From an optimization exercise on the open Yosys and OpenROAD flow, aimed at small area, a short achievable clock period and few clock cycles; shortcuts taken in it are not production practice.
RTL that was checked went through simulation tests only; none was proved equivalent to the original.
Some runs may be left out. An edit can pass the tests and still lose a function that they never use.
Function not checked in runs 7 and 8: the RTL went through the layout flow alone.

**flow/design.v**
```verilog
module INV_IP (
    input  [5:0] IN_P,
    input  [3:0] IN_M,
    output reg [5:0] OUT_INV
);
always @(*) begin
    case ({IN_P[5:1], IN_M})
        {5'd1, 4'd0}: OUT_INV = 6'd1;
        {5'd2, 4'd0}: OUT_INV = 6'd1;
        {5'd3, 4'd0}: OUT_INV = 6'd1;
        {5'd3, 4'd1}: OUT_INV = 6'd5;
        {5'd5, 4'd0}: OUT_INV = 6'd1;
        {5'd5, 4'd1}: OUT_INV = 6'd4;
        {5'd5, 4'd2}: OUT_INV = 6'd9;
        {5'd6, 4'd0}: OUT_INV = 6'd1;
        {5'd6, 4'd1}: OUT_INV = 6'd9;
        {5'd6, 4'd2}: OUT_INV = 6'd8;
        {5'd8, 4'd0}: OUT_INV = 6'd1;
        {5'd8, 4'd1}: OUT_INV = 6'd6;
        {5'd8, 4'd2}: OUT_INV = 6'd7;
        {5'd8, 4'd3}: OUT_INV = 6'd5;
        {5'd9, 4'd0}: OUT_INV = 6'd1;
        {5'd9, 4'd1}: OUT_INV = 6'd13;
        {5'd9, 4'd2}: OUT_INV = 6'd4;
        {5'd9, 4'd3}: OUT_INV = 6'd11;
        {5'd9, 4'd4}: OUT_INV = 6'd17;
        {5'd11, 4'd0}: OUT_INV = 6'd1;
        {5'd11, 4'd1}: OUT_INV = 6'd8;
        {5'd11, 4'd2}: OUT_INV = 6'd14;
        {5'd11, 4'd3}: OUT_INV = 6'd10;
        {5'd11, 4'd4}: OUT_INV = 6'd18;
        {5'd11, 4'd5}: OUT_INV = 6'd21;
        {5'd14, 4'd0}: OUT_INV = 6'd1;
        {5'd14, 4'd1}: OUT_INV = 6'd10;
        {5'd14, 4'd2}: OUT_INV = 6'd6;
        {5'd14, 4'd3}: OUT_INV = 6'd25;
        {5'd14, 4'd4}: OUT_INV = 6'd13;
        {5'd14, 4'd5}: OUT_INV = 6'd8;
        {5'd14, 4'd6}: OUT_INV = 6'd9;
        {5'd15, 4'd0}: OUT_INV = 6'd1;
        {5'd15, 4'd1}: OUT_INV = 6'd21;
        {5'd15, 4'd2}: OUT_INV = 6'd25;
        {5'd15, 4'd3}: OUT_INV = 6'd9;
        {5'd15, 4'd4}: OUT_INV = 6'd7;
        {5'd15, 4'd5}: OUT_INV = 6'd17;
        {5'd15, 4'd6}: OUT_INV = 6'd12;
        {5'd15, 4'd7}: OUT_INV = 6'd29;
        {5'd18, 4'd0}: OUT_INV = 6'd1;
        {5'd18, 4'd1}: OUT_INV = 6'd25;
        {5'd18, 4'd2}: OUT_INV = 6'd15;
        {5'd18, 4'd3}: OUT_INV = 6'd16;
        {5'd18, 4'd4}: OUT_INV = 6'd33;
        {5'd18, 4'd5}: OUT_INV = 6'd27;
        {5'd18, 4'd6}: OUT_INV = 6'd20;
        {5'd18, 4'd7}: OUT_INV = 6'd5;
        {5'd18, 4'd8}: OUT_INV = 6'd24;
        {5'd20, 4'd0}: OUT_INV = 6'd1;
        {5'd20, 4'd1}: OUT_INV = 6'd14;
        {5'd20, 4'd2}: OUT_INV = 6'd33;
        {5'd20, 4'd3}: OUT_INV = 6'd6;
        {5'd20, 4'd4}: OUT_INV = 6'd32;
        {5'd20, 4'd5}: OUT_INV = 6'd15;
        {5'd20, 4'd6}: OUT_INV = 6'd19;
        {5'd20, 4'd7}: OUT_INV = 6'd11;
        {5'd20, 4'd8}: OUT_INV = 6'd29;
        {5'd20, 4'd9}: OUT_INV = 6'd13;
        {5'd21, 4'd0}: OUT_INV = 6'd1;
        {5'd21, 4'd1}: OUT_INV = 6'd29;
        {5'd21, 4'd2}: OUT_INV = 6'd26;
        {5'd21, 4'd3}: OUT_INV = 6'd37;
        {5'd21, 4'd4}: OUT_INV = 6'd24;
        {5'd21, 4'd5}: OUT_INV = 6'd4;
        {5'd21, 4'd6}: OUT_INV = 6'd10;
        {5'd21, 4'd7}: OUT_INV = 6'd23;
        {5'd21, 4'd8}: OUT_INV = 6'd38;
        {5'd21, 4'd9}: OUT_INV = 6'd34;
        {5'd21, 4'd10}: OUT_INV = 6'd41;
        {5'd23, 4'd0}: OUT_INV = 6'd1;
        {5'd23, 4'd1}: OUT_INV = 6'd16;
        {5'd23, 4'd2}: OUT_INV = 6'd19;
        {5'd23, 4'd3}: OUT_INV = 6'd27;
        {5'd23, 4'd4}: OUT_INV = 6'd21;
        {5'd23, 4'd5}: OUT_INV = 6'd30;
        {5'd23, 4'd6}: OUT_INV = 6'd29;
        {5'd23, 4'd7}: OUT_INV = 6'd22;
        {5'd23, 4'd8}: OUT_INV = 6'd36;
        {5'd23, 4'd9}: OUT_INV = 6'd5;
        {5'd23, 4'd10}: OUT_INV = 6'd9;
        {5'd23, 4'd11}: OUT_INV = 6'd45;
        {5'd26, 4'd0}: OUT_INV = 6'd1;
        {5'd26, 4'd1}: OUT_INV = 6'd18;
        {5'd26, 4'd2}: OUT_INV = 6'd32;
        {5'd26, 4'd3}: OUT_INV = 6'd38;
        {5'd26, 4'd4}: OUT_INV = 6'd6;
        {5'd26, 4'd5}: OUT_INV = 6'd29;
        {5'd26, 4'd6}: OUT_INV = 6'd49;
        {5'd26, 4'd7}: OUT_INV = 6'd46;
        {5'd26, 4'd8}: OUT_INV = 6'd25;
        {5'd26, 4'd9}: OUT_INV = 6'd14;
        {5'd26, 4'd10}: OUT_INV = 6'd48;
        {5'd26, 4'd11}: OUT_INV = 6'd30;
        {5'd26, 4'd12}: OUT_INV = 6'd17;
        {5'd29, 4'd0}: OUT_INV = 6'd1;
        {5'd29, 4'd1}: OUT_INV = 6'd20;
        {5'd29, 4'd2}: OUT_INV = 6'd12;
        {5'd29, 4'd3}: OUT_INV = 6'd17;
        {5'd29, 4'd4}: OUT_INV = 6'd46;
        {5'd29, 4'd5}: OUT_INV = 6'd43;
        {5'd29, 4'd6}: OUT_INV = 6'd50;
        {5'd29, 4'd7}: OUT_INV = 6'd4;
        {5'd29, 4'd8}: OUT_INV = 6'd7;
        {5'd29, 4'd9}: OUT_INV = 6'd28;
        {5'd29, 4'd10}: OUT_INV = 6'd45;
        {5'd29, 4'd11}: OUT_INV = 6'd18;
        {5'd29, 4'd12}: OUT_INV = 6'd26;
        {5'd29, 4'd13}: OUT_INV = 6'd35;
        {5'd29, 4'd14}: OUT_INV = 6'd57;
        {5'd30, 4'd0}: OUT_INV = 6'd1;
        {5'd30, 4'd1}: OUT_INV = 6'd41;
        {5'd30, 4'd2}: OUT_INV = 6'd49;
        {5'd30, 4'd3}: OUT_INV = 6'd35;
        {5'd30, 4'd4}: OUT_INV = 6'd34;
        {5'd30, 4'd5}: OUT_INV = 6'd50;
        {5'd30, 4'd6}: OUT_INV = 6'd47;
        {5'd30, 4'd7}: OUT_INV = 6'd57;
        {5'd30, 4'd8}: OUT_INV = 6'd18;
        {5'd30, 4'd9}: OUT_INV = 6'd45;
        {5'd30, 4'd10}: OUT_INV = 6'd32;
        {5'd30, 4'd11}: OUT_INV = 6'd8;
        {5'd30, 4'd12}: OUT_INV = 6'd22;
        {5'd30, 4'd13}: OUT_INV = 6'd52;
        {5'd30, 4'd14}: OUT_INV = 6'd40;
        default: OUT_INV = 6'd0;
    endcase
end
endmodule
module EC_TOP(
    clk, rst_n, in_valid,
    in_Px, in_Py, in_Qx, in_Qy, in_prime, in_a,
    out_valid, out_Rx, out_Ry
);
input clk, rst_n, in_valid;
input [5:0] in_Px, in_Py, in_Qx, in_Qy, in_prime, in_a;
output reg out_valid;
output [5:0] out_Rx, out_Ry;
function [5:0] red6;      
    input [12:0] n;
    input [7:0]  np;      
    integer k;
    reg [12:0] r;
    reg [7:0]  d;
    begin
        r = n;
        for (k = 5; k >= 0; k = k - 1) begin
            d = {1'b0, r[k +: 7]} + np;
            if (!d[7]) r[k +: 7] = d[6:0];
        end
        red6 = r[5:0];
    end
endfunction
function [5:0] red8;      
    input [13:0] n;
    input [7:0]  np;      
    integer k;
    reg [14:0] r;
    reg [7:0]  d;
    begin
        r = {1'b0, n};
        for (k = 7; k >= 0; k = k - 1) begin
            d = {1'b0, r[k +: 7]} + np;
            if (!d[7]) r[k +: 7] = d[6:0];
        end
        red8 = r[5:0];
    end
endfunction
function [5:0] subm;
    input [5:0] a, b, p;
    reg [6:0] d;
    begin
        d = {1'b0, a} - {1'b0, b};
        subm = d[6] ? d[5:0] + p : d[5:0];
    end
endfunction
function [5:0] halfm;
    input [5:0] v, p;
    reg [6:0] t;
    begin
        t = v[0] ? {1'b0, v} + {1'b0, p} : {1'b0, v};
        halfm = t[6:1];
    end
endfunction
wire [5:0] p = in_prime;
wire [7:0] np1 = 8'd0 - {2'b0, p};
wire dbl = (in_Px == in_Qx) && (in_Py == in_Qy);
wire [11:0] sq   = in_Px * in_Px;
wire [13:0] n3   = {sq, 1'b0} + sq + in_a;
wire [5:0]  numD = red8(n3, np1);
wire [5:0]  numA = subm(in_Qy, in_Py, p);
wire [5:0]  num  = dbl ? numD : numA;
wire [6:0]  py2  = {in_Py, 1'b0};
wire [6:0]  py2r = py2 - {1'b0, p};
wire [5:0]  denD = py2r[6] ? py2[5:0] : py2r[5:0];
wire [5:0]  denA = subm(in_Qx, in_Px, p);
wire [5:0]  den  = dbl ? denD : denA;
wire        neg  = den > {1'b0, p[5:1]};
wire [5:0]  dh   = neg ? p - den : den;      
reg  [2:0]  k;
reg  [4:0]  m;
always @(*) begin
    casez (dh[4:0])
        5'b????1: begin k = 3'd0; m = dh[4:0];        end
        5'b???10: begin k = 3'd1; m = {1'b0, dh[4:1]}; end
        5'b??100: begin k = 3'd2; m = {2'b0, dh[4:2]}; end
        5'b?1000: begin k = 3'd3; m = {3'b0, dh[4:3]}; end
        default:  begin k = 3'd4; m = 5'd1;            end
    endcase
end
wire [5:0] im;
INV_IP u_inv(.IN_P(p), .IN_M(m[4:1]), .OUT_INV(im));
wire [5:0] im1 = (k > 3'd0) ? halfm(im,  p) : im;
wire [5:0] im2 = (k > 3'd1) ? halfm(im1, p) : im1;
wire [5:0] im3 = (k > 3'd2) ? halfm(im2, p) : im2;
wire [5:0] im4 = (k > 3'd3) ? halfm(im3, p) : im3;
wire [5:0] inv = neg ? subm(6'd0, im4, p) : im4;
wire [5:0] s = red6(num * inv, np1);
reg [5:0] s_r, px_r, qx_r, py_r, p_r;
always @(posedge clk) begin
    s_r  <= s;
    px_r <= in_Px;
    qx_r <= in_Qx;
    py_r <= in_Py;
    p_r  <= in_prime;
end
always @(posedge clk or negedge rst_n)
    if (!rst_n) out_valid <= 1'b0;
    else        out_valid <= in_valid;
wire [7:0] np2 = 8'd0 - {2'b0, p_r};
wire [12:0] xs = s_r * s_r + {p_r, 1'b0} - px_r - qx_r;
assign out_Rx  = red6(xs, np2);
wire [5:0]  t  = subm(px_r, out_Rx, p_r);
wire [12:0] ys = s_r * t + p_r - py_r;
assign out_Ry  = red6(ys, np2);
endmodule
```
**flow/run.sh**
```bash
#!/bin/bash
# synth_recipe.tcl (not shown) runs the flow's synth.tcl, then flattens the netlist and writes it again
# the make line also repeats each setting of config.mk as NAME=value (left out here)
make -C /OpenROAD-flow-scripts/flow DESIGN_CONFIG=/design/flow/config.mk WORK_HOME=/design/flow/orfs CLKGATE_MAP_FILE= SYNTH_SCRIPT=/design/flow/synth_recipe.tcl finish
```
**flow/config.mk**
```make
export PLATFORM = sky130hd
export DESIGN_NAME = EC_TOP
export DESIGN_NICKNAME = EC_TOP
export VERILOG_FILES = /design/flow/design.v
export SDC_FILE = /design/flow/constraint.sdc
export NUM_CORES = 4
export LEC_CHECK = 0
export CAP_MARGIN = 20
export CORE_MARGIN = 2
export CORE_UTILIZATION = 30
export PLACE_DENSITY = 0.5
export SLEW_MARGIN = 20
```
**flow/constraint.sdc**
```tcl
create_clock -name core_clock -period 80.0 [get_ports {clk}]
set_input_delay 16.0000 -clock core_clock [delete_from_list [all_inputs] [get_ports {clk}]]
set_output_delay 16.0000 -clock core_clock [all_outputs]
set_load 0.01 [all_outputs]
```
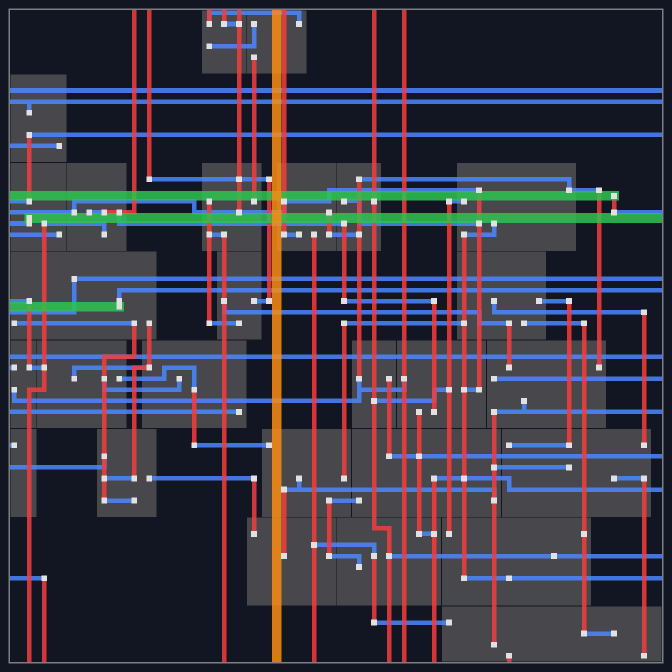
run_1/detail.png
Region (122, 69) to (142, 89) um. Cells in grey, sequential cells in the stronger grey; small squares are vias.
legend:
  metal 1:
    colour: blue
  metal 2:
    colour: red
  metal 3:
    colour: green
  metal 4:
    colour: orange
cells with their middle in the window: 23
most frequent: a21o_1 (4), ha_1 (4), a21oi_1 (3)
sequential cells in the window: 0

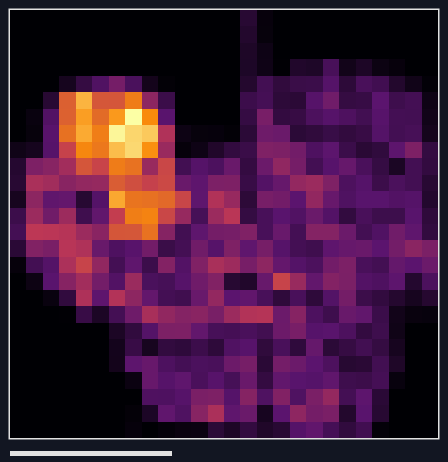
run_1/metal_density.png
Scale bar: 100 um. 26 x 26 tiles, from black (low) to pale yellow (high), scaled to the fullest tile. Values are wire area over tile area, all layers added.
mean over tiles: 0.14
densest ninth of the die: west
nearly empty tiles: 29%
tiles over half the peak: 6.8%
fullest tile: 0.72
emptiest ninth of the die: south-west
GRT Overall Usage: 17.69%
per-cell routed wire length: 18.27 um
drt total wl: 62.38 mm

==> qor.yml, run 1 <==
core-area_sq_mm: 0.06716
htree_levels: 2
postSynthCellCount: 2514
design.seq.count: 31
cts_buffer_depth: 2
cp.required_ns: 80.18
multi_input_area_sq_mm: 0.01841
holdWs_ns: 15.85
drive_above_1_share_pct: 7.674
drtIter0Drc: 1317
cts_resized: 0
signal_buffers: 83
seqCellArea_sq_um: 625.6
multi_input_area_share_pct: 83.38
vias: 18660
cpMostUsedCell: "a21oi_1"
maxCapViolations: 0
nNonClkInverters: 275
die_h_um: 264.4
design.die.area_sq_mm: 0.06989
finalCritPeriodShare_pct: 66.24
ys_seq_elements: 31
gp_congestion: 0.9544
cts_hold_buf: 0
clkbuf_count: 5
drt_first_pass_iters: 7
worstSetupPathType: "input pin to register"
hold_path_class: "input pin to async pin"
synthFlopType: "dfxtp_1"
final_cell_mix: "ha_1 (380), inv_1 (269), a21oi_1 (192), nand2_1 (180), xnor2_1 (146)"
slew_violations: 0
syn2layout_area_growth_pct: 8.582
worst_slew_margin_rel_pct: 16.24
clock_sinks: 31
row_count: 95
hold_viol_final: 0
synth_edf_count: 0
worst_pin_slew_ns: 1.249
max_stage_delay_ns: 0.64
grt_pass1_vias: 18810
num_antenna_cells: 0
fmax_ghz: 0.01887
seq_share_pct: 2.833
seq_area_frac_synth_pct: 3.076
grt_max_degree: 36
antenna_left: 0
cts.clk_slew.worst_paths_ns: 0.06
crit_slowest_cell: "clkdlybuf4s50_1"
syn_area_per_cell_sq_um: 8.090
synth_warnings: 2
path_max_fanout: 10
crit_family: "compound AO/OA/AOI/OAI gates"
io_buffers: 51
nMultiInputCombCells: 2144
async_flop_share_pct: 3.226
syn_area_sq_mm: 0.02034
drc: 0
cp-start-kind: "input pin"
dominant_cells: "multi-input combinational cells"
root_buffer: "clkbuf_16"
cts_setup_buffers: 0
vias_per_cell: 5.466
rsz0062_at_grt: "false"
design_area_sq_mm: 0.02208
crit_buf_inv: 13
synth.distinct_cells: 110
numCtsBuffers: 5
initial_core_util_pct: 30.28
finalSetupViolCount: 0
status: "timing/DRC/antenna clean"
die_w_um: 264.4
dp.final_hpwl_mm: 50.10
dpl_cell_area_sq_mm: 0.02191
arrival_ns: 53.17
grt_pass1_wl_mm: 101.4
final_common_cell: "ha_1"
clockNetworkAreaShare_pct: 0.7649
cts_tree: "yes"
final_nets: 3081
nWellTaps: 873
io-pin-count: 52
nFillCells: 7023
buffer_area_share_pct: 3.399
antenna_found_initial: 4
cp-end-kind: "register"
grt_overflow_total: 0
Testbench counts for the RTL of run 1, summed over its fixed seeds: cycles 1,600.
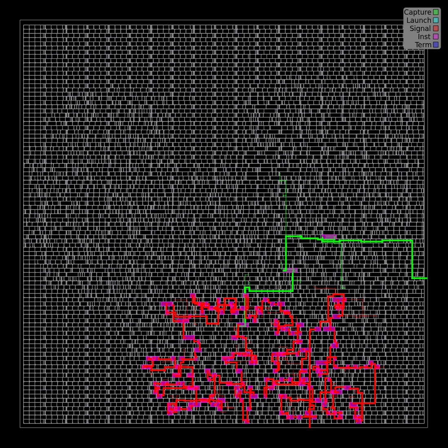
run_1/worst_path.png
non-filler cells, final: 3,414
post-route setup slack: 27.01 ns
Setup TNS: 0 ns
post-layout utilization of the core: 32.88%
final worst path period need: 52.99 ns

==> run 1: cells in the mapped netlist, types with 8 or more instances <==
library cell	count	share of area [%]
a2111oi_0	9	0.39
a211o_1	12	0.52
a211oi_1	28	1.0
a21o_1	126	4.7
a21oi_1	192	4.7
a311oi_1	9	0.39
a31oi_1	14	0.43
and2_1	37	1.1
and3_1	8	0.25
buf_2	17	0.42
buf_6	8	0.44
clkbuf_1	32	0.59
dfxtp_1	30	3.0
fa_1	122	12
ha_1	380	23
inv_1	269	5.0
mux2_2	83	4.6
mux2i_1	26	1.3
nand2_1	180	3.3
nand2b_1	20	0.62
nand3_1	35	0.86
nand4_1	12	0.37
nor2_1	126	2.3
nor2b_1	18	0.55
nor3_1	41	1.0
nor4_1	9	0.28
o2111ai_1	9	0.39
o211a_1	9	0.44
o211ai_1	30	1.1
o21a_1	17	0.63
o21ai_0	121	3.0
o21bai_1	55	2.0
o31ai_1	13	0.48
or3_1	21	0.65
xnor2_1	150	6.5
xor2_1	79	3.4
==> run 1: registers in the layout, indices dropped and copies added, names as in the netlist <==
| name | flops |
|---|---|
| out_valid | 1 |
| s_r | 6 |
| p_r | 6 |
| qx_r | 6 |
| px_r | 6 |
| py_r | 6 |
==> run 1: final timing paths <==
check / start / end / slack (ns) / cells past startpoint
worst max-delay path: in_Px[3] / s_r[2] / 27.01 / 165
max in group asynchronous: rst_n / out_valid / 64.06 / 1
worst min-delay path: rst_n / out_valid / 15.85 / 1
min in group core_clock: in_valid / out_valid / 16.15 / 1
==> run 1: metrics by stage <==
step / worst slack (ns) / util (%) / std cells
floorplan: 30.84 / - / 2514
global route: 23.83 / 32.88 / 3414
detailed placement: 26.78 / 32.62 / 3406
finish: 27.01 / 32.88 / 3414
CTS: 27.03 / 32.88 / 3414
global placement: 27.97 / 32.62 / 3406
==> run 1: logic make-up (layout without fill, tap and decap cells) <==
family / after synthesis / in the layout / synth area share, %
buf+inv: 339 / 366 / 6.693
simple gates: 549 / 549 / 13.18
flops: 31 / 31 / 3.076
mux: 111 / 111 / 6.023
xor+xnor: 229 / 229 / 9.862
compound gates: 753 / 753 / 25.78
fa+ha+maj: 502 / 502 / 35.39
==> run 1: routing by layer <==
metal  wire length, um  GRT usage (%)
met3              2797          1.347
met4              1187          3.501
met5                22              0
met2             29670          30.97
met1             28700          23.81
--- run 2 (changed files replaced; the others as in run 1) ---
removed: flow/run.sh
==> flow/design.v <==
module INV_IP (
    input  [5:0] IN_P,
    input  [3:0] IN_M,
    output reg [5:0] OUT_INV
);
always @(*) begin
    case ({IN_P[5:1], IN_M})
        {5'd1, 4'd0}: OUT_INV = 6'd1;
        {5'd2, 4'd0}: OUT_INV = 6'd1;
        {5'd3, 4'd0}: OUT_INV = 6'd1;
        {5'd3, 4'd1}: OUT_INV = 6'd5;
        {5'd5, 4'd0}: OUT_INV = 6'd1;
        {5'd5, 4'd1}: OUT_INV = 6'd4;
        {5'd5, 4'd2}: OUT_INV = 6'd9;
        {5'd6, 4'd0}: OUT_INV = 6'd1;
        {5'd6, 4'd1}: OUT_INV = 6'd9;
        {5'd6, 4'd2}: OUT_INV = 6'd8;
        {5'd8, 4'd0}: OUT_INV = 6'd1;
        {5'd8, 4'd1}: OUT_INV = 6'd6;
        {5'd8, 4'd2}: OUT_INV = 6'd7;
        {5'd8, 4'd3}: OUT_INV = 6'd5;
        {5'd9, 4'd0}: OUT_INV = 6'd1;
        {5'd9, 4'd1}: OUT_INV = 6'd13;
        {5'd9, 4'd2}: OUT_INV = 6'd4;
        {5'd9, 4'd3}: OUT_INV = 6'd11;
        {5'd9, 4'd4}: OUT_INV = 6'd17;
        {5'd11, 4'd0}: OUT_INV = 6'd1;
        {5'd11, 4'd1}: OUT_INV = 6'd8;
        {5'd11, 4'd2}: OUT_INV = 6'd14;
        {5'd11, 4'd3}: OUT_INV = 6'd10;
        {5'd11, 4'd4}: OUT_INV = 6'd18;
        {5'd11, 4'd5}: OUT_INV = 6'd21;
        {5'd14, 4'd0}: OUT_INV = 6'd1;
        {5'd14, 4'd1}: OUT_INV = 6'd10;
        {5'd14, 4'd2}: OUT_INV = 6'd6;
        {5'd14, 4'd3}: OUT_INV = 6'd25;
        {5'd14, 4'd4}: OUT_INV = 6'd13;
        {5'd14, 4'd5}: OUT_INV = 6'd8;
        {5'd14, 4'd6}: OUT_INV = 6'd9;
        {5'd15, 4'd0}: OUT_INV = 6'd1;
        {5'd15, 4'd1}: OUT_INV = 6'd21;
        {5'd15, 4'd2}: OUT_INV = 6'd25;
        {5'd15, 4'd3}: OUT_INV = 6'd9;
        {5'd15, 4'd4}: OUT_INV = 6'd7;
        {5'd15, 4'd5}: OUT_INV = 6'd17;
        {5'd15, 4'd6}: OUT_INV = 6'd12;
        {5'd15, 4'd7}: OUT_INV = 6'd29;
        {5'd18, 4'd0}: OUT_INV = 6'd1;
        {5'd18, 4'd1}: OUT_INV = 6'd25;
        {5'd18, 4'd2}: OUT_INV = 6'd15;
        {5'd18, 4'd3}: OUT_INV = 6'd16;
        {5'd18, 4'd4}: OUT_INV = 6'd33;
        {5'd18, 4'd5}: OUT_INV = 6'd27;
        {5'd18, 4'd6}: OUT_INV = 6'd20;
        {5'd18, 4'd7}: OUT_INV = 6'd5;
        {5'd18, 4'd8}: OUT_INV = 6'd24;
        {5'd20, 4'd0}: OUT_INV = 6'd1;
        {5'd20, 4'd1}: OUT_INV = 6'd14;
        {5'd20, 4'd2}: OUT_INV = 6'd33;
        {5'd20, 4'd3}: OUT_INV = 6'd6;
        {5'd20, 4'd4}: OUT_INV = 6'd32;
        {5'd20, 4'd5}: OUT_INV = 6'd15;
        {5'd20, 4'd6}: OUT_INV = 6'd19;
        {5'd20, 4'd7}: OUT_INV = 6'd11;
        {5'd20, 4'd8}: OUT_INV = 6'd29;
        {5'd20, 4'd9}: OUT_INV = 6'd13;
        {5'd21, 4'd0}: OUT_INV = 6'd1;
        {5'd21, 4'd1}: OUT_INV = 6'd29;
        {5'd21, 4'd2}: OUT_INV = 6'd26;
        {5'd21, 4'd3}: OUT_INV = 6'd37;
        {5'd21, 4'd4}: OUT_INV = 6'd24;
        {5'd21, 4'd5}: OUT_INV = 6'd4;
        {5'd21, 4'd6}: OUT_INV = 6'd10;
        {5'd21, 4'd7}: OUT_INV = 6'd23;
        {5'd21, 4'd8}: OUT_INV = 6'd38;
        {5'd21, 4'd9}: OUT_INV = 6'd34;
        {5'd21, 4'd10}: OUT_INV = 6'd41;
        {5'd23, 4'd0}: OUT_INV = 6'd1;
        {5'd23, 4'd1}: OUT_INV = 6'd16;
        {5'd23, 4'd2}: OUT_INV = 6'd19;
        {5'd23, 4'd3}: OUT_INV = 6'd27;
        {5'd23, 4'd4}: OUT_INV = 6'd21;
        {5'd23, 4'd5}: OUT_INV = 6'd30;
        {5'd23, 4'd6}: OUT_INV = 6'd29;
        {5'd23, 4'd7}: OUT_INV = 6'd22;
        {5'd23, 4'd8}: OUT_INV = 6'd36;
        {5'd23, 4'd9}: OUT_INV = 6'd5;
        {5'd23, 4'd10}: OUT_INV = 6'd9;
        {5'd23, 4'd11}: OUT_INV = 6'd45;
        {5'd26, 4'd0}: OUT_INV = 6'd1;
        {5'd26, 4'd1}: OUT_INV = 6'd18;
        {5'd26, 4'd2}: OUT_INV = 6'd32;
        {5'd26, 4'd3}: OUT_INV = 6'd38;
        {5'd26, 4'd4}: OUT_INV = 6'd6;
        {5'd26, 4'd5}: OUT_INV = 6'd29;
        {5'd26, 4'd6}: OUT_INV = 6'd49;
        {5'd26, 4'd7}: OUT_INV = 6'd46;
        {5'd26, 4'd8}: OUT_INV = 6'd25;
        {5'd26, 4'd9}: OUT_INV = 6'd14;
        {5'd26, 4'd10}: OUT_INV = 6'd48;
        {5'd26, 4'd11}: OUT_INV = 6'd30;
        {5'd26, 4'd12}: OUT_INV = 6'd17;
        {5'd29, 4'd0}: OUT_INV = 6'd1;
        {5'd29, 4'd1}: OUT_INV = 6'd20;
        {5'd29, 4'd2}: OUT_INV = 6'd12;
        {5'd29, 4'd3}: OUT_INV = 6'd17;
        {5'd29, 4'd4}: OUT_INV = 6'd46;
        {5'd29, 4'd5}: OUT_INV = 6'd43;
        {5'd29, 4'd6}: OUT_INV = 6'd50;
        {5'd29, 4'd7}: OUT_INV = 6'd4;
        {5'd29, 4'd8}: OUT_INV = 6'd7;
        {5'd29, 4'd9}: OUT_INV = 6'd28;
        {5'd29, 4'd10}: OUT_INV = 6'd45;
        {5'd29, 4'd11}: OUT_INV = 6'd18;
        {5'd29, 4'd12}: OUT_INV = 6'd26;
        {5'd29, 4'd13}: OUT_INV = 6'd35;
        {5'd29, 4'd14}: OUT_INV = 6'd57;
        {5'd30, 4'd0}: OUT_INV = 6'd1;
        {5'd30, 4'd1}: OUT_INV = 6'd41;
        {5'd30, 4'd2}: OUT_INV = 6'd49;
        {5'd30, 4'd3}: OUT_INV = 6'd35;
        {5'd30, 4'd4}: OUT_INV = 6'd34;
        {5'd30, 4'd5}: OUT_INV = 6'd50;
        {5'd30, 4'd6}: OUT_INV = 6'd47;
        {5'd30, 4'd7}: OUT_INV = 6'd57;
        {5'd30, 4'd8}: OUT_INV = 6'd18;
        {5'd30, 4'd9}: OUT_INV = 6'd45;
        {5'd30, 4'd10}: OUT_INV = 6'd32;
        {5'd30, 4'd11}: OUT_INV = 6'd8;
        {5'd30, 4'd12}: OUT_INV = 6'd22;
        {5'd30, 4'd13}: OUT_INV = 6'd52;
        {5'd30, 4'd14}: OUT_INV = 6'd40;
        default: OUT_INV = 6'd0;
    endcase
end
endmodule
module EC_TOP(
    clk, rst_n, in_valid,
    in_Px, in_Py, in_Qx, in_Qy, in_prime, in_a,
    out_valid, out_Rx, out_Ry
);
input clk, rst_n, in_valid;
input [5:0] in_Px, in_Py, in_Qx, in_Qy, in_prime, in_a;
output reg out_valid;
output [5:0] out_Rx, out_Ry;
wire [5:0] p = in_prime;
wire dbl = (in_Px == in_Qx) && (in_Py == in_Qy);
wire [12:0] sq;
wire [5:0]  sqr, numD, numA, num;
ec_sqadd u_sq(.a(in_Px), .c(13'd0), .y(sq));
ec_red6  u_r0(.n(sq), .p(p), .r(sqr));
wire [7:0]  n2, n3;
ec_add #(8) u_n2(.a({1'b0, sqr, 1'b0}), .b({2'b0, sqr}), .cin(1'b0), .s(n2), .co());
ec_add #(8) u_n3(.a(n2), .b({2'b0, in_a}), .cin(1'b0), .s(n3), .co());    
ec_red2  u_r1(.n(n3), .p(p), .r(numD));
ec_subm  u_na(.a(in_Qy), .b(in_Py), .p(p), .r(numA));
assign num = dbl ? numD : numA;
wire [6:0] py2;
wire       py2ge;
wire [5:0] denD, denA, den;
ec_sub7 u_py2(.a({in_Py, 1'b0}), .b(p), .ge(py2ge), .d(py2));
assign denD = py2ge ? py2[5:0] : {in_Py[4:0], 1'b0};
ec_subm u_da(.a(in_Qx), .b(in_Px), .p(p), .r(denA));
assign den = dbl ? denD : denA;
wire [6:0] hc, pd;
wire       hge;
ec_sub7 u_hc(.a({2'b0, p[5:1]}), .b(den), .ge(hge), .d(hc));
wire       neg = ~hge;                       
ec_sub7 u_pd(.a({1'b0, p}), .b(den), .ge(), .d(pd));
wire [4:0] dh = neg ? pd[4:0] : den[4:0];    
reg  [2:0] k;
reg  [3:0] m;
always @(*) begin
    casez (dh)
        5'b????1: begin k = 3'd0; m = dh[4:1];         end
        5'b???10: begin k = 3'd1; m = {1'b0, dh[4:2]}; end
        5'b??100: begin k = 3'd2; m = {2'b0, dh[4:3]}; end
        5'b?1000: begin k = 3'd3; m = {3'b0, dh[4]};   end
        default:  begin k = 3'd4; m = 4'd0;            end
    endcase
end
wire [5:0] im0, im1, im2, im3, im;
INV_IP u_inv(.IN_P(p), .IN_M(m), .OUT_INV(im0));
ec_halfm u_h1(.v(im0), .p(p), .en(k > 3'd0), .r(im1));
ec_halfm u_h2(.v(im1), .p(p), .en(k > 3'd1), .r(im2));
ec_halfm u_h3(.v(im2), .p(p), .en(k > 3'd2), .r(im3));
ec_halfm u_h4(.v(im3), .p(p), .en(k > 3'd3), .r(im));
wire [12:0] prod;
wire [5:0]  s;
ec_muladd u_mu(.a(num), .b(im), .c(13'd0), .y(prod));
ec_red6   u_r2(.n(prod), .p(p), .r(s));
wire [6:0] pq, c2;
wire [6:0] pmy;
ec_add #(7) u_pq(.a({1'b0, in_Px}), .b({1'b0, in_Qx}), .cin(1'b0), .s(pq), .co());
ec_add #(7) u_c2(.a({p, 1'b0}), .b(~pq), .cin(1'b1), .s(c2), .co());     
ec_sub7     u_pm(.a({1'b0, p}), .b(in_Py), .ge(), .d(pmy));              
reg [5:0] s_r, px_r, d_r, p_r;
reg [6:0] c_r;
reg       n_r;
always @(posedge clk) begin
    n_r  <= neg;
    s_r  <= s;
    px_r <= in_Px;
    c_r  <= c2;
    d_r  <= pmy[5:0];
    p_r  <= in_prime;
end
always @(posedge clk or negedge rst_n)
    if (!rst_n) out_valid <= 1'b0;
    else        out_valid <= in_valid;
wire [12:0] xs, ys;
wire [5:0]  t;
ec_sqadd  u_xs(.a(s_r), .c({6'd0, c_r}), .y(xs));           
ec_red6   u_rx(.n(xs), .p(p_r), .r(out_Rx));
ec_subn   u_t (.a(px_r), .b(out_Rx), .p(p_r), .neg(n_r), .r(t));  
ec_muladd u_ys(.a(s_r), .b(t), .c({7'd0, d_r}), .y(ys));     
ec_red6   u_ry(.n(ys), .p(p_r), .r(out_Ry));
endmodule
module ec_add #(parameter W = 8) (
    input  [W-1:0] a, b,
    input          cin,
    output [W-1:0] s,
    output         co
);
assign {co, s} = a + b + cin;
endmodule
module ec_sub7 (
    input  [6:0] a,
    input  [5:0] b,
    output       ge,
    output [6:0] d
);
ec_add #(7) u(.a(a), .b({1'b1, ~b}), .cin(1'b1), .s(d), .co(ge));
endmodule
module ec_red6 (
    input  [12:0] n,
    input  [5:0]  p,
    output [5:0]  r
);
wire [12:0] v [0:6];
assign v[6] = n;
genvar k;
generate
    for (k = 5; k >= 0; k = k - 1) begin : g_st
        wire [6:0] d;
        wire       ge;
        ec_sub7 u(.a(v[k+1][k +: 7]), .b(p), .ge(ge), .d(d));     
        if (k > 0) begin : g_lo
            assign v[k] = {v[k+1][12:k+7] & {(6-k){1'b0}}, ge ? d : v[k+1][k +: 7], v[k+1][k-1:0]};
        end else begin : g_lo0
            assign v[k] = {6'd0, ge ? d : v[k+1][6:0]};
        end
    end
endgenerate
assign r = v[0][5:0];
endmodule
module ec_red2 (
    input  [7:0] n,
    input  [5:0] p,
    output [5:0] r
);
wire [6:0] d1, d0;
wire       g1, g0;
ec_sub7 u1(.a(n[7:1]), .b(p), .ge(g1), .d(d1));
wire [6:0] v1 = {g1 ? d1[5:0] : n[6:1], n[0]};
ec_sub7 u0(.a(v1), .b(p), .ge(g0), .d(d0));
assign r = g0 ? d0[5:0] : v1[5:0];
endmodule
module ec_subm (
    input  [5:0] a, b, p,
    output [5:0] r
);
wire [6:0] d;
wire       ge;
wire [5:0] dp;
ec_sub7 u0(.a({1'b0, a}), .b(b), .ge(ge), .d(d));
ec_add #(6) u1(.a(d[5:0]), .b(p), .cin(1'b0), .s(dp), .co());
assign r = ge ? d[5:0] : dp;
endmodule
module ec_subn (
    input  [5:0] a, b, p,
    input        neg,
    output [5:0] r
);
wire [6:0] d;
wire [5:0] dp;
ec_add #(7) u0(.a({1'b0, a} ^ {7{neg}}), .b(~{1'b0, b} ^ {7{neg}}), .cin(1'b1), .s(d), .co());
ec_add #(6) u1(.a(d[5:0]), .b(p), .cin(1'b0), .s(dp), .co());
assign r = d[6] ? dp : d[5:0];
endmodule
module ec_halfm (
    input  [5:0] v, p,
    input        en,
    output [5:0] r
);
wire [6:0] t;
ec_add #(6) u(.a(v), .b(p & {6{v[0]}}), .cin(1'b0), .s(t[5:0]), .co(t[6]));
assign r = en ? t[6:1] : v;
endmodule
module ec_muladd (
    input  [5:0]  a, b,
    input  [12:0] c,
    output [12:0] y
);
wire [12:0] acc [0:6];
assign acc[0] = c;
genvar i;
generate
    for (i = 0; i < 6; i = i + 1) begin : g_row
        wire [12:0] pp = {7'd0, a & {6{b[i]}}} << i;
        ec_add #(13) u(.a(acc[i]), .b(pp), .cin(1'b0), .s(acc[i+1]), .co());
    end
endgenerate
assign y = acc[6];
endmodule
module ec_sqadd (
    input  [5:0]  a,
    input  [12:0] c,
    output [12:0] y
);
wire [12:0] acc [0:5];
ec_add #(13) u0(.a(c), .b({2'b0, a[5], 1'b0, a[4], 1'b0, a[3], 1'b0, a[2], 1'b0, a[1], 1'b0, a[0]}),
                .cin(1'b0), .s(acc[0]), .co());
genvar i;
generate
    for (i = 0; i < 5; i = i + 1) begin : g_row
        wire [12:0] pp = {7'd0, (a >> (i + 1)) & {6{a[i]}}} << (2 * i + 2);
        ec_add #(13) u(.a(acc[i]), .b(pp), .cin(1'b0), .s(acc[i+1]), .co());
    end
endgenerate
assign y = acc[5];
endmodule
==> flow/flow/run.sh <==
#!/bin/bash
# The standard layout (standard.sh), with two changes:
# - synthesis maps Yosys's carry-lookahead cells ($lcu) to ripple carry
#   (flow/ripple_lcu.v) instead of ORFS's Kogge-Stone map, which makes the
#   many small adders of this design about a fifth smaller;
# - timing repair aims for 30 ns of setup slack, so that the resizer speeds
#   up the long adder chains (the constraints themselves are unchanged).
set -euo pipefail
export SYNTH_OPERATIONS_ARGS="-extra-map $PWD/flow/ripple_lcu.v"
bash standard.sh SETUP_SLACK_MARGIN=30 finish > standard.log 2>&1
==> flow/flow/ripple_lcu.v <==
(* techmap_celltype = "$lcu" *)
module _80_lcu_ripple (P, G, CI, CO);
	parameter WIDTH = 2;

	(* force_downto *)
	input [WIDTH-1:0] P, G;
	input CI;

	(* force_downto *)
	output [WIDTH-1:0] CO;

	integer i;
	(* force_downto *)
	reg [WIDTH-1:0] c;

	wire [1023:0] _TECHMAP_DO_ = "proc; opt -fast";

	always @* begin
		c[0] = G[0] | (P[0] & CI);
		for (i = 1; i < WIDTH; i = i + 1)
			c[i] = G[i] | (P[i] & c[i - 1]);
	end

	assign CO = c;
endmodule
==> flow/standard.sh <==
#!/bin/bash
# synth_recipe.tcl (not shown) runs the flow's synth.tcl, then flattens the netlist and writes it again
# the make line also repeats each setting of config.mk as NAME=value (left out here)
make -C /OpenROAD-flow-scripts/flow DESIGN_CONFIG=/design/flow/config.mk WORK_HOME=/design/flow/orfs CLKGATE_MAP_FILE= SYNTH_SCRIPT=/design/flow/synth_recipe.tcl "${@:-finish}"
==> qor.yml, run 2 <==
syn2layout_area_growth_pct: 22.16
grt_pass1_vias: 13350  # -29%
design_area_sq_mm: 0.01836  # -17%
dp.final_hpwl_mm: 35.26  # -30%
crit_slowest_cell: "fa_2"
io_buffers: 51  # unchanged
syn_area_sq_mm: 0.01503  # -26%
worstSetupPathType: "input pin to register"
cpMostUsedCell: "fa_2"
cts_hold_buf: 0  # unchanged
syn_area_per_cell_sq_um: 9.223  # +14%
final_nets: 2187  # -29%
cts_tree: "yes"
yosys.area.top_type: "fa_1"
multi_input_area_sq_mm: 0.01413  # -23%
synthTopCellsByArea: "fa_1 (37%), ha_1 (9.1%), inv_1 (5.8%)"
finalSetupViolCount: 0  # unchanged
io-pin-count: 52  # unchanged
min_from: "in_Px[2]"
finalWirelength_mm: 46.25  # -26%
synthFlopType: "dfxtp_1"
die_w_um: 227.9  # -14%
core-area_sq_mm: 0.04976  # -26%
synth_warnings: 5  # +3
status: "timing/DRC/antenna clean"
hold_depth: 1
antenna_found_initial: 1  # -3
grt_overflow_total: 0  # unchanged
nFillCells: 5042  # -28%
initial_core_util_pct: 30.21  # -0.073 points
drive_above_1_share_pct: 33.52  # +26 points
grt_pass1_wl_mm: 74.20  # -27%
clock_sinks: 33  # +6.5%
final_common_cell: "inv_1"
drtIter0Drc: 768  # -42%
async_flop_share_pct: 3.030  # -0.20 points
grtUsageTotal_pct: 17.99  # +0.30 points
antenna_left: 0  # unchanged
crit_start: "in_Px[4]"
root_buffer: "clkbuf_16"
cts_buffer_depth: 2  # unchanged
drc: 0  # unchanged
cp-end-kind: "register"
holdWs_ns: 15.83  # -0.01890 ns
ys_seq_elements: 33  # +6.5%
die_h_um: 227.9  # -14%
synth_edf_count: 0  # unchanged
arrival_ns: 51.20  # -1.97 ns
fin_tns_setup_ns: 0  # unchanged
worst_pin_slew_ns: 1.019  # -0.2295 ns
largest-register: "c_r"
largest_reg_flops: 7
num_antenna_cells: 0  # unchanged
finalCritPeriodShare_pct: 63.73  # -2.5 points
vias: 12530  # -33%
cts.clk_slew.worst_paths_ns: 0.06  # about the same
avgRoutedWirePerCell_um: 19.02  # +4.1%
pre_cts_ws_ns: 25.74  # -1.036 ns
cp.required_ns: 80.22  # +0.04 ns
design.die.area_sq_mm: 0.05192  # -26%
path_max_fanout: 6  # -4
row_count: 82  # -14%
seq_area_frac_synth_pct: 4.428  # +1.4 points
cp-start-kind: "input pin"
dpl_cell_area_sq_mm: 0.01677  # -23%
postSynthCellCount: 1630  # -35%
final_cell_mix: "inv_1 (172), fa_2 (160), buf_4 (140), fa_1 (120)"
holdPathEnd: "px_r[2]"
rsz0062_at_grt: "true"
synthTopCellsByCount: "fa_1 (280), inv_1 (232), ha_1 (109)"
gp_congestion: 0.9216  # -3.4%
vias_per_cell: 5.153  # -5.7%
slew_violations: 0  # unchanged
hold_path_class: "input pin to register"
dp.cells: 2303  # -32%
numCtsBuffers: 5  # unchanged
maxCapViolations: 0  # unchanged
synth_top_area_share_pct: 37.29  # +14 points
max_stage_delay_ns: 0.57  # -0.07 ns
htree_levels: 2  # unchanged
drt_first_pass_iters: 7  # unchanged
synth.distinct_cells: 96  # -13%
worst_slew_margin_rel_pct: 30.10  # +14 points
grt_max_degree: 42  # +17%
synth_most_common_cell: "fa_1"
fmax_ghz: 0.01961  # +3.9%
hold_viol_final: 0  # unchanged
Testbench counts for the RTL of run 2, summed over its fixed seeds: cycles 1,600.
-- run 2: cell types whose count changed after synthesis, sizes merged, moves of 54 or more --
cell,delta
o21ai,-54
nand2,-75
mux2i,+57
xor2,-68
xnor2,-129
ha,-271
o21bai,-54
a21o,-120
a21oi,-104
fa,+158
-- run 2: what timing repair did --
action / CTS / global route
pin swaps: 88 / 49
endpoints found under the setup margin: 12 / 12
resized for setup: 219 / 22
buffers inserted: 95 / 26
-- run 2: kinds of logic (layout without fill, tap and decap cells) --
group / count (synthesis) / in the layout / share of synthesized area, %
fa+ha+maj: 389 / 389 / 46.36
simple gates: 366 / 366 / 11.76
compound gates: 331 / 331 / 14.91
buf+inv: 313 / 443 / 8.348
mux: 166 / 166 / 12.33
flops: 33 / 33 / 4.428
xor+xnor: 32 / 32 / 1.864
-- run 2: critical path, delay by kind of cell --
kind                     cells  cell delay [ns]
AND/OR/NAND/NOR             14             1.86
adder cells (fa/ha/maj)     85            28.44
multiplexers                 5             1.50
buffers and inverters       29             1.70
AO/OA/AOI/OAI               18             1.59
XOR/XNOR                     1             0.10
-- run 2: worst max-delay path by stage --
stage             end  cells past startpoint
4_1_cts        s_r[0]                    152
2_1_floorplan  s_r[0]                    159
5_1_grt        s_r[0]                    156
6_report       s_r[0]                    152
3_5_place_dp   s_r[0]                    154
3_3_place_gp   s_r[0]                    152
-- run 2: per-layer routing --
| layer | GRT usage (%) | vias to the layer above | part of all wire (%) |
|---|---|---|---|
| met2 | 31.15 | 343 | 49 |
| met3 | 1.975 | 88 | 4.3 |
| li1 | - | 5785 | - |
| met5 | 0 | - | 0.028 |
| met1 | 23.63 | 6314 | 44 |
| met4 | 5.372 | 2 | 2.8 |
-- run 2: final cells by class --
type / count / share of cell area (%)
well taps: 672 / 4.579
flip-flops and latches: 33 / 3.679
multi-input cells: 1284 / 76.94
clock inverters: 3 / 0.3747
clock buffers: 5 / 0.6813
repair buffers: 196 / 8.728
inverters: 239 / 5.015
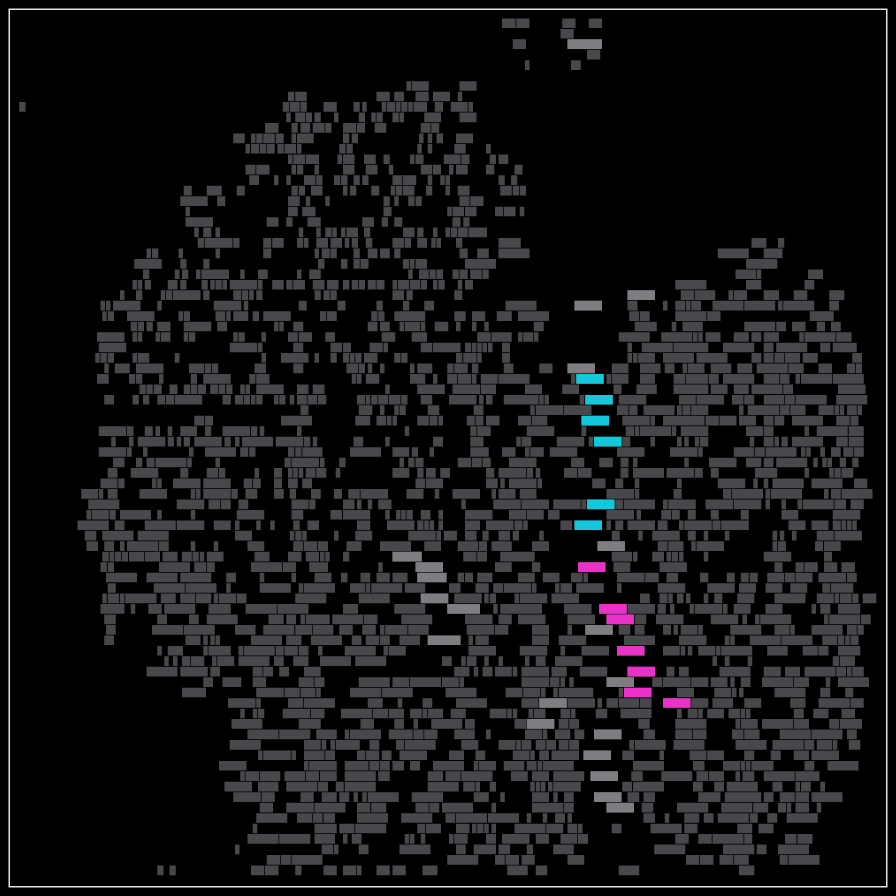
run_2/flops_by_reg.png
legend:
  d_r:
    colour: cyan
    sequential_cells: 6
  c_r:
    colour: magenta
    sequential_cells: 7
not coloured: 20
Reg area: 675.6 sq um
fraction of area in registers: 3.679%

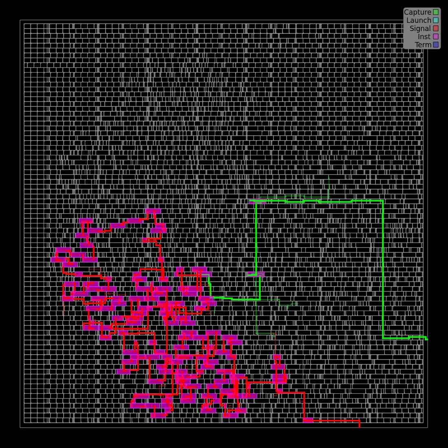
run_2/worst_path.png
non-filler cells, final: 2,432
final worst path period need: 50.98 ns
post-layout utilization of the core: 36.90%
post-route setup slack: 29.02 ns

--- run 3 (diff from run 2) ---
==> flow/flow/run.sh (replaced) <==
#!/bin/bash
# The standard layout (standard.sh), with two changes:
# - synthesis maps Yosys's carry-lookahead cells ($lcu) to ripple carry
#   (flow/ripple_lcu.v) instead of ORFS's Kogge-Stone map, which makes the
#   many small adders of this design about a fifth smaller;
# - timing repair aims for 45 ns of setup slack, so that the resizer speeds
#   up the long adder chains (the constraints themselves are unchanged).
set -euo pipefail
export SYNTH_OPERATIONS_ARGS="-extra-map $PWD/flow/ripple_lcu.v"
bash standard.sh SETUP_SLACK_MARGIN=45 finish > standard.log 2>&1
==> qor.yml, run 3 <==
clock_sinks: 33  # unchanged
holdWs_ns: 15.83  # +0.005800 ns
arrival_ns: 51.27  # +0.07 ns
dp.final_hpwl_mm: 35.49  # +0.66%
vias_per_cell: 5.178  # +0.48%
fmax_ghz: 0.01959  # -0.13%
hold_path_class: "input pin to async pin"
synth_edf_count: 0  # unchanged
syn2layout_area_growth_pct: 20.55
hold_viol_final: 0  # unchanged
cp.required_ns: 80.22  # about the same
postSynthCellCount: 1630  # unchanged
root_buffer: "clkbuf_16"
seq_area_frac_synth_pct: 4.428  # unchanged
finalWirelength_mm: 46.03  # -0.48%
fin_tns_setup_ns: 0  # unchanged
finalSetupViolCount: 0  # unchanged
fin_cells: 2407  # -1.0%
worst_pin_slew_ns: 1.022  # +0.002679 ns
crit_slowest_cell: "fa_1"
cts_buffer_depth: 2  # unchanged
synthTopCellsByCount: "fa_1 (280), inv_1 (232), ha_1 (109)"
io_buffers: 51  # unchanged
synth_top_area_share_pct: 37.29  # unchanged
htree_levels: 2  # unchanged
synth_most_common_cell: "fa_1"
synth_warnings: 5  # unchanged
dp.cells: 2303  # unchanged
drive_above_1_share_pct: 32.45  # -1.1 points
path_max_fanout: 6  # unchanged
numCtsBuffers: 5  # unchanged
syn_area_per_cell_sq_um: 9.223  # unchanged
grt_max_degree: 44  # +4.8%
drt_first_pass_iters: 5  # -2
finalCritPeriodShare_pct: 63.81  # +0.082 points
grt_pass1_vias: 13250  # -0.76%
vias: 12460  # -0.55%
row_count: 82  # unchanged
synth-compound-area-share_pct: 14.91  # unchanged
avgRoutedWirePerCell_um: 19.12  # +0.55%
gp_congestion: 0.9376  # +1.7%
drtIter0Drc: 793  # +3.3%
antenna_left: 0  # unchanged
synth_mux_area_share_pct: 12.33  # unchanged
largest-register: "c_r"
final_nets: 2162  # -1.1%
final_common_cell: "inv_1"
crit_start: "in_Px[4]"
syn_area_sq_mm: 0.01503  # unchanged
synthSimpleGateAreaFrac_pct: 11.76  # unchanged
antenna_found_initial: 0  # -1
synth_fa_ha_area_share_pct: 46.36  # unchanged
grt_overflow_total: 0  # unchanged
crit_family: "adder cells"
synthXorXnorAreaFrac_pct: 1.864  # unchanged
cts_hold_buf: 0  # unchanged
final_cell_mix: "inv_1 (174), fa_2 (161), fa_1 (119), buf_4 (116), ha_1 (102)"
synthFlopType: "dfxtp_1"
dpl_cell_area_sq_mm: 0.01690  # +0.78%
cts_tree: "yes"
yosys.area.top_type: "fa_1"
cp-start-kind: "input pin"
grt_pass1_wl_mm: 74.55  # +0.47%
ys_seq_elements: 33  # unchanged
grtUsageTotal_pct: 18.04  # +0.046 points
synthTopCellsByArea: "fa_1 (37%), ha_1 (9.1%), inv_1 (5.8%)"
rsz0062_at_grt: "true"
max_stage_delay_ns: 0.55  # -0.02 ns
synth.distinct_cells: 96  # unchanged
crit_buf_inv: 31  # +6.9%
design.die.area_sq_mm: 0.05192  # unchanged
maxCapViolations: 0  # unchanged
period_needed_ns: 51.05  # +0.06530 ns
die_w_um: 227.9  # unchanged
num_antenna_cells: 0  # unchanged
slew_violations: 0  # unchanged
die_h_um: 227.9  # unchanged
status: "timing/DRC/antenna clean"
cpMostUsedCell: "fa_2"
cp-end-kind: "register"
async_flop_share_pct: 3.030  # unchanged
largest_reg_flops: 7  # unchanged
cts.clk_slew.worst_paths_ns: 0.06  # about the same
design_area_sq_mm: 0.01812  # -1.3%
drc: 0  # unchanged
synth_top_family_by_area: "adder cells"
io-pin-count: 52  # unchanged
worstSetupPathType: "input pin to register"
worst_slew_margin_rel_pct: 29.91  # -0.18 points
[run 3: layout make-up]
type	instances	area [sq um]
timing repair buffer	171	1419
sequential	33	676.9
tap	672	840.8
fill	5068	31640
multi-input combinational	1284	14090
clock inverter	3	46.29
inverter	239	920.9
clock buffer	5	125.1
[run 3: kinds of logic (layout without fill, tap and decap cells)]
kind of cell,Yosys count,count (layout)
fa+ha+maj,389,389
simple gates,366,366
compound gates,331,331
buf+inv,313,418
mux,166,166
flops,33,33
xor+xnor,32,32
[run 3: per-layer routing]
layer  GRT usage (%)  vias to the layer above  share of wire (%)
met5               0                        -                  0
met4           4.739                        0                2.0
met3           1.838                       56                4.0
met2           31.22                      313                 50
met1           24.03                     6367                 44
li1                -                     5727                  -
[run 3: worst max-delay path by stage]
stage                        end  slack [ns]  cells after the start
after floorplan           s_r[0]       28.74                    159
after global routing      s_r[0]       27.73                    154
after CTS                 s_r[0]       28.82                    153
after detailed placement  s_r[0]       25.67                    156
after global placement    s_r[0]       26.33                    154
final                     s_r[0]       28.95                    154
[run 3: repair_timing]
action                                  in CTS  in global routing
pin swaps                                   77                 57
endpoints found under the setup margin      12                 12
gates cloned                                 0                  0
gates resized for setup                    129                 44
buffers inserted                            68                 28
[run 3: stage by stage]
stage | utilization [%] | worst slack [ns]
2_1_floorplan | - | 28.74
3_3_place_gp | 33.96 | 26.33
3_5_place_dp | 33.96 | 25.67
4_1_cts | 35.79 | 28.82
5_1_grt | 36.42 | 27.73
6_report | 36.42 | 28.95
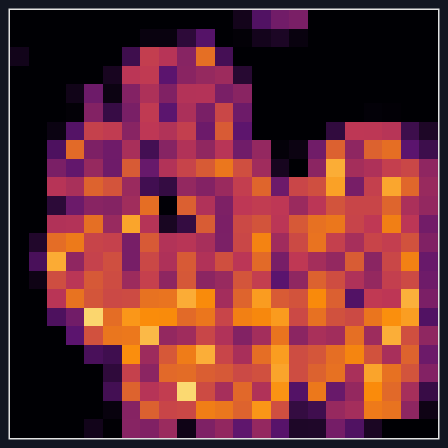
run_3/cell_density.png
23 x 23 tiles, from black (low) to pale yellow (high), 0 to 100% covered.
densest ninth of the die: south
emptiest ninth of the die: north-east
nearly empty tiles: 28%
mean over tiles: 33%
fullest tile: 92%
core box area: 0.04976 sq mm
post-layout utilization of the core: 36.42%
Initial Util: 30.21%

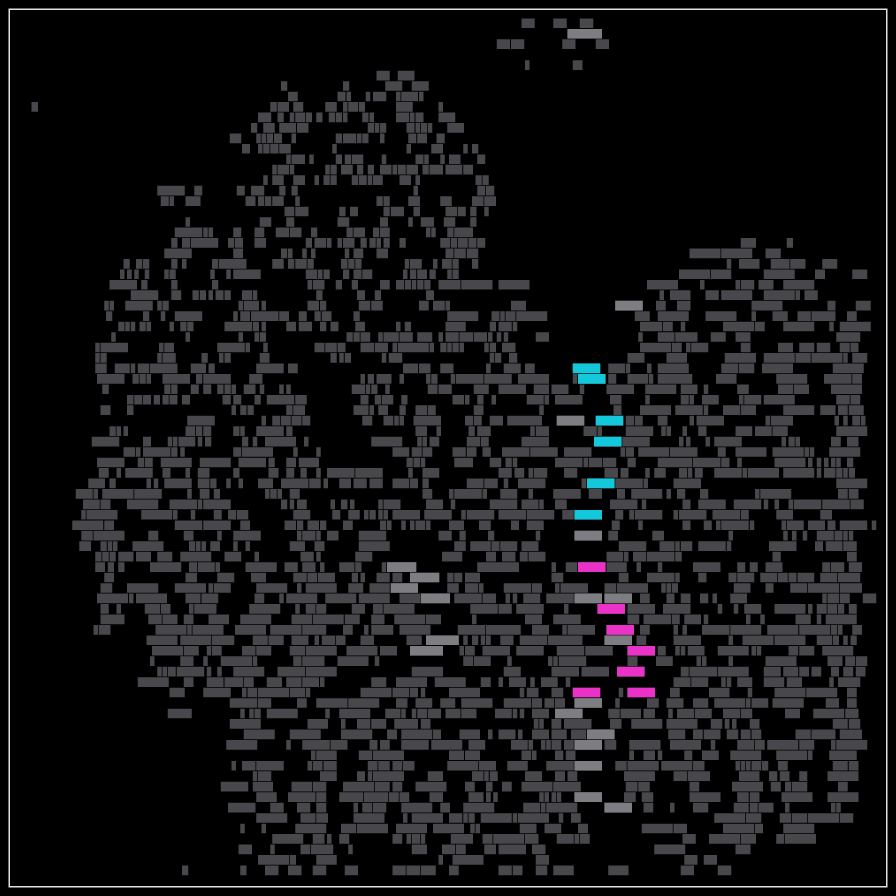
run_3/flops_by_reg.png
legend:
  c_r:
    colour: magenta
    sequential_cells: 7
  d_r:
    colour: cyan
    sequential_cells: 6
not coloured: 20
Reg area: 676.9 sq um
fraction of area in registers: 3.735%

--- run 4 (diff from run 3) ---
--- a/flow/config.mk
+++ b/flow/config.mk
@@ -7,6 +7,6 @@
 export LEC_CHECK = 0
 export CAP_MARGIN = 20
 export CORE_MARGIN = 2
-export CORE_UTILIZATION = 30
-export PLACE_DENSITY = 0.5
+export CORE_UTILIZATION = 55
+export PLACE_DENSITY = 0.65
 export SLEW_MARGIN = 20
==> qor.yml, run 4 <==
grt_max_degree: 46  # +4.5%
slew_violations: 0  # unchanged
finalSetupViolCount: 0  # unchanged
cts.clk_slew.worst_paths_ns: 0.06  # about the same
htree_levels: 2  # unchanged
gp_congestion: 0.9821  # +4.7%
min_from: "in_Px[3]"
use_met2_pct: 57.76  # +27 points
finalCritPeriodShare_pct: 63.81  # about the same
die_w_um: 169.3  # -26%
worstSetupPathType: "input pin to register"
synth_top_area_share_pct: 37.29  # unchanged
pre_cts_ws_ns: 25.67  # -0.004100 ns
drt_first_pass_iters: 8  # +3
antenna_left: 0  # unchanged
grtUsageTotal_pct: 31.29  # +13 points
drc: 0  # unchanged
synth-compound-area-share_pct: 14.91  # unchanged
crit_slowest_cell: "fa_1"
grt_pass1_wl_mm: 71.00  # -4.8%
cp.required_ns: 80.16  # -0.06 ns
synth_mux_area_share_pct: 12.33  # unchanged
async_flop_share_pct: 3.030  # unchanged
synth_edf_count: 0  # unchanged
synth_warnings: 5  # unchanged
antenna_found_initial: 1  # +1
max_stage_delay_ns: 0.56  # about the same
postSynthCellCount: 1630  # unchanged
design.die.area_sq_mm: 0.02867  # -45%
drtIter0Drc: 986  # +24%
drive_above_1_share_pct: 33.28  # +0.83 points
synth.distinct_cells: 96  # unchanged
worst_slew_margin_rel_pct: 29.98  # +0.071 points
syn_area_per_cell_sq_um: 9.223  # unchanged
synthTopCellsByArea: "fa_1 (37%), ha_1 (9.1%), inv_1 (5.8%)"
cp-start-kind: "input pin"
synth_fa_ha_area_share_pct: 46.36  # unchanged
grt_overflow_total: 0  # unchanged
fin_tns_setup_ns: 0  # unchanged
clock_sinks: 33  # unchanged
synth_most_common_cell: "fa_1"
cts_tree: "yes"
largest_reg_flops: 7  # unchanged
final_nets: 2182  # +0.93%
status: "timing/DRC/antenna clean"
cpMostUsedCell: "fa_2"
io-pin-count: 52  # unchanged
worst_pin_slew_ns: 1.046  # +0.02358 ns
core-area_sq_mm: 0.02688  # -46%
gr-usage-met3_pct: 2.705  # +0.87 points
synthTopCellsByCount: "fa_1 (280), inv_1 (232), ha_1 (109)"
final_common_cell: "inv_1"
rsz0062_at_grt: "true"
final_cell_mix: "inv_1 (171), fa_2 (160), buf_4 (133), fa_1 (120), ha_1 (102)"
hold_viol_final: 0  # unchanged
syn2layout_area_growth_pct: 18.92
vias: 12720  # +2.1%
vias_per_cell: 6.068  # +17%
setup_ws_ns: 28.95  # -0.003100 ns
grt_pass1_vias: 13570  # +2.5%
synthFlopType: "dfxtp_1"
fmax_ghz: 0.01959  # about the same
yosys.area.top_type: "fa_1"
synthSimpleGateAreaFrac_pct: 11.76  # unchanged
hold_depth: 1
synth_top_family_by_area: "adder cells"
root_buffer: "clkbuf_16"
dp.final_hpwl_mm: 32.74  # -7.8%
path_max_fanout: 6  # unchanged
hold_path_class: "input pin to register"
crit_start: "in_Px[4]"
cp-end-kind: "register"
finalWirelength_mm: 43.48  # -5.5%
numCtsBuffers: 5  # unchanged
top_usage_layer: "met2"
design_area_sq_mm: 0.01788  # -1.4%
syn_area_sq_mm: 0.01503  # unchanged
ys_seq_elements: 33  # unchanged
maxCapViolations: 0  # unchanged
seq_area_frac_synth_pct: 4.428  # unchanged
avgRoutedWirePerCell_um: 20.73  # +8.4%
cts_buffer_depth: 2  # unchanged
dpl_cell_area_sq_mm: 0.01646  # -2.6%
initial_core_util_pct: 55.94  # +26 points
io_buffers: 51  # unchanged
grt_use_met1_pct: 38.31  # +14 points
arrival_ns: 51.21  # -0.06 ns
largest-register: "c_r"
synthXorXnorAreaFrac_pct: 1.864  # unchanged
die_h_um: 169.3  # -26%
run 4: metal layers:
layer | vias up | part of all wire, %
li1 | 5774 | -
met1 | 6364 | 40
met2 | 472 | 52
met3 | 114 | 5.2
met4 | 0 | 3.2
met5 | - | 0
run 4: per-stage QoR:
| stage | util (%) | hold WS [ns] | cells |
|---|---|---|---|
| floorplan | - | 15.70 | 1630 |
| global placement | 61.24 | 16.15 | 1969 |
| detailed placement | 61.24 | 16.15 | 1969 |
| CTS | 65.52 | 15.85 | 2072 |
| global route | 66.52 | 15.85 | 2097 |
| finish | 66.52 | 15.85 | 2097 |
run 4: cells by family (layout without fill, tap and decap cells):
logic type | after synthesis | count (layout)
flip-flops | 33 | 33
AND/OR/NAND/NOR | 366 | 366
multiplexers | 166 | 166
buffers and inverters | 313 | 438
adder cells (fa/ha/maj) | 389 | 389
AO/OA/AOI/OAI | 331 | 331
other | 0 | 1
XOR/XNOR | 32 | 32
run 4: worst max-delay path by stage:
stage,to,slack (ns),depth (start not counted)
4_1_cts,s_r[3],28.83,153
3_3_place_gp,s_r[0],26.33,156
6_report,s_r[3],28.95,150
5_1_grt,s_r[0],27.82,156
3_5_place_dp,s_r[0],25.67,156
2_1_floorplan,s_r[0],28.74,159
run 4: repair_timing:
action,in CTS,in global routing
setup buffers,95,24
endpoints found under the setup margin,12,12
pin swaps,73,20
resized for setup,132,37
hold buffers,0,0
run 4: critical path: cells and delay by family:
family                     cells  cell delay (ns)
buffers and inverters         29             1.67
and+or+nand+nor               13             1.97
muxes                          5             1.52
xor gates and xnor gates       1             0.10
AOI/OAI and AO/OA             17             1.56
adders and majority gates     85            28.35
run 4: cell type report:
cell class / count / area (sq um)
inverters: 239 / 920.9
fillers: 2220 / 8999
multi-input cells: 1284 / 14100
diodes: 1 / 2.502
repair buffers: 191 / 1582
well taps: 341 / 426.7
flip-flops and latches: 33 / 679.4
clock inverters: 2 / 35.03
clock buffers: 6 / 128.9
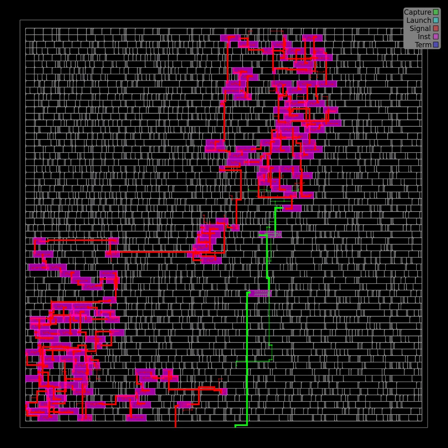
run_4/worst_path.png
final worst path period need: 51.05 ns
post-layout utilization of the core: 66.52%

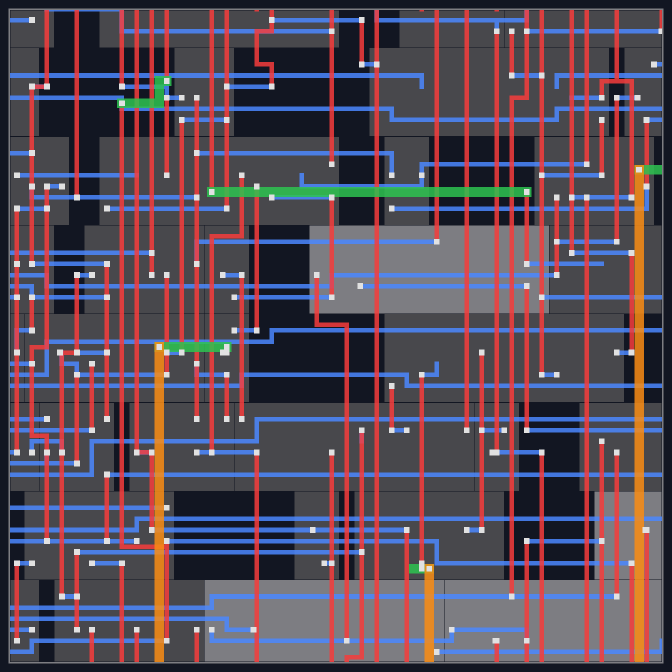
run_4/detail.png
Region (75, 41) to (95, 61) um. Cells in grey, sequential cells in the stronger grey; small squares are vias.
legend:
  metal 1:
    colour: blue
  metal 4:
    colour: orange
  metal 3:
    colour: green
  metal 2:
    colour: red
sequential cells in the window: 3
cells with their middle in the window: 24
most frequent: inv_1 (5), fa_1 (4), dfxtp_1 (3)

--- run 5 (diff from run 4) ---
==> flow/flow/run.sh (replaced) <==
#!/bin/bash
# The standard layout (standard.sh), with one change to synthesis:
# Yosys's carry-lookahead cells ($lcu) are mapped to ripple carry
# (flow/ripple_lcu.v) instead of ORFS's Kogge-Stone map, which makes the
# many small adders of this design about a fifth smaller.
set -euo pipefail
export SYNTH_OPERATIONS_ARGS="-extra-map $PWD/flow/ripple_lcu.v"
bash standard.sh finish > standard.log 2>&1
--- a/flow/config.mk
+++ b/flow/config.mk
@@ -7,6 +7,6 @@
 export LEC_CHECK = 0
 export CAP_MARGIN = 20
 export CORE_MARGIN = 2
-export CORE_UTILIZATION = 55
-export PLACE_DENSITY = 0.65
+export CORE_UTILIZATION = 30
+export PLACE_DENSITY = 0.5
 export SLEW_MARGIN = 20
==> qor.yml, run 5 <==
status: "timing/DRC/antenna clean"
clock_sinks: 33  # unchanged
grt_overflow_total: 0  # unchanged
grt_pass1_vias: 12650  # -6.8%
worst_pin_slew_ns: 1.043  # -0.002511 ns
final_nets: 2066  # -5.3%
rsz0062_at_grt: "false"
drtIter0Drc: 873  # -11%
io_buffers: 51  # unchanged
cp-start-kind: "input pin"
ys_seq_elements: 33  # unchanged
cts.clk_slew.worst_paths_ns: 0.06  # about the same
die_h_um: 227.9  # +35%
dp.final_hpwl_mm: 34.76  # +6.2%
path_max_fanout: 11  # +5
yosys.area.top_type: "fa_1"
synthTopCellsByArea: "fa_1 (37%), ha_1 (9.1%), inv_1 (5.8%)"
syn_area_sq_mm: 0.01503  # unchanged
final_common_cell: "fa_1"
worst_slew_margin_rel_pct: 29.98  # about the same
finalSetupViolCount: 0  # unchanged
num_antenna_cells: 0  # -1
async_flop_share_pct: 3.030  # unchanged
synth_warnings: 5  # unchanged
worstSetupPathType: "input pin to register"
crit_start: "in_Px[1]"
seq_area_frac_synth_pct: 4.428  # unchanged
synth_edf_count: 0  # unchanged
antenna_found_initial: 2  # +1
fin_tns_setup_ns: 0  # unchanged
synthTopCellsByCount: "fa_1 (280), inv_1 (232), ha_1 (109)"
core-area_sq_mm: 0.04976  # +85%
cp-end-kind: "register"
max_stage_delay_ns: 0.68  # +0.12 ns
synthFlopType: "dfxtp_1"
cts_tree: "yes"
root_buffer: "clkbuf_16"
pre_cts_ws_ns: 22.04  # -3.628 ns
drive_above_1_share_pct: 9.457  # -24 points
cts_hold_buf: 0  # unchanged
gp_congestion: 0.8980  # -8.6%
cp.required_ns: 80.22  # +0.06 ns
syn_area_per_cell_sq_um: 9.223  # unchanged
drt_first_pass_iters: 6  # -2
fmax_ghz: 0.01734  # -11%
grt_pass1_wl_mm: 70.79  # -0.29%
crit_slowest_cell: "clkdlybuf4s50_1"
grt_max_degree: 42  # -8.7%
arrival_ns: 57.90  # +6.69 ns
die_w_um: 227.9  # +35%
io-pin-count: 52  # unchanged
cpMostUsedCell: "fa_1"
final_cell_mix: "fa_1 (280), inv_1 (232), ha_1 (109), nand2_1 (105)"
finalWirelength_mm: 43.70  # +0.52%
initial_core_util_pct: 30.21  # -26 points
run 5: metal layers:
layer | track usage, % | share of wire [%] | up-vias | wire, um
li1 | - | - | 5551 | -
met1 | 23.10 | 44 | 6133 | 19440
met2 | 28.85 | 48 | 331 | 21150
met3 | 1.938 | 5.0 | 58 | 2201
met4 | 4.208 | 2.0 | 4 | 884
met5 | 0 | 0.050 | - | 22
run 5: worst max-delay path by stage:
stage / endpoint / slack (ns) / depth (start not counted)
6_report: s_r[0] / 22.32 / 153
5_1_grt: s_r[0] / 20.01 / 153
4_1_cts: s_r[0] / 22.29 / 153
3_5_place_dp: s_r[0] / 22.04 / 153
3_3_place_gp: s_r[0] / 23.11 / 151
2_1_floorplan: s_r[0] / 25.49 / 156
run 5: layout make-up:
| cell class | instances | area [sq um] |
|---|---|---|
| repair buffers | 75 | 670.6 |
| inverters | 239 | 899.6 |
| multi-input cells | 1284 | 13140 |
| flip-flops and latches | 33 | 665.6 |
| clock inverters | 3 | 68.82 |
| well taps | 672 | 840.8 |
| clock buffers | 5 | 125.1 |
| fillers | 5180 | 33350 |
run 5: worst max-delay path, delay by kind of cell:
kind	cells	cell delay (ns)
fa+ha+maj	85	30.39
compound gates	19	3.64
simple gates	14	3.39
buf+inv	29	2.64
mux	5	1.66
xor+xnor	1	0.14
run 5: through the flow:
| stage | hold slack [ns] | cells | instance area (sq um) |
|---|---|---|---|
| CTS | 15.83 | 2310 | 16410 |
| global route | 15.83 | 2311 | 16410 |
| detailed placement | 16.15 | 2302 | 16210 |
| floorplan | 15.70 | 1630 | 15030 |
| global placement | 16.15 | 2302 | 16210 |
| finish | 15.84 | 2311 | 16410 |
run 5: logic make-up (layout without fill, tap and decap cells):
kind of cell             Yosys count  in the layout  share of synthesized area [%]
AND/OR/NAND/NOR                  366            366                          11.76
XOR/XNOR                          32             32                          1.864
buffers and inverters            313            322                          8.348
flip-flops                        33             33                          4.428
adder cells (fa/ha/maj)          389            389                          46.36
multiplexers                     166            166                          12.33
AO/OA/AOI/OAI                    331            331                          14.91
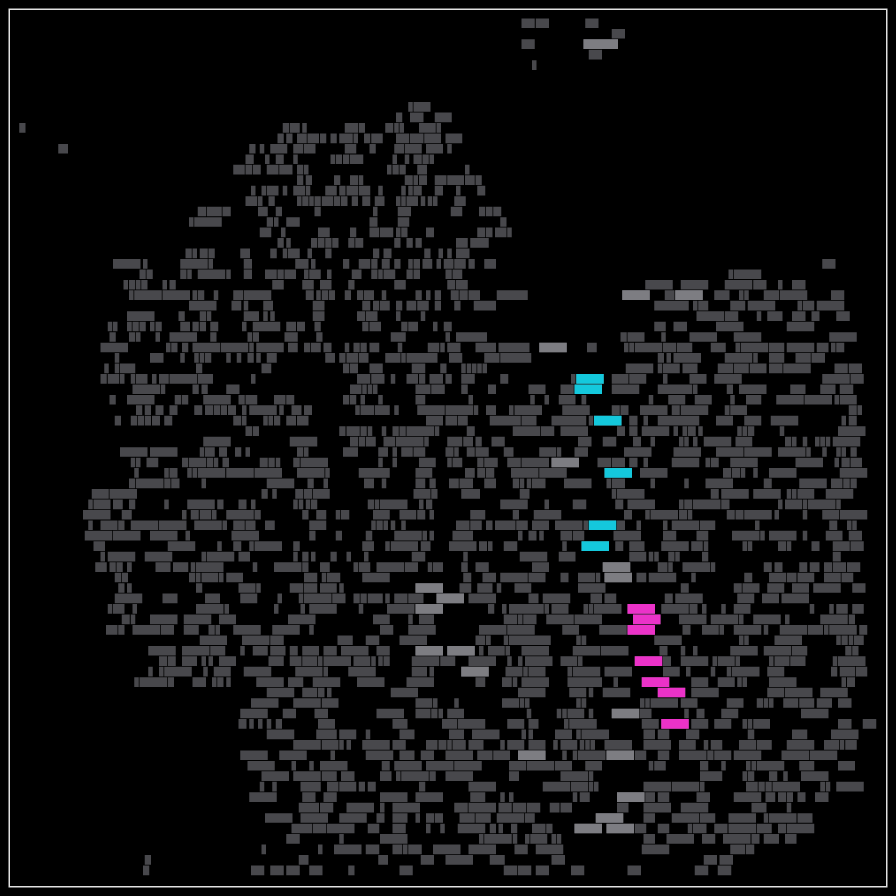
run_5/flops_by_reg.png
legend:
  c_r:
    colour: magenta
    sequential_cells: 7
    where: south-east
  d_r:
    colour: cyan
    sequential_cells: 6
post-layout utilization of the core: 32.98%
Reg area: 665.6 sq um
fraction of area in registers: 4.056%

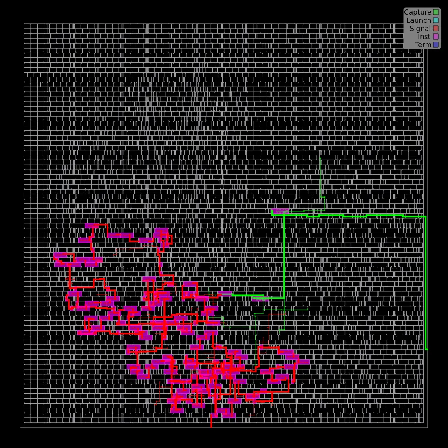
run_5/worst_path.png
non-filler cells, final: 2,311
final worst path period need: 57.68 ns
post-route setup slack: 22.32 ns

--- run 6 (diff from run 5) ---
==> flow/run.sh (new file) <==
#!/bin/bash
# synth_recipe.tcl (not shown) runs the flow's synth.tcl, then flattens the netlist and writes it again
# the make line also repeats each setting of config.mk as NAME=value (left out here)
make -C /OpenROAD-flow-scripts/flow DESIGN_CONFIG=/design/flow/config.mk WORK_HOME=/design/flow/orfs CLKGATE_MAP_FILE= SYNTH_SCRIPT=/design/flow/synth_recipe.tcl finish
removed: flow/flow/run.sh
removed: flow/flow/ripple_lcu.v
removed: flow/standard.sh
==> qor.yml, run 6 <==
cts_resized: 0
cpMostUsedCell: "a21o_1"
synthFlopType: "dfxtp_1"
cts_buffer_depth: 2
die_h_um: 246.5  # +8.2%
synthTopCellsByArea: "ha_1 (24%), fa_1 (10%), xnor2_1 (6.0%)"
maxCapViolations: 0
setup_ws_ns: 29.59  # +7.270 ns
grt_overflow_total: 0  # unchanged
cp-start-kind: "input pin"
final_cell_mix: "ha_1 (333), inv_1 (236), a21oi_1 (200), nor2_1 (163), nand2_1 (162)"
grt_pass1_vias: 16050  # +27%
syn_area_per_cell_sq_um: 7.800  # -15%
arrival_ns: 50.58  # -7.32 ns
crit_start: "in_Px[1]"
max_stage_delay_ns: 0.63  # -0.05 ns
pre_cts_ws_ns: 29.38  # +7.334 ns
synth_warnings: 5  # unchanged
io_buffers: 51  # unchanged
synthTopCellsByCount: "ha_1 (333), inv_1 (237), a21oi_1 (200)"
fmax_ghz: 0.01984  # +14%
antenna_found_initial: 1  # -1
root_buffer: "clkbuf_16"
grt_pass1_wl_mm: 82.95  # +17%
syn_area_sq_mm: 0.01764  # +17%
path_max_fanout: 10  # -1
cp.required_ns: 80.18  # -0.04 ns
cp-end-kind: "register"
dp.cells: 3041  # +32%
final_common_cell: "ha_1"
gp_congestion: 0.8620  # -4.0%
drive_above_1_share_pct: 5.911  # -3.5 points
worstSetupPathType: "input pin to register"
clock_sinks: 33  # unchanged
io-pin-count: 52  # unchanged
worst_slew_margin_rel_pct: 43.15  # +13 points
final_nets: 2746  # +33%
core-area_sq_mm: 0.05792  # +16%
crit_slowest_cell: "fa_1"
finalSetupViolCount: 0  # unchanged
rsz0062_at_grt: "false"
dp.final_hpwl_mm: 40.04  # +15%
fin_cells: 3050  # +32%
grt_max_degree: 41  # -2.4%
async_flop_share_pct: 3.030  # unchanged
yosys.area.top_type: "ha_1"
status: "timing/DRC/antenna clean"
cts_hold_buf: 0  # unchanged
seq_area_frac_synth_pct: 3.773  # -0.66 points
synth_edf_count: 0  # unchanged
ys_seq_elements: 33  # unchanged
cts_tree: "yes"
fin_tns_setup_ns: 0  # unchanged
drtIter0Drc: 908  # +4.0%
worst_pin_slew_ns: 0.8500  # -0.1932 ns
initial_core_util_pct: 30.47  # +0.25 points
die_w_um: 246.5  # +8.2%
drt_first_pass_iters: 8  # +2
nFillCells: 6178  # +19%
cts.clk_slew.worst_paths_ns: 0.06  # about the same
[run 6: cell types whose count changed after synthesis, sizes merged, moves of 20 or more]
cell	before	now
nand2	106	162
nor2	91	163
o21bai	2	28
o21ai	72	114
a21oi	92	201
ha	109	333
xnor2	21	120
mux2i	83	44
fa	280	91
xor2	11	74
a21o	6	118
mux2	83	63
[run 6: worst max path at each step]
stage	to	slack, ns	cells after the start
2_1_floorplan	s_r[1]	33.13	150
6_report	s_r[4]	29.59	145
3_5_place_dp	s_r[4]	29.38	145
5_1_grt	s_r[5]	26.62	146
3_3_place_gp	s_r[1]	30.30	145
4_1_cts	s_r[4]	29.57	145
[run 6: kinds of logic after synthesis]
logic type      share of synthesized area (%)
mux                                     6.581
xor+xnor                                9.630
simple gates                            15.03
compound gates                          24.17
fa+ha+maj                               33.94
flops                                   3.772
buf+inv                                 6.878
[run 6: layout make-up]
type	count	area, sq um	area share, %
clock inverter	1	30.03	0.1567
multi-input combinational	1924	15770	82.28
clock buffer	7	142.6	0.7441
tap	765	957.2	4.993
inverter	244	917.1	4.785
antenna	1	2.502	0.01305
sequential	33	665.6	3.473
timing repair buffer	75	680.7	3.551
[run 6: metrics by stage]
stage / area [sq um] / util, % / hold slack [ns]
final: 19170 / 33.10 / 15.85
after global routing: 19170 / 33.09 / 15.83
after CTS: 19160 / 33.08 / 15.83
after detailed placement: 18990 / 32.78 / 16.15
after global placement: 18990 / 32.78 / 16.15
after floorplan: 17640 / - / 15.70
[run 6: routing by layer]
metal  up-vias  part of all wire, %  track usage, %  routed length, um
li1       8042                    -               -                  -
met1      7556                   48           22.48              24180
met2       371                   46           28.81              23460
met4         2                  1.6           3.579                809
met5         -                0.026               0                 13
met3        62                  4.0           1.558               1994
[run 6: critical path: cells and delay by family]
family,cells,cell delay (ns)
AND/OR/NAND/NOR,20,4.47
XOR/XNOR,3,0.62
buffers and inverters,12,1.67
AO/OA/AOI/OAI,79,16.42
multiplexers,7,2.73
adder cells (fa/ha/maj),24,8.64
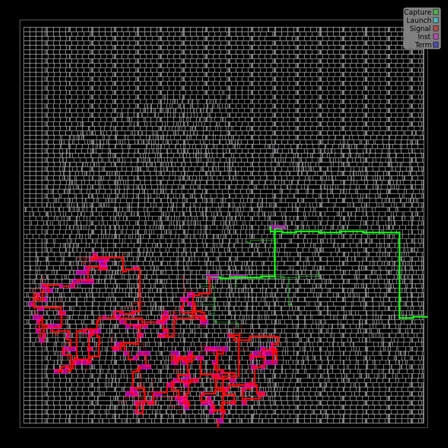
run_6/worst_path.png
post-layout utilization of the core: 33.10%
final worst path period need: 50.41 ns

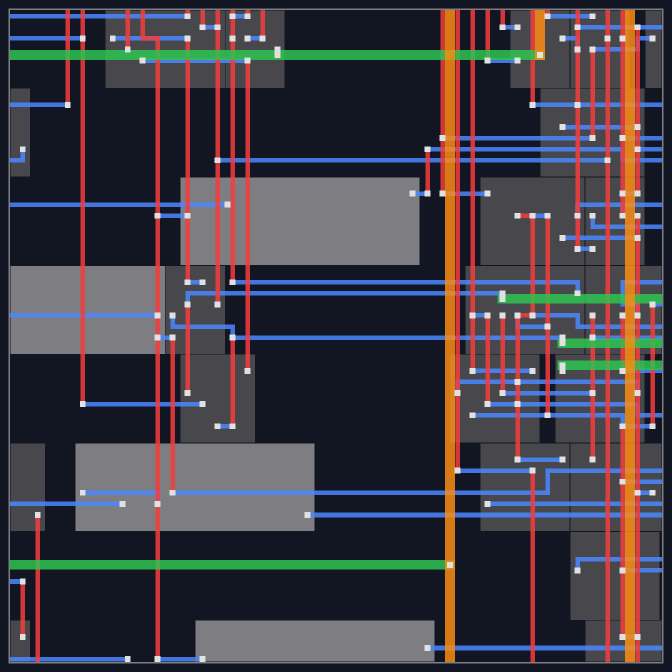
run_6/detail.png
Region (113, 64) to (133, 84) um. Cells in grey, sequential cells in the stronger grey; small squares are vias.

==> run 7: a larger rewrite; changed files in full <==
removed: flow/run.sh
==> flow/design.v <==
module INV_IP (
    input  [5:0] IN_P,
    input  [3:0] IN_M,
    output reg [5:0] OUT_INV
);
always @(*) begin
    case ({IN_P[5:1], IN_M})
        {5'd1, 4'd0}: OUT_INV = 6'd1;
        {5'd2, 4'd0}: OUT_INV = 6'd4;
        {5'd3, 4'd0}: OUT_INV = 6'd1;
        {5'd3, 4'd1}: OUT_INV = 6'd5;
        {5'd5, 4'd0}: OUT_INV = 6'd9;
        {5'd5, 4'd1}: OUT_INV = 6'd3;
        {5'd5, 4'd2}: OUT_INV = 6'd4;
        {5'd6, 4'd0}: OUT_INV = 6'd12;
        {5'd6, 4'd1}: OUT_INV = 6'd4;
        {5'd6, 4'd2}: OUT_INV = 6'd5;
        {5'd8, 4'd0}: OUT_INV = 6'd13;
        {5'd8, 4'd1}: OUT_INV = 6'd10;
        {5'd8, 4'd2}: OUT_INV = 6'd6;
        {5'd8, 4'd3}: OUT_INV = 6'd14;
        {5'd9, 4'd0}: OUT_INV = 6'd7;
        {5'd9, 4'd1}: OUT_INV = 6'd15;
        {5'd9, 4'd2}: OUT_INV = 6'd9;
        {5'd9, 4'd3}: OUT_INV = 6'd1;
        {5'd9, 4'd4}: OUT_INV = 6'd5;
        {5'd11, 4'd0}: OUT_INV = 6'd18;
        {5'd11, 4'd1}: OUT_INV = 6'd6;
        {5'd11, 4'd2}: OUT_INV = 6'd22;
        {5'd11, 4'd3}: OUT_INV = 6'd19;
        {5'd11, 4'd4}: OUT_INV = 6'd2;
        {5'd11, 4'd5}: OUT_INV = 6'd10;
        {5'd14, 4'd0}: OUT_INV = 6'd6;
        {5'd14, 4'd1}: OUT_INV = 6'd2;
        {5'd14, 4'd2}: OUT_INV = 6'd7;
        {5'd14, 4'd3}: OUT_INV = 6'd5;
        {5'd14, 4'd4}: OUT_INV = 6'd20;
        {5'd14, 4'd5}: OUT_INV = 6'd19;
        {5'd14, 4'd6}: OUT_INV = 6'd25;
        {5'd15, 4'd0}: OUT_INV = 6'd2;
        {5'd15, 4'd1}: OUT_INV = 6'd11;
        {5'd15, 4'd2}: OUT_INV = 6'd19;
        {5'd15, 4'd3}: OUT_INV = 6'd18;
        {5'd15, 4'd4}: OUT_INV = 6'd14;
        {5'd15, 4'd5}: OUT_INV = 6'd3;
        {5'd15, 4'd6}: OUT_INV = 6'd24;
        {5'd15, 4'd7}: OUT_INV = 6'd27;
        {5'd18, 4'd0}: OUT_INV = 6'd27;
        {5'd18, 4'd1}: OUT_INV = 6'd9;
        {5'd18, 4'd2}: OUT_INV = 6'd35;
        {5'd18, 4'd3}: OUT_INV = 6'd25;
        {5'd18, 4'd4}: OUT_INV = 6'd3;
        {5'd18, 4'd5}: OUT_INV = 6'd26;
        {5'd18, 4'd6}: OUT_INV = 6'd22;
        {5'd18, 4'd7}: OUT_INV = 6'd24;
        {5'd18, 4'd8}: OUT_INV = 6'd19;
        {5'd20, 4'd0}: OUT_INV = 6'd23;
        {5'd20, 4'd1}: OUT_INV = 6'd35;
        {5'd20, 4'd2}: OUT_INV = 6'd21;
        {5'd20, 4'd3}: OUT_INV = 6'd15;
        {5'd20, 4'd4}: OUT_INV = 6'd39;
        {5'd20, 4'd5}: OUT_INV = 6'd17;
        {5'd20, 4'd6}: OUT_INV = 6'd27;
        {5'd20, 4'd7}: OUT_INV = 6'd7;
        {5'd20, 4'd8}: OUT_INV = 6'd11;
        {5'd20, 4'd9}: OUT_INV = 6'd12;
        {5'd21, 4'd0}: OUT_INV = 6'd21;
        {5'd21, 4'd1}: OUT_INV = 6'd7;
        {5'd21, 4'd2}: OUT_INV = 6'd30;
        {5'd21, 4'd3}: OUT_INV = 6'd3;
        {5'd21, 4'd4}: OUT_INV = 6'd31;
        {5'd21, 4'd5}: OUT_INV = 6'd41;
        {5'd21, 4'd6}: OUT_INV = 6'd38;
        {5'd21, 4'd7}: OUT_INV = 6'd10;
        {5'd21, 4'd8}: OUT_INV = 6'd24;
        {5'd21, 4'd9}: OUT_INV = 6'd26;
        {5'd21, 4'd10}: OUT_INV = 6'd1;
        {5'd23, 4'd0}: OUT_INV = 6'd17;
        {5'd23, 4'd1}: OUT_INV = 6'd37;
        {5'd23, 4'd2}: OUT_INV = 6'd41;
        {5'd23, 4'd3}: OUT_INV = 6'd36;
        {5'd23, 4'd4}: OUT_INV = 6'd28;
        {5'd23, 4'd5}: OUT_INV = 6'd40;
        {5'd23, 4'd6}: OUT_INV = 6'd23;
        {5'd23, 4'd7}: OUT_INV = 6'd45;
        {5'd23, 4'd8}: OUT_INV = 6'd1;
        {5'd23, 4'd9}: OUT_INV = 6'd38;
        {5'd23, 4'd10}: OUT_INV = 6'd12;
        {5'd23, 4'd11}: OUT_INV = 6'd13;
        {5'd26, 4'd0}: OUT_INV = 6'd11;
        {5'd26, 4'd1}: OUT_INV = 6'd39;
        {5'd26, 4'd2}: OUT_INV = 6'd34;
        {5'd26, 4'd3}: OUT_INV = 6'd47;
        {5'd26, 4'd4}: OUT_INV = 6'd13;
        {5'd26, 4'd5}: OUT_INV = 6'd1;
        {5'd26, 4'd6}: OUT_INV = 6'd9;
        {5'd26, 4'd7}: OUT_INV = 6'd29;
        {5'd26, 4'd8}: OUT_INV = 6'd10;
        {5'd26, 4'd9}: OUT_INV = 6'd48;
        {5'd26, 4'd10}: OUT_INV = 6'd51;
        {5'd26, 4'd11}: OUT_INV = 6'd12;
        {5'd26, 4'd12}: OUT_INV = 6'd28;
        {5'd29, 4'd0}: OUT_INV = 6'd5;
        {5'd29, 4'd1}: OUT_INV = 6'd41;
        {5'd29, 4'd2}: OUT_INV = 6'd1;
        {5'd29, 4'd3}: OUT_INV = 6'd26;
        {5'd29, 4'd4}: OUT_INV = 6'd53;
        {5'd29, 4'd5}: OUT_INV = 6'd38;
        {5'd29, 4'd6}: OUT_INV = 6'd14;
        {5'd29, 4'd7}: OUT_INV = 6'd20;
        {5'd29, 4'd8}: OUT_INV = 6'd35;
        {5'd29, 4'd9}: OUT_INV = 6'd22;
        {5'd29, 4'd10}: OUT_INV = 6'd48;
        {5'd29, 4'd11}: OUT_INV = 6'd31;
        {5'd29, 4'd12}: OUT_INV = 6'd12;
        {5'd29, 4'd13}: OUT_INV = 6'd57;
        {5'd29, 4'd14}: OUT_INV = 6'd49;
        {5'd30, 4'd0}: OUT_INV = 6'd3;
        {5'd30, 4'd1}: OUT_INV = 6'd1;
        {5'd30, 4'd2}: OUT_INV = 6'd25;
        {5'd30, 4'd3}: OUT_INV = 6'd44;
        {5'd30, 4'd4}: OUT_INV = 6'd41;
        {5'd30, 4'd5}: OUT_INV = 6'd28;
        {5'd30, 4'd6}: OUT_INV = 6'd19;
        {5'd30, 4'd7}: OUT_INV = 6'd49;
        {5'd30, 4'd8}: OUT_INV = 6'd54;
        {5'd30, 4'd9}: OUT_INV = 6'd13;
        {5'd30, 4'd10}: OUT_INV = 6'd35;
        {5'd30, 4'd11}: OUT_INV = 6'd24;
        {5'd30, 4'd12}: OUT_INV = 6'd5;
        {5'd30, 4'd13}: OUT_INV = 6'd34;
        {5'd30, 4'd14}: OUT_INV = 6'd59;
        default: OUT_INV = 6'd0;
    endcase
end
endmodule
module EC_TOP(
    clk, rst_n, in_valid,
    in_Px, in_Py, in_Qx, in_Qy, in_prime, in_a,
    out_valid, out_Rx, out_Ry
);
input clk, rst_n, in_valid;
input [5:0] in_Px, in_Py, in_Qx, in_Qy, in_prime, in_a;
output reg out_valid;
output [5:0] out_Rx, out_Ry;
wire [5:0] p = in_prime;
wire dbl = (in_Px == in_Qx) && (in_Py == in_Qy);
wire [12:0] sq;
wire [13:0] n3;
wire [7:0]  nm;
wire [5:0]  numD, numA, num;
ec_sqadd u_sq(.a(in_Px), .c(13'd0), .y(sq));
assign n3 = {sq, 1'b0} + sq + in_a;                  
ec_redc6 u_rm(.n(n3), .p(p), .r(nm));                
ec_red2  u_r1(.n(nm), .p(p), .r(numD));
ec_subm  u_na(.a(in_Qy), .b(in_Py), .p(p), .r(numA));
assign num = dbl ? numD : numA;
wire [5:0] py1, py2, py3, py4, denD, denA, den;
ec_halfm u_y1(.v(in_Py), .p(p), .en(1'b1), .r(py1));
ec_halfm u_y2(.v(py1),   .p(p), .en(1'b1), .r(py2));
ec_halfm u_y3(.v(py2),   .p(p), .en(1'b1), .r(py3));
ec_halfm u_y4(.v(py3),   .p(p), .en(1'b1), .r(py4));
ec_halfm u_y5(.v(py4),   .p(p), .en(1'b1), .r(denD));
ec_subm  u_da(.a(in_Qx), .b(in_Px), .p(p), .r(denA));
assign den = dbl ? denD : denA;
wire [6:0] hc, pd;
wire       hge;
ec_sub7 u_hc(.a({2'b0, p[5:1]}), .b(den), .ge(hge), .d(hc));
wire       neg = ~hge;                       
ec_sub7 u_pd(.a({1'b0, p}), .b(den), .ge(), .d(pd));
wire [4:0] dh = neg ? pd[4:0] : den[4:0];    
reg  [2:0] k;
reg  [3:0] m;
always @(*) begin
    casez (dh)
        5'b????1: begin k = 3'd0; m = dh[4:1];         end
        5'b???10: begin k = 3'd1; m = {1'b0, dh[4:2]}; end
        5'b??100: begin k = 3'd2; m = {2'b0, dh[4:3]}; end
        5'b?1000: begin k = 3'd3; m = {3'b0, dh[4]};   end
        default:  begin k = 3'd4; m = 4'd0;            end
    endcase
end
wire [5:0] im0, im1, im2, im3, im;
INV_IP u_inv(.IN_P(p), .IN_M(m), .OUT_INV(im0));
ec_halfm u_h1(.v(im0), .p(p), .en(k > 3'd0), .r(im1));
ec_halfm u_h2(.v(im1), .p(p), .en(k > 3'd1), .r(im2));
ec_halfm u_h3(.v(im2), .p(p), .en(k > 3'd2), .r(im3));
ec_halfm u_h4(.v(im3), .p(p), .en(k > 3'd3), .r(im));
wire [12:0] prod;
wire [5:0]  s;
ec_muladd u_mu(.a(num), .b(im), .c(13'd0), .y(prod));
ec_mred   u_r2(.n(prod), .p(p), .r(s));
wire [6:0] pq, c2;
wire [6:0] pmy;
ec_add #(7) u_pq(.a({1'b0, in_Px}), .b({1'b0, in_Qx}), .cin(1'b0), .s(pq), .co());
ec_add #(7) u_c2(.a({p, 1'b0}), .b(~pq), .cin(1'b1), .s(c2), .co());     
ec_sub7     u_pm(.a({1'b0, p}), .b(in_Py), .ge(), .d(pmy));              
wire [12:0] xs;
wire [10:0] xs5;
ec_sqadd  u_xs(.a(s), .c({6'd0, c2}), .y(xs));               
ec_rstep #(5) u_x5(.n(xs), .p(p), .r(xs5));                  
reg [5:0]  s_r, px_r, d_r, p_r;
reg [10:0] x_r;
reg       n_r;
always @(posedge clk) begin
    n_r  <= neg;
    s_r  <= s;
    px_r <= in_Px;
    x_r  <= xs5;
    d_r  <= pmy[5:0];
    p_r  <= in_prime;
end
always @(posedge clk or negedge rst_n)
    if (!rst_n) out_valid <= 1'b0;
    else        out_valid <= in_valid;
wire [12:0] ys;
wire [5:0]  t;
ec_red5   u_rx(.n(x_r), .p(p_r), .r(out_Rx));
ec_subn   u_t (.a(px_r), .b(out_Rx), .p(p_r), .neg(n_r), .r(t));  
ec_muladd u_ys(.a(s_r), .b(t), .c({7'd0, d_r}), .y(ys));     
ec_red6   u_ry(.n(ys), .p(p_r), .r(out_Ry));
endmodule
module ec_add #(parameter W = 8) (
    input  [W-1:0] a, b,
    input          cin,
    output [W-1:0] s,
    output         co
);
assign {co, s} = a + b + cin;
endmodule
module ec_sub7 (
    input  [6:0] a,
    input  [5:0] b,
    output       ge,
    output [6:0] d
);
ec_add #(7) u(.a(a), .b({1'b1, ~b}), .cin(1'b1), .s(d), .co(ge));
endmodule
module ec_red6 (
    input  [12:0] n,
    input  [5:0]  p,
    output [5:0]  r
);
wire [12:0] v [0:6];
assign v[6] = n;
genvar k;
generate
    for (k = 5; k >= 0; k = k - 1) begin : g_st
        wire [6:0] d;
        wire       ge;
        ec_sub7 u(.a(v[k+1][k +: 7]), .b(p), .ge(ge), .d(d));     
        if (k > 0) begin : g_lo
            assign v[k] = {v[k+1][12:k+7] & {(6-k){1'b0}}, ge ? d : v[k+1][k +: 7], v[k+1][k-1:0]};
        end else begin : g_lo0
            assign v[k] = {6'd0, ge ? d : v[k+1][6:0]};
        end
    end
endgenerate
assign r = v[0][5:0];
endmodule
module ec_red5 (
    input  [10:0] n,
    input  [5:0]  p,
    output [5:0]  r
);
wire [10:0] v [0:5];
assign v[5] = n;
genvar k;
generate
    for (k = 4; k >= 0; k = k - 1) begin : g_st
        wire [6:0] d;
        wire       ge;
        ec_sub7 u(.a(v[k+1][k +: 7]), .b(p), .ge(ge), .d(d));     
        if (k == 4) begin : g_top
            assign v[k] = {ge ? d : v[k+1][10:4], v[k+1][3:0]};
        end else if (k > 0) begin : g_lo
            assign v[k] = {v[k+1][10:k+7] & {(4-k){1'b0}}, ge ? d : v[k+1][k +: 7], v[k+1][k-1:0]};
        end else begin : g_lo0
            assign v[k] = {4'd0, ge ? d : v[k+1][6:0]};
        end
    end
endgenerate
assign r = v[0][5:0];
endmodule
module ec_rstep #(parameter K = 5) (
    input  [K+7:0] n,
    input  [5:0]   p,
    output [K+5:0] r
);
wire [6:0] d;
wire       ge;
ec_sub7 u(.a(n[K +: 7]), .b(p), .ge(ge), .d(d));
assign r = {ge ? d[5:0] : n[K +: 6], n[K-1:0]};
endmodule
module ec_mred (
    input  [12:0] n,
    input  [5:0]  p,
    output [5:0]  r
);
wire [14:0] v [0:6];
assign v[0] = {2'b0, n};
genvar i;
generate
    for (i = 0; i < 6; i = i + 1) begin : g_st
        assign v[i+1] = v[i] + ({15{v[i][i]}} & ({9'd0, p} << i));
    end
endgenerate
wire [6:0] u = v[6][12:6];       
wire [6:0] d;
wire       ge;
ec_sub7 uc(.a(u), .b(p), .ge(ge), .d(d));
assign r = ge ? d[5:0] : u[5:0];
endmodule
module ec_redc6 (
    input  [13:0] n,
    input  [5:0]  p,
    output [7:0]  r
);
wire [14:0] v [0:6];
assign v[0] = {1'b0, n};
genvar i;
generate
    for (i = 0; i < 6; i = i + 1) begin : g_st
        assign v[i+1] = v[i] + ({15{v[i][i]}} & ({9'd0, p} << i));
    end
endgenerate
assign r = v[6][13:6];
endmodule
module ec_red2 (
    input  [7:0] n,
    input  [5:0] p,
    output [5:0] r
);
wire [6:0] d1, d0;
wire       g1, g0;
ec_sub7 u1(.a(n[7:1]), .b(p), .ge(g1), .d(d1));
wire [6:0] v1 = {g1 ? d1[5:0] : n[6:1], n[0]};
ec_sub7 u0(.a(v1), .b(p), .ge(g0), .d(d0));
assign r = g0 ? d0[5:0] : v1[5:0];
endmodule
module ec_subm (
    input  [5:0] a, b, p,
    output [5:0] r
);
wire [6:0] d;
wire       ge;
wire [5:0] dp;
ec_sub7 u0(.a({1'b0, a}), .b(b), .ge(ge), .d(d));
ec_add #(6) u1(.a(d[5:0]), .b(p), .cin(1'b0), .s(dp), .co());
assign r = ge ? d[5:0] : dp;
endmodule
module ec_subn (
    input  [5:0] a, b, p,
    input        neg,
    output [5:0] r
);
wire [6:0] d;
wire [5:0] dp;
ec_add #(7) u0(.a({1'b0, a} ^ {7{neg}}), .b(~{1'b0, b} ^ {7{neg}}), .cin(1'b1), .s(d), .co());
ec_add #(6) u1(.a(d[5:0]), .b(p), .cin(1'b0), .s(dp), .co());
assign r = d[6] ? dp : d[5:0];
endmodule
module ec_halfm (
    input  [5:0] v, p,
    input        en,
    output [5:0] r
);
wire [6:0] t;
ec_add #(6) u(.a(v), .b(p & {6{v[0]}}), .cin(1'b0), .s(t[5:0]), .co(t[6]));
assign r = en ? t[6:1] : v;
endmodule
module ec_muladd (
    input  [5:0]  a, b,
    input  [12:0] c,
    output [12:0] y
);
wire [12:0] acc [0:6];
assign acc[0] = c;
genvar i;
generate
    for (i = 0; i < 6; i = i + 1) begin : g_row
        wire [12:0] pp = {7'd0, a & {6{b[i]}}} << i;
        ec_add #(13) u(.a(acc[i]), .b(pp), .cin(1'b0), .s(acc[i+1]), .co());
    end
endgenerate
assign y = acc[6];
endmodule
module ec_sqadd (
    input  [5:0]  a,
    input  [12:0] c,
    output [12:0] y
);
wire [12:0] acc [0:5];
ec_add #(13) u0(.a(c), .b({2'b0, a[5], 1'b0, a[4], 1'b0, a[3], 1'b0, a[2], 1'b0, a[1], 1'b0, a[0]}),
                .cin(1'b0), .s(acc[0]), .co());
genvar i;
generate
    for (i = 0; i < 5; i = i + 1) begin : g_row
        wire [12:0] pp = {7'd0, (a >> (i + 1)) & {6{a[i]}}} << (2 * i + 2);
        ec_add #(13) u(.a(acc[i]), .b(pp), .cin(1'b0), .s(acc[i+1]), .co());
    end
endgenerate
assign y = acc[5];
endmodule
==> flow/flow/run.sh <==
#!/bin/bash
# The standard layout (standard.sh), with these changes:
# - synthesis maps Yosys's carry-lookahead cells ($lcu) to ripple carry
#   (flow/ripple_lcu.v) instead of ORFS's Kogge-Stone map, which makes the
#   many small adders of this design about a fifth smaller;
# - timing repair aims for 45 ns of setup slack, so that the resizer speeds
#   up the long adder chains (the constraints themselves are unchanged);
# - every port is still buffered, with the smallest buffer cell.
set -euo pipefail
export SYNTH_OPERATIONS_ARGS="-extra-map $PWD/flow/ripple_lcu.v"
export BUFFER_PORTS_ARGS="-buffer_cell sky130_fd_sc_hd__buf_1"
bash standard.sh SETUP_SLACK_MARGIN=45 finish > standard.log 2>&1
==> flow/flow/ripple_lcu.v <==
(* techmap_celltype = "$lcu" *)
module _80_lcu_ripple (P, G, CI, CO);
	parameter WIDTH = 2;

	(* force_downto *)
	input [WIDTH-1:0] P, G;
	input CI;

	(* force_downto *)
	output [WIDTH-1:0] CO;

	integer i;
	(* force_downto *)
	reg [WIDTH-1:0] c;

	wire [1023:0] _TECHMAP_DO_ = "proc; opt -fast";

	always @* begin
		c[0] = G[0] | (P[0] & CI);
		for (i = 1; i < WIDTH; i = i + 1)
			c[i] = G[i] | (P[i] & c[i - 1]);
	end

	assign CO = c;
endmodule
==> flow/standard.sh <==
#!/bin/bash
# synth_recipe.tcl (not shown) runs the flow's synth.tcl, then flattens the netlist and writes it again
# the make line also repeats each setting of config.mk as NAME=value (left out here)
make -C /OpenROAD-flow-scripts/flow DESIGN_CONFIG=/design/flow/config.mk WORK_HOME=/design/flow/orfs CLKGATE_MAP_FILE= SYNTH_SCRIPT=/design/flow/synth_recipe.tcl "${@:-finish}"
==> qor.yml, run 7 <==
status: "timing/DRC/antenna clean"
critical_path.endpoint: "out_Ry[3]"
worstSetupPathType: "register to primary output"
grtUsageTotal_pct: 18.66
synthXorXnorAreaFrac_pct: 2.458  # -7.2 points
numCtsBuffers: 5
synth.distinct_cells: 109
io-pin-count: 52  # unchanged
ys_seq_elements: 37  # +12%
root_buffer: "clkbuf_16"
nFillCells: 5529  # -11%
synthTopCellsByCount: "fa_1 (313), inv_1 (264), ha_1 (160)"
cpMostUsedCell: "fa_2"
syn2layout_area_growth_pct: 22.27
synth-compound-area-share_pct: 12.84  # -11 points
grt_pass1_wl_mm: 83.46  # +0.61%
cts_hold_buf: 0  # unchanged
async_flop_share_pct: 2.703  # -0.33 points
grt_pass1_vias: 14720  # -8.3%
avgRoutedWirePerCell_um: 19.55
cts.clk_slew.worst_paths_ns: 0.06  # about the same
arrival_ns: 30.06  # -20.52 ns
slew_violations: 0
grt_overflow_total: 0  # unchanged
dr_wl_met2_mm: 24.05  # +2.5%
crit_family: "adder cells"
synth_top_area_share_pct: 37.87
synth_fa_ha_area_share_pct: 49.97  # +16 points
synth_most_common_cell: "fa_1"
antenna_found_initial: 1  # unchanged
hold_viol_final: 0
grt_max_degree: 59  # +44%
maxCapViolations: 0  # unchanged
cp-start-kind: "register"
vias_per_cell: 5.171
syn_area_per_cell_sq_um: 9.254  # +19%
setup_ws_ns: 33.94  # +4.351 ns
io_buffers: 51  # unchanged
seqCellArea_sq_um: 758.2  # +14%
rsz0062_at_grt: "true"
highest_layer: "met5"
cts_tree: "yes"
seq_area_frac_synth_pct: 4.507  # +0.73 points
clock_sinks: 37  # +12%
synth_mux_area_share_pct: 6.685  # +0.10 points
period_needed_ns: 46.06  # -4.351 ns
synthTopCellsByArea: "fa_1 (38%), ha_1 (12%), inv_1 (6.0%)"
gp_congestion: 0.9507  # +10%
antenna_left: 0
finalCritPeriodShare_pct: 57.57
synth_warnings: 8  # +3
worst_pin_slew_ns: 1.025  # +0.1754 ns
synth_top_family_by_area: "adder cells"
finalSetupViolCount: 0  # unchanged
max_stage_delay_ns: 0.52  # -0.11 ns
drc: 0
design.die.area_sq_mm: 0.05705
largest-register: "x_r"
largest_reg_flops: 11
fmax_ghz: 0.02171  # +9.4%
multi_input_area_sq_mm: 0.01561  # -1.1%
die_h_um: 238.8  # -3.1%
crit_start: "x_r[4]"
dp.final_hpwl_mm: 39.31  # -1.8%
worst_slew_margin_rel_pct: 30.92  # -12 points
final_common_cell: "inv_1"
synthFlopType: "dfxtp_1"
vias: 13730
crit_slowest_cell: "fa_1"
drtIter0Drc: 989  # +8.9%
fin_tns_setup_ns: 0  # unchanged
path_max_fanout: 7  # -3
cp-end-kind: "primary output"
hold_path_class: "input pin to async pin"
num_antenna_cells: 0  # -1
synthSimpleGateAreaFrac_pct: 15.45  # +0.42 points
wl_met1_mm: 23.37  # -3.4%
row_count: 86
finalWirelength_mm: 51.91
htree_levels: 2
cts_buffer_depth: 2  # unchanged
postSynthCellCount: 1788
final_cell_mix: "inv_1 (207), fa_1 (184), ha_1 (142), buf_4 (137), fa_2 (129)"
syn_area_sq_mm: 0.01655  # -6.2%
crit_buf_inv: 20  # +8
drt_first_pass_iters: 5  # -3
yosys.area.top_type: "fa_1"
drive_above_1_share_pct: 29.83  # +24 points
final_nets: 2462  # -10%
die_w_um: 238.8  # -3.1%
cp.required_ns: 64.00  # -16.18 ns
cp.depth: 120  # -17%
wl_met3_mm: 3.050  # +53%
synth_edf_count: 0  # unchanged
pre_cts_ws_ns: 32.94  # +3.569 ns
==> run 7: changes by cell type after synthesis, moves of 47 or more <==
cell / before / now
a21o_1: 118 / 8
a21oi_1: 200 / 58
fa_1: 91 / 313
ha_1: 333 / 160
nand2b_1: 25 / 72
nor2_1: 163 / 102
o21ai_0: 105 / 52
xnor2_1: 120 / 28
xor2_1: 74 / 14
==> run 7: layout make-up <==
cell class	count	area share (%)
multi-input cells	1410	77.14
repair buffers	225	8.745
inverters	271	5.282
well taps	704	4.354
flip-flops and latches	37	3.748
clock buffers	5	0.6185
clock inverters	3	0.1175
==> run 7: metal layers <==
metal	vias up	GRT usage, %
met5	-	0
met4	2	4.451
met3	107	2.564
met2	427	30.36
met1	6935	26.16
li1	6257	-
==> run 7: stage by stage <==
| step | cell area [sq um] | std cells | hold WS [ns] | util (%) |
|---|---|---|---|---|
| floorplan | 17400 | 1788 | 15.70 | - |
| CTS | 19920 | 2637 | 15.46 | 36.38 |
| finish | 20230 | 2655 | 15.47 | 36.94 |
| global placement | 18190 | 2497 | 15.76 | 33.21 |
| global route | 20230 | 2655 | 15.46 | 36.94 |
| detailed placement | 18190 | 2497 | 15.76 | 33.21 |
==> run 7: what timing repair did <==
item                                    4_1_cts  5_1_grt
endpoints found under the setup margin       23       23
cloned                                        2        0
pin swaps                                   120       56
hold endpoints to repair                      0        0
resized for setup                           142       44
setup buffers                               130       18
==> run 7: how the worst min path moves through the flow <==
stage / to / depth (start not counted)
finish: out_valid / 1
global route: out_valid / 1
CTS: out_valid / 1
detailed placement: out_valid / 1
global placement: out_valid / 1
floorplan: out_valid / 0
==> run 7: logic make-up after synthesis <==
kind of cell,after synthesis
multiplexers,102
flip-flops,37
AO/OA/AOI/OAI,292
XOR/XNOR,44
buffers and inverters,342
adder cells (fa/ha/maj),473
AND/OR/NAND/NOR,498
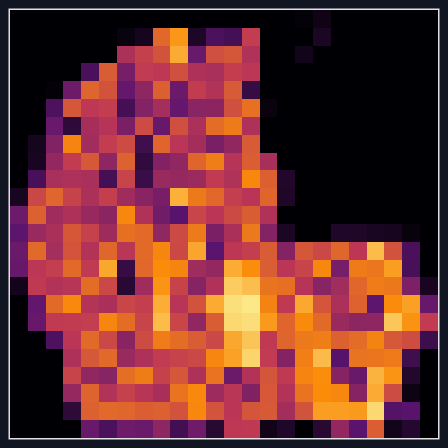
run_7/cell_density.png
24 x 24 tiles, from black (low) to pale yellow (high), 0 to 100% covered.
post-layout utilization of the core: 36.94%
core box area: 0.05477 sq mm
Initial Util: 30.21%

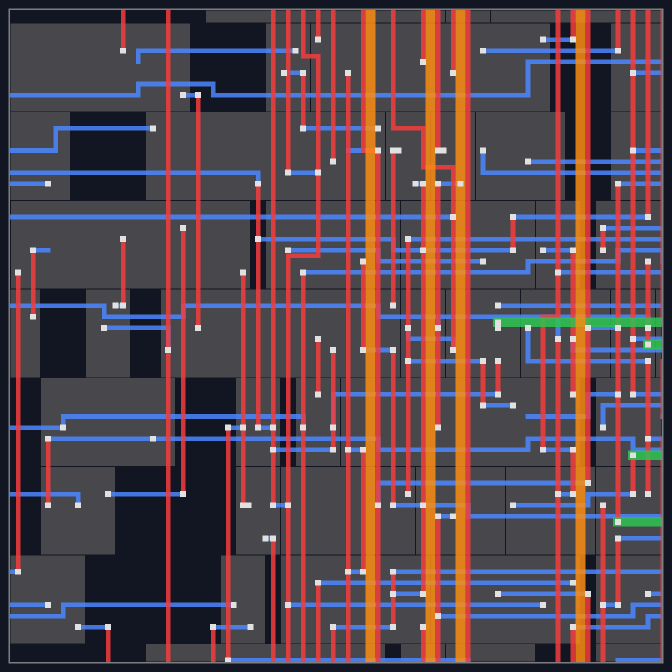
run_7/detail.png
Region (109, 62) to (129, 82) um. Cells in grey, sequential cells in the stronger grey; small squares are vias.
legend:
  metal 2:
    colour: red
  metal 3:
    colour: green
  metal 4:
    colour: orange
  metal 1:
    colour: blue
cells with their middle in the window: 35
sequential cells in the window: 0
most frequent: buf_4 (8), inv_1 (6), fa_1 (6)

==> run 8: too many edits to list; what changed since run 7 <==
flow/design.v: 404 -> 393 lines; modules unchanged: 0
  INV_IP: edited, 136 -> 167 lines
  EC_TOP: edited, 86 -> 226 lines
  removed: ec_add, ec_sub7, ec_red6, ec_red5, ec_rstep, ec_mred, ec_redc6, ec_red2, ec_subm, ec_subn, ec_halfm, ec_muladd, ec_sqadd
==> flow/run.sh (new file) <==
#!/bin/bash
# synth_recipe.tcl (not shown) runs the flow's synth.tcl, then flattens the netlist and writes it again
# the make line also repeats each setting of config.mk as NAME=value (left out here)
make -C /OpenROAD-flow-scripts/flow DESIGN_CONFIG=/design/flow/config.mk WORK_HOME=/design/flow/orfs CLKGATE_MAP_FILE= SYNTH_SCRIPT=/design/flow/synth_recipe.tcl finish
removed: flow/flow/run.sh
removed: flow/flow/ripple_lcu.v
removed: flow/standard.sh
==> qor.yml, run 8 <==
grt_pass1_wl_mm: 1324  # +1500%
row_count: 327  # +280%
worstSetupPathType: "register to register"
fmax_ghz: 0.01587  # -27%
initial_core_util_pct: 30.11  # -0.096 points
cp-start-kind: "register"
min_from: "cnt_in[0]"
finalCritPeriodShare_pct: 78.78  # +21 points
final_nets: 36240  # +1400%
grt_max_degree: 74  # +25%
crit_slowest_cell: "nor2_1"
async_flop_share_pct: 100.0  # +97 points
die_h_um: 896.4  # +280%
vias: 224200  # +1500%
dpl_cell_area_sq_mm: 0.2556  # +1300%
clock_latency_ns: 0.41
cts_setup_buffers: 0  # -100%
largest_reg_flops: 21  # +10
rrSetupSlack_ns: 16.97
nFillCells: 84080  # +1400%
antenna_left: 0  # unchanged
io-pin-count: 52  # unchanged
worst_pin_slew_ns: 1.194  # +0.1682 ns
hold_depth: 1
slew_violations: 0  # unchanged
finalSetupViolCount: 0  # unchanged
vias_per_cell: 5.455  # +5.5%
avgRoutedWirePerCell_um: 21.01  # +7.4%
design.die.area_sq_mm: 0.8035  # +1300%
grt_pass1_vias: 221400  # +1400%
grtUsageTotal_pct: 20.78  # +2.1 points
syn2layout_area_growth_pct: 7.160
dp.final_hpwl_mm: 695.5  # +1700%
clock_sinks: 95  # +160%
worst_slew_margin_rel_pct: 20.16  # -11 points
final_cell_mix: "ha_1 (4,414), a21oi_1 (3,285), inv_1 (2,483), nand2_1 (2,111), xnor2_1 (2,071)"
root_buffer: "clkbuf_16"
io_buffers: 51  # unchanged
crit_start: "Px[0]"
synthTopCellsByArea: "ha_1 (23%), fa_1 (10%), xnor2_1 (7.6%)"
pre_cts_ws_ns: 17.23  # -15.72 ns
drt_first_pass_iters: 6  # +1
largest-register: "s_REG"
design_area_sq_mm: 0.2560  # +1200%
hold_viol_final: 0  # unchanged
core-area_sq_mm: 0.7933  # +1300%
path_max_fanout: 17  # +10
maxCapViolations: 0  # unchanged
syn_area_sq_mm: 0.2389  # +1300%
holdPathEnd: "cnt_in[0]"
cts.clk_slew.worst_paths_ns: 0.09  # +0.03 ns
synth_edf_count: 0  # unchanged
r2r-start: "Px[0]"
cts_resized: 0  # -100%
syn_area_per_cell_sq_um: 7.841  # -15%
yosys.area.top_type: "ha_1"
rsz0062_at_grt: "false"
drive_above_1_share_pct: 7.863  # -22 points
status: "timing/DRC/antenna clean"
cp.required_ns: 80.29  # +16.29 ns
antenna_found_initial: 42  # +41
gp_congestion: 0.9192  # -3.3%
grt_overflow_total: 0  # unchanged
synth.distinct_cells: 174  # +60%
finalWirelength_mm: 863.3  # +1600%
postSynthCellCount: 30470  # +1600%
cpMostUsedCell: "o21a_1"
synthTopCellsByCount: "ha_1 (4,425), a21oi_1 (3,318), inv_1 (2,501)"
r2r_end: "s_REG[20]"
max_stage_delay_ns: 0.80  # +0.28 ns
seq_area_frac_synth_pct: 0.9951  # -3.5 points
drc: 0  # unchanged
synth_top_area_share_pct: 23.18  # -15 points
final_common_cell: "ha_1"
synth_most_common_cell: "ha_1"
reg2regPathDepth: 276
drtIter0Drc: 13510  # +1300%
cts_tree: "yes"
fin_tns_setup_ns: 0  # unchanged
synth_warnings: 2  # -6
ys_seq_elements: 95  # +160%
numCtsBuffers: 9  # +4
synthFlopType: "dfrtp_1"
cp-end-kind: "register"
cts_hold_buf: 0  # unchanged
hold_path_class: "register to register"
skew_ns: 0.01638
htree_levels: 3  # +1
die_w_um: 896.4  # +280%
arrival_ns: 63.32  # +33.26 ns
cts_buffer_depth: 2  # unchanged
[run 8: how the worst max path moves through the flow]
stage | to | slack, ns
4_1_cts | s_REG[20] | 16.91
3_3_place_gp | s_REG[20] | 16.53
5_1_grt | s_REG[20] | 10.41
6_report | s_REG[20] | 16.97
3_5_place_dp | s_REG[20] | 17.23
2_1_floorplan | DOWN_RESULT[1] | -57.55
[run 8: through the flow]
stage          std cells  hold WS (ns)
3_5_place_dp       41060        0.4823
3_3_place_gp       41060        0.4768
4_1_cts            41080        0.4953
2_1_floorplan      30470        0.4516
6_report           41090        0.4911
5_1_grt            41080        0.5343
[run 8: critical path, delay by kind of cell, from the launching register on]
kind,cells,cell delay (ns)
adders and majority gates,33,11.45
DFF,1,0.53
buffers and inverters,23,2.26
xor gates and xnor gates,4,0.93
AOI/OAI and AO/OA,130,27.96
muxes,4,0.95
and+or+nand+nor,82,18.74
[run 8: layout make-up]
cell class              instances  area, sq um  area share [%]
multi-input cells           27370       226200           88.36
well taps                   10530        13170           5.145
inverters                    2516         9480           3.703
repair buffers                548         4422           1.727
flip-flops and latches         95         2379          0.9291
clock buffers                   9        225.2         0.08797
clock inverters                 7        85.08         0.03323
diodes                         17        42.54         0.01662
[run 8: layer usage]
metal  global-route usage (%)  wire length [um]  vias to the layer above
met3                    1.482             35940                      905
met4                    6.525             32660                        2
met5                        0                13                        -
met2                    36.09            404200                     4553
li1                         -                 -                   110500
met1                    27.37            390500                   108200
[run 8: cells by family (layout without fill, tap and decap cells)]
kind of cell	count (synthesis)	after routing	share of synthesized area [%]
XOR/XNOR	3279	3279	12.08
adder cells (fa/ha/maj)	5665	5665	33.54
AND/OR/NAND/NOR	6864	6864	13.99
AO/OA/AOI/OAI	9342	9342	24.64
flip-flops	95	95	0.9951
other	1	19	0.001570
buffers and inverters	3002	3080	4.861
multiplexers	2221	2221	9.893
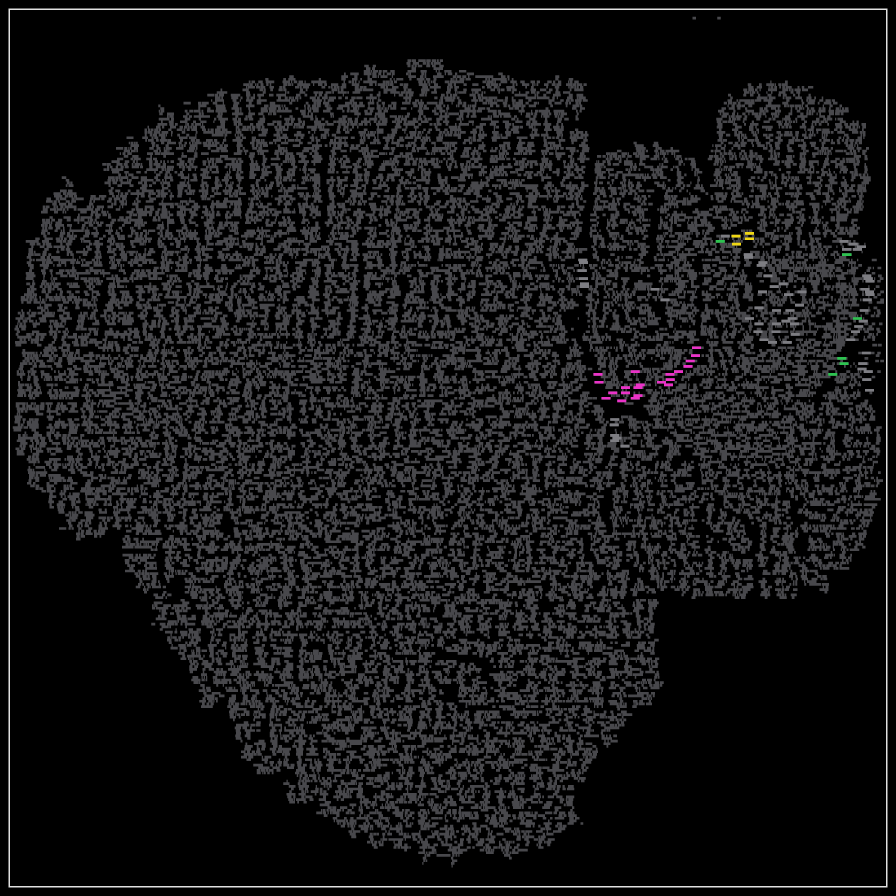
run_8/flops_by_reg.png
Reg area: 0.002379 sq mm
fraction of area in registers: 0.9291%
post-layout utilization of the core: 32.27%

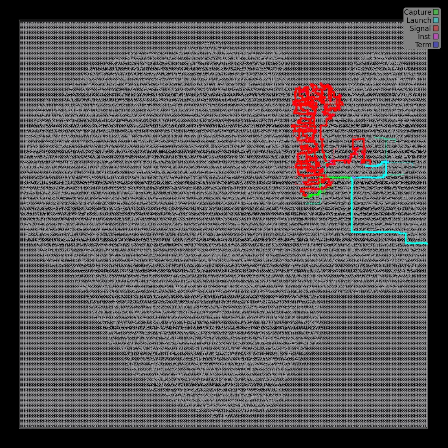
run_8/worst_path.png
non-filler cells, final: 41,090
final worst path period need: 63.03 ns
post-route setup slack: 16.97 ns

## Run 9: large edit since run 8, in outline
flow/design.v: 393 -> 762 lines; modules unchanged: 0
  INV_IP: edited, 167 -> 259 lines
  SQ_IP: new, 276 lines
  EC_TOP: edited, 226 -> 79 lines
  ec_add: new, 8 lines
  ec_sub7: new, 8 lines
  ec_red6: new, 22 lines
  ec_redk: new, 26 lines
  ec_rstep: new, 10 lines
  ec_mred: new, 19 lines
  ec_subm: new, 11 lines
  ec_subn: new, 11 lines
  ec_muladd: new, 16 lines
  ec_sqadd: new, 17 lines
==> module ec_add as of run 9 <==
module ec_add #(parameter W = 8) (
    input  [W-1:0] a, b,
    input          cin,
    output [W-1:0] s,
    output         co
);
assign {co, s} = a + b + cin;
endmodule
==> module ec_mred as of run 9 <==
module ec_mred (
    input  [12:0] n,
    input  [5:0]  p,
    output [5:0]  r
);
wire [12:0] v [0:6];              
assign v[0] = n;
genvar i;
generate
    for (i = 0; i < 6; i = i + 1) begin : g_st
        assign v[i+1] = v[i] + ({13{v[i][i]}} & ({7'd0, p} << i));
    end
endgenerate
wire [6:0] u = v[6][12:6];       
wire [6:0] d;
wire       ge;
ec_sub7 uc(.a(u), .b(p), .ge(ge), .d(d));
assign r = ge ? d[5:0] : u[5:0];
endmodule
==> module ec_subn as of run 9 <==
module ec_subn (
    input  [5:0] a, b, p,
    input        neg,
    output [5:0] r
);
wire [6:0] d;
wire [5:0] dp;
ec_add #(7) u0(.a({1'b0, a} ^ {7{neg}}), .b(~{1'b0, b} ^ {7{neg}}), .cin(1'b1), .s(d), .co());
ec_add #(6) u1(.a(d[5:0]), .b(p), .cin(1'b0), .s(dp), .co());
assign r = d[6] ? dp : d[5:0];
endmodule
==> module ec_subm as of run 9 <==
module ec_subm (
    input  [5:0] a, b, p,
    output [5:0] r
);
wire [6:0] d;
wire       ge;
wire [5:0] dp;
ec_sub7 u0(.a({1'b0, a}), .b(b), .ge(ge), .d(d));
ec_add #(6) u1(.a(d[5:0]), .b(p), .cin(1'b0), .s(dp), .co());
assign r = ge ? d[5:0] : dp;
endmodule
==> module ec_muladd as of run 9 <==
module ec_muladd (
    input  [5:0]  a, b,
    input  [12:0] c,
    output [12:0] y
);
wire [11:0] acc [0:6];            
assign acc[0] = c[11:0];
genvar i;
generate
    for (i = 0; i < 6; i = i + 1) begin : g_row
        wire [11:0] pp = {6'd0, a & {6{b[i]}}} << i;
        ec_add #(12) u(.a(acc[i]), .b(pp), .cin(1'b0), .s(acc[i+1]), .co());
    end
endgenerate
assign y = {1'b0, acc[6]};
endmodule
==> module ec_redk as of run 9 <==
module ec_redk #(parameter K = 4) (
    input  [K+5:0] n,
    input  [5:0]   p,
    output [5:0]   r
);
wire [K+5:0] v [0:K];
assign v[K] = n;
genvar k;
generate
    for (k = K - 1; k >= 0; k = k - 1) begin : g_st
        wire [6:0] d;
        wire       ge;
        ec_sub7 u(.a(v[k+1][k +: 7]), .b(p), .ge(ge), .d(d));     
        if (k == K - 1 && k > 0) begin : g_top
            assign v[k] = {ge ? d : v[k+1][K+5:k], v[k+1][k-1:0]};
        end else if (k == K - 1) begin : g_top0
            assign v[k] = ge ? d : v[k+1][6:0];
        end else if (k > 0) begin : g_lo
            assign v[k] = {{(K-1-k){1'b0}}, ge ? d : v[k+1][k +: 7], v[k+1][k-1:0]};
        end else begin : g_lo0
            assign v[k] = {{(K-1){1'b0}}, ge ? d : v[k+1][6:0]};
        end
    end
endgenerate
assign r = v[0][5:0];
endmodule
==> module ec_sub7 as of run 9 <==
module ec_sub7 (
    input  [6:0] a,
    input  [5:0] b,
    output       ge,
    output [6:0] d
);
ec_add #(7) u(.a(a), .b({1'b1, ~b}), .cin(1'b1), .s(d), .co(ge));
endmodule
==> flow/flow/run.sh (new file) <==
#!/bin/bash
# The standard layout (standard.sh), with these changes:
# - synthesis maps Yosys's carry-lookahead cells ($lcu) to ripple carry
#   (flow/ripple_lcu.v) instead of ORFS's Kogge-Stone map, which makes the
#   many small adders of this design about a fifth smaller;
# - every port is still buffered, with the smallest buffer cell;
# - the clock tree uses small clock buffers and no dummy loads (there are only
#   a few dozen flip-flops).
set -euo pipefail
export SYNTH_OPERATIONS_ARGS="-extra-map $PWD/flow/ripple_lcu.v"
export BUFFER_PORTS_ARGS="-buffer_cell sky130_fd_sc_hd__buf_1"
export CTS_ARGS="-sink_clustering_enable -repair_clock_nets -dont_use_dummy_load -root_buf sky130_fd_sc_hd__clkbuf_4 -buf_list sky130_fd_sc_hd__clkbuf_4"
bash standard.sh finish > standard.log 2>&1
==> flow/flow/ripple_lcu.v (new file) <==
(* techmap_celltype = "$lcu" *)
module _80_lcu_ripple (P, G, CI, CO);
	parameter WIDTH = 2;

	(* force_downto *)
	input [WIDTH-1:0] P, G;
	input CI;

	(* force_downto *)
	output [WIDTH-1:0] CO;

	integer i;
	(* force_downto *)
	reg [WIDTH-1:0] c;

	wire [1023:0] _TECHMAP_DO_ = "proc; opt -fast";

	always @* begin
		c[0] = G[0] | (P[0] & CI);
		for (i = 1; i < WIDTH; i = i + 1)
			c[i] = G[i] | (P[i] & c[i - 1]);
	end

	assign CO = c;
endmodule
==> flow/standard.sh (new file) <==
#!/bin/bash
# synth_recipe.tcl (not shown) runs the flow's synth.tcl, then flattens the netlist and writes it again
# the make line also repeats each setting of config.mk as NAME=value (left out here)
make -C /OpenROAD-flow-scripts/flow DESIGN_CONFIG=/design/flow/config.mk WORK_HOME=/design/flow/orfs CLKGATE_MAP_FILE= SYNTH_SCRIPT=/design/flow/synth_recipe.tcl "${@:-finish}"
--- a/flow/config.mk
+++ b/flow/config.mk
@@ -6,4 +6,5 @@
 export NUM_CORES = 4
 export LEC_CHECK = 0
+export ABC_AREA = 1
 export CAP_MARGIN = 20
 export CORE_MARGIN = 2
removed: flow/run.sh
==> qor.yml, run 9 <==
status: "timing/DRC/antenna clean"
grt_pass1_vias: 14570  # -93%
multi_input_area_sq_mm: 0.01224  # -95%
root_buffer: "clkbuf_4"
worstSetupPathType: "register to primary output"
synth_warnings: 8  # +6
gr-usage-met3_pct: 2.425  # +0.94 points
cts_setup_buffers: 0  # unchanged
maxCapViolations: 0  # unchanged
syn_area_sq_mm: 0.01466  # -94%
fin_tns_setup_ns: 0  # unchanged
cts_resized: 0  # unchanged
htree_levels: 2  # -1
design.die.area_sq_mm: 0.05064  # -94%
clock_sinks: 35  # -63%
hold_viol_final: 0  # unchanged
die_h_um: 225.0  # -75%
final_cell_mix: "nand2_1 (542), inv_1 (358), fa_1 (223), nand3_1 (172), nor2_1 (159)"
io-pin-count: 52  # unchanged
cts_buffer_depth: 2  # unchanged
finalWirelength_mm: 55.27  # -94%
cp-end-kind: "primary output"
synth_most_common_cell: "nand2_1"
slew_violations: 0  # unchanged
nFillCells: 5277  # -94%
rsz0062_at_grt: "false"
final_nets: 2514  # -93%
avgRoutedWirePerCell_um: 20.21  # -3.8%
synth.distinct_cells: 54  # -69%
grt_max_degree: 50  # -32%
top_usage_layer: "met2"
drive_above_1_share_pct: 4.344  # -3.5 points
drtIter0Drc: 1647  # -88%
ys_seq_elements: 35  # -63%
worst_slew_margin_rel_pct: 35.77  # +16 points
arrival_ns: 29.89  # -33.43 ns
drt_first_pass_iters: 6  # unchanged
drc: 0  # unchanged
gp_congestion: 0.9656  # +5.0%
worst_pin_slew_ns: 0.9553  # -0.2383 ns
seq_area_frac_synth_pct: 4.815  # +3.8 points
numCtsBuffers: 5  # -4
die_w_um: 225.0  # -75%
vias: 14530  # -94%
grt_pass1_wl_mm: 85.13  # -94%
max_stage_delay_ns: 0.76  # -0.04 ns
grtUsageTotal_pct: 21.85  # +1.1 points
antenna_found_initial: 3  # -93%
crit_slowest_cell: "dfxtp_1"
vias_per_cell: 5.314  # -2.6%
grt_use_met1_pct: 28.58  # +1.2 points
io_buffers: 51  # unchanged
hold_path_class: "input pin to async pin"
antenna_left: 0  # unchanged
cp-start-kind: "register"
row_count: 80  # -76%
cpMostUsedCell: "fa_1"
path_max_fanout: 11  # -6
final_common_cell: "nand2_1"
synthFlopType: "dfxtp_1"
syn2layout_area_growth_pct: 5.830
cts_hold_buf: 0  # unchanged
synthTopCellsByArea: "fa_1 (30%), nand2_1 (14%), ha_1 (11%)"
dp.cells: 2728  # -93%
dp.final_hpwl_mm: 43.62  # -94%
holdWs_ns: 15.41  # +14.92 ns
largest_reg_flops: 9  # -57%
grt_overflow_total: 0  # unchanged
postSynthCellCount: 2111  # -93%
async_flop_share_pct: 2.857  # -97 points
crit_start: "p_r[1]"
synth_top_area_share_pct: 30.46  # +7.3 points
synth_edf_count: 0  # unchanged
largest-register: "x_r"
syn_area_per_cell_sq_um: 6.943  # -11%
yosys.area.top_type: "fa_1"
Testbench counts for the RTL of run 9, summed over its fixed seeds: cycles 1,600.
==> run 9: changes by cell type after synthesis, moves of 1107 or more <==
cell	delta
ha_1	-4293
a21oi_1	-3250
inv_1	-2143
xnor2_1	-2059
nor2_1	-1753
a21o_1	-1737
nand2_1	-1592
o21ai_0	-1497
xor2_1	-1180
mux2i_1	-1107
==> run 9: how the worst max path moves through the flow <==
| stage | end | slack, ns |
|---|---|---|
| after global routing | out_Ry[0] | 32.26 |
| after floorplan | out_Ry[5] | 36.22 |
| after global placement | out_Ry[0] | 35.04 |
| after detailed placement | out_Ry[0] | 34.33 |
| after CTS | out_Ry[0] | 33.92 |
| final | out_Ry[0] | 34.11 |
==> run 9: final cells by class <==
type	count	area share, %
antenna	1	0.01613
tap	615	4.961
clock buffer	5	0.2420
multi-input combinational	1632	78.91
sequential	35	4.549
inverter	375	9.075
timing repair buffer	71	2.242
==> run 9: kinds of logic after synthesis <==
logic type	after synthesis	synth area share, %
multiplexers	23	1.613
flip-flops	35	4.815
buffers and inverters	444	11.77
AND/OR/NAND/NOR	937	26.63
XOR/XNOR	28	1.673
AO/OA/AOI/OAI	289	11.76
adder cells (fa/ha/maj)	355	41.73
==> run 9: worst max-delay path, delay by kind of cell, from the launching register on <==
| kind | cells | cell delay (ns) |
|---|---|---|
| xor+xnor | 1 | 0.12 |
| fa+ha+maj | 62 | 22.60 |
| flops | 1 | 0.76 |
| buf+inv | 27 | 2.42 |
| simple gates | 11 | 1.64 |
| compound gates | 12 | 1.97 |
==> run 9: through the flow <==
stage | cell area (sq um) | setup slack (ns)
finish | 15510 | 34.11
global route | 15510 | 32.26
CTS | 15510 | 33.92
detailed placement | 15470 | 34.33
global placement | 15470 | 35.04
floorplan | 14660 | 36.22
==> run 9: metal layers <==
layer / vias up / wire length [um]
met5: - / 27
met4: 4 / 2066
met3: 147 / 3986
met2: 688 / 26230
met1: 7026 / 22960
li1: 6664 / -
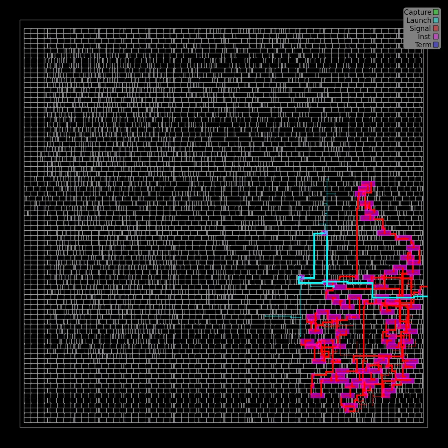
run_9/worst_path.png
post-layout utilization of the core: 32.35%
final worst path period need: 45.89 ns
post-route setup slack: 34.11 ns
non-filler cells, final: 2,734

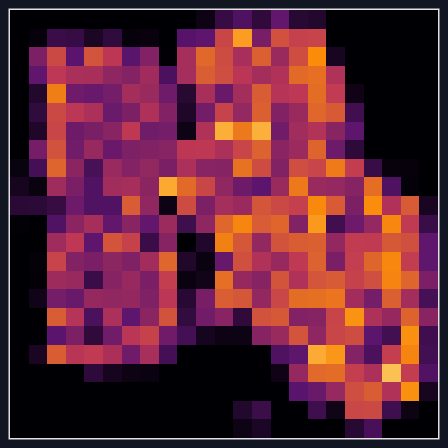
run_9/cell_density.png
23 x 23 tiles, from black (low) to pale yellow (high), 0 to 100% covered.
core box area: 0.04795 sq mm
Initial Util: 30.57%

separate check: timing with driven ports:
Ports are ideal in the flow. The routed layouts listed here were re-timed in OpenROAD. Step 1, drivers: a clkbuf_16 drives clk and a buf_2 each remaining input, both assumed. Step 2, shift: input delay + t, output delay - t, t = (earliest + latest rising clock arrival at the registers) / 2. This alone moves slack from input paths to output paths. a / b / c = no drivers / after step 1 / after step 2; a / b = the first two.
| run | t, ns | slack for setup (ns) | hold slack, ns | worst setup path at the end | pins driven straight from the clock port |
|---|---|---|---|---|---|
| run 1 | 0.326 | 27.009 / 26.982 / 26.656 | 15.846 / 15.834 / 16.160 | input to register | 1 |
| run 2 | 0.345 | 29.018 / 29.007 / 28.663 | 15.827 / 15.810 / 16.154 | input to register | 1 |
| run 3 | 0.346 | 28.952 / 28.952 / 28.606 | 15.833 / 15.803 / 16.149 | input to register | 1 |
| run 4 | 0.305 | 28.949 / 28.940 / 28.635 | 15.851 / 15.851 / 16.156 | input to register | 1 |
| run 5 | 0.341 | 22.324 / 22.349 / 22.009 | 15.839 / 15.820 / 16.161 | input to register | 1 |
| run 6 | 0.338 | 29.594 / 29.626 / 29.288 | 15.846 / 15.817 / 16.155 | input to register | 1 |
| run 7 | 0.318 | 33.945 / 33.907 / 34.225 | 15.465 / 15.450 / 15.768 | register to output | 1 |
| run 8 | 0.480 | 16.973 / 16.973 / 16.973 | 0.491 / 0.491 / 0.491 | register to register | 1 |
| run 9 | 0.372 | 34.110 / 34.079 / 34.452 | 15.407 / 15.398 / 15.771 | register to output | 1 |
After both steps every run listed still meets setup and hold. For run 2, which loses most, drivers alone change the setup slack by -0.011 ns; drivers and shift together by -0.355 ns.
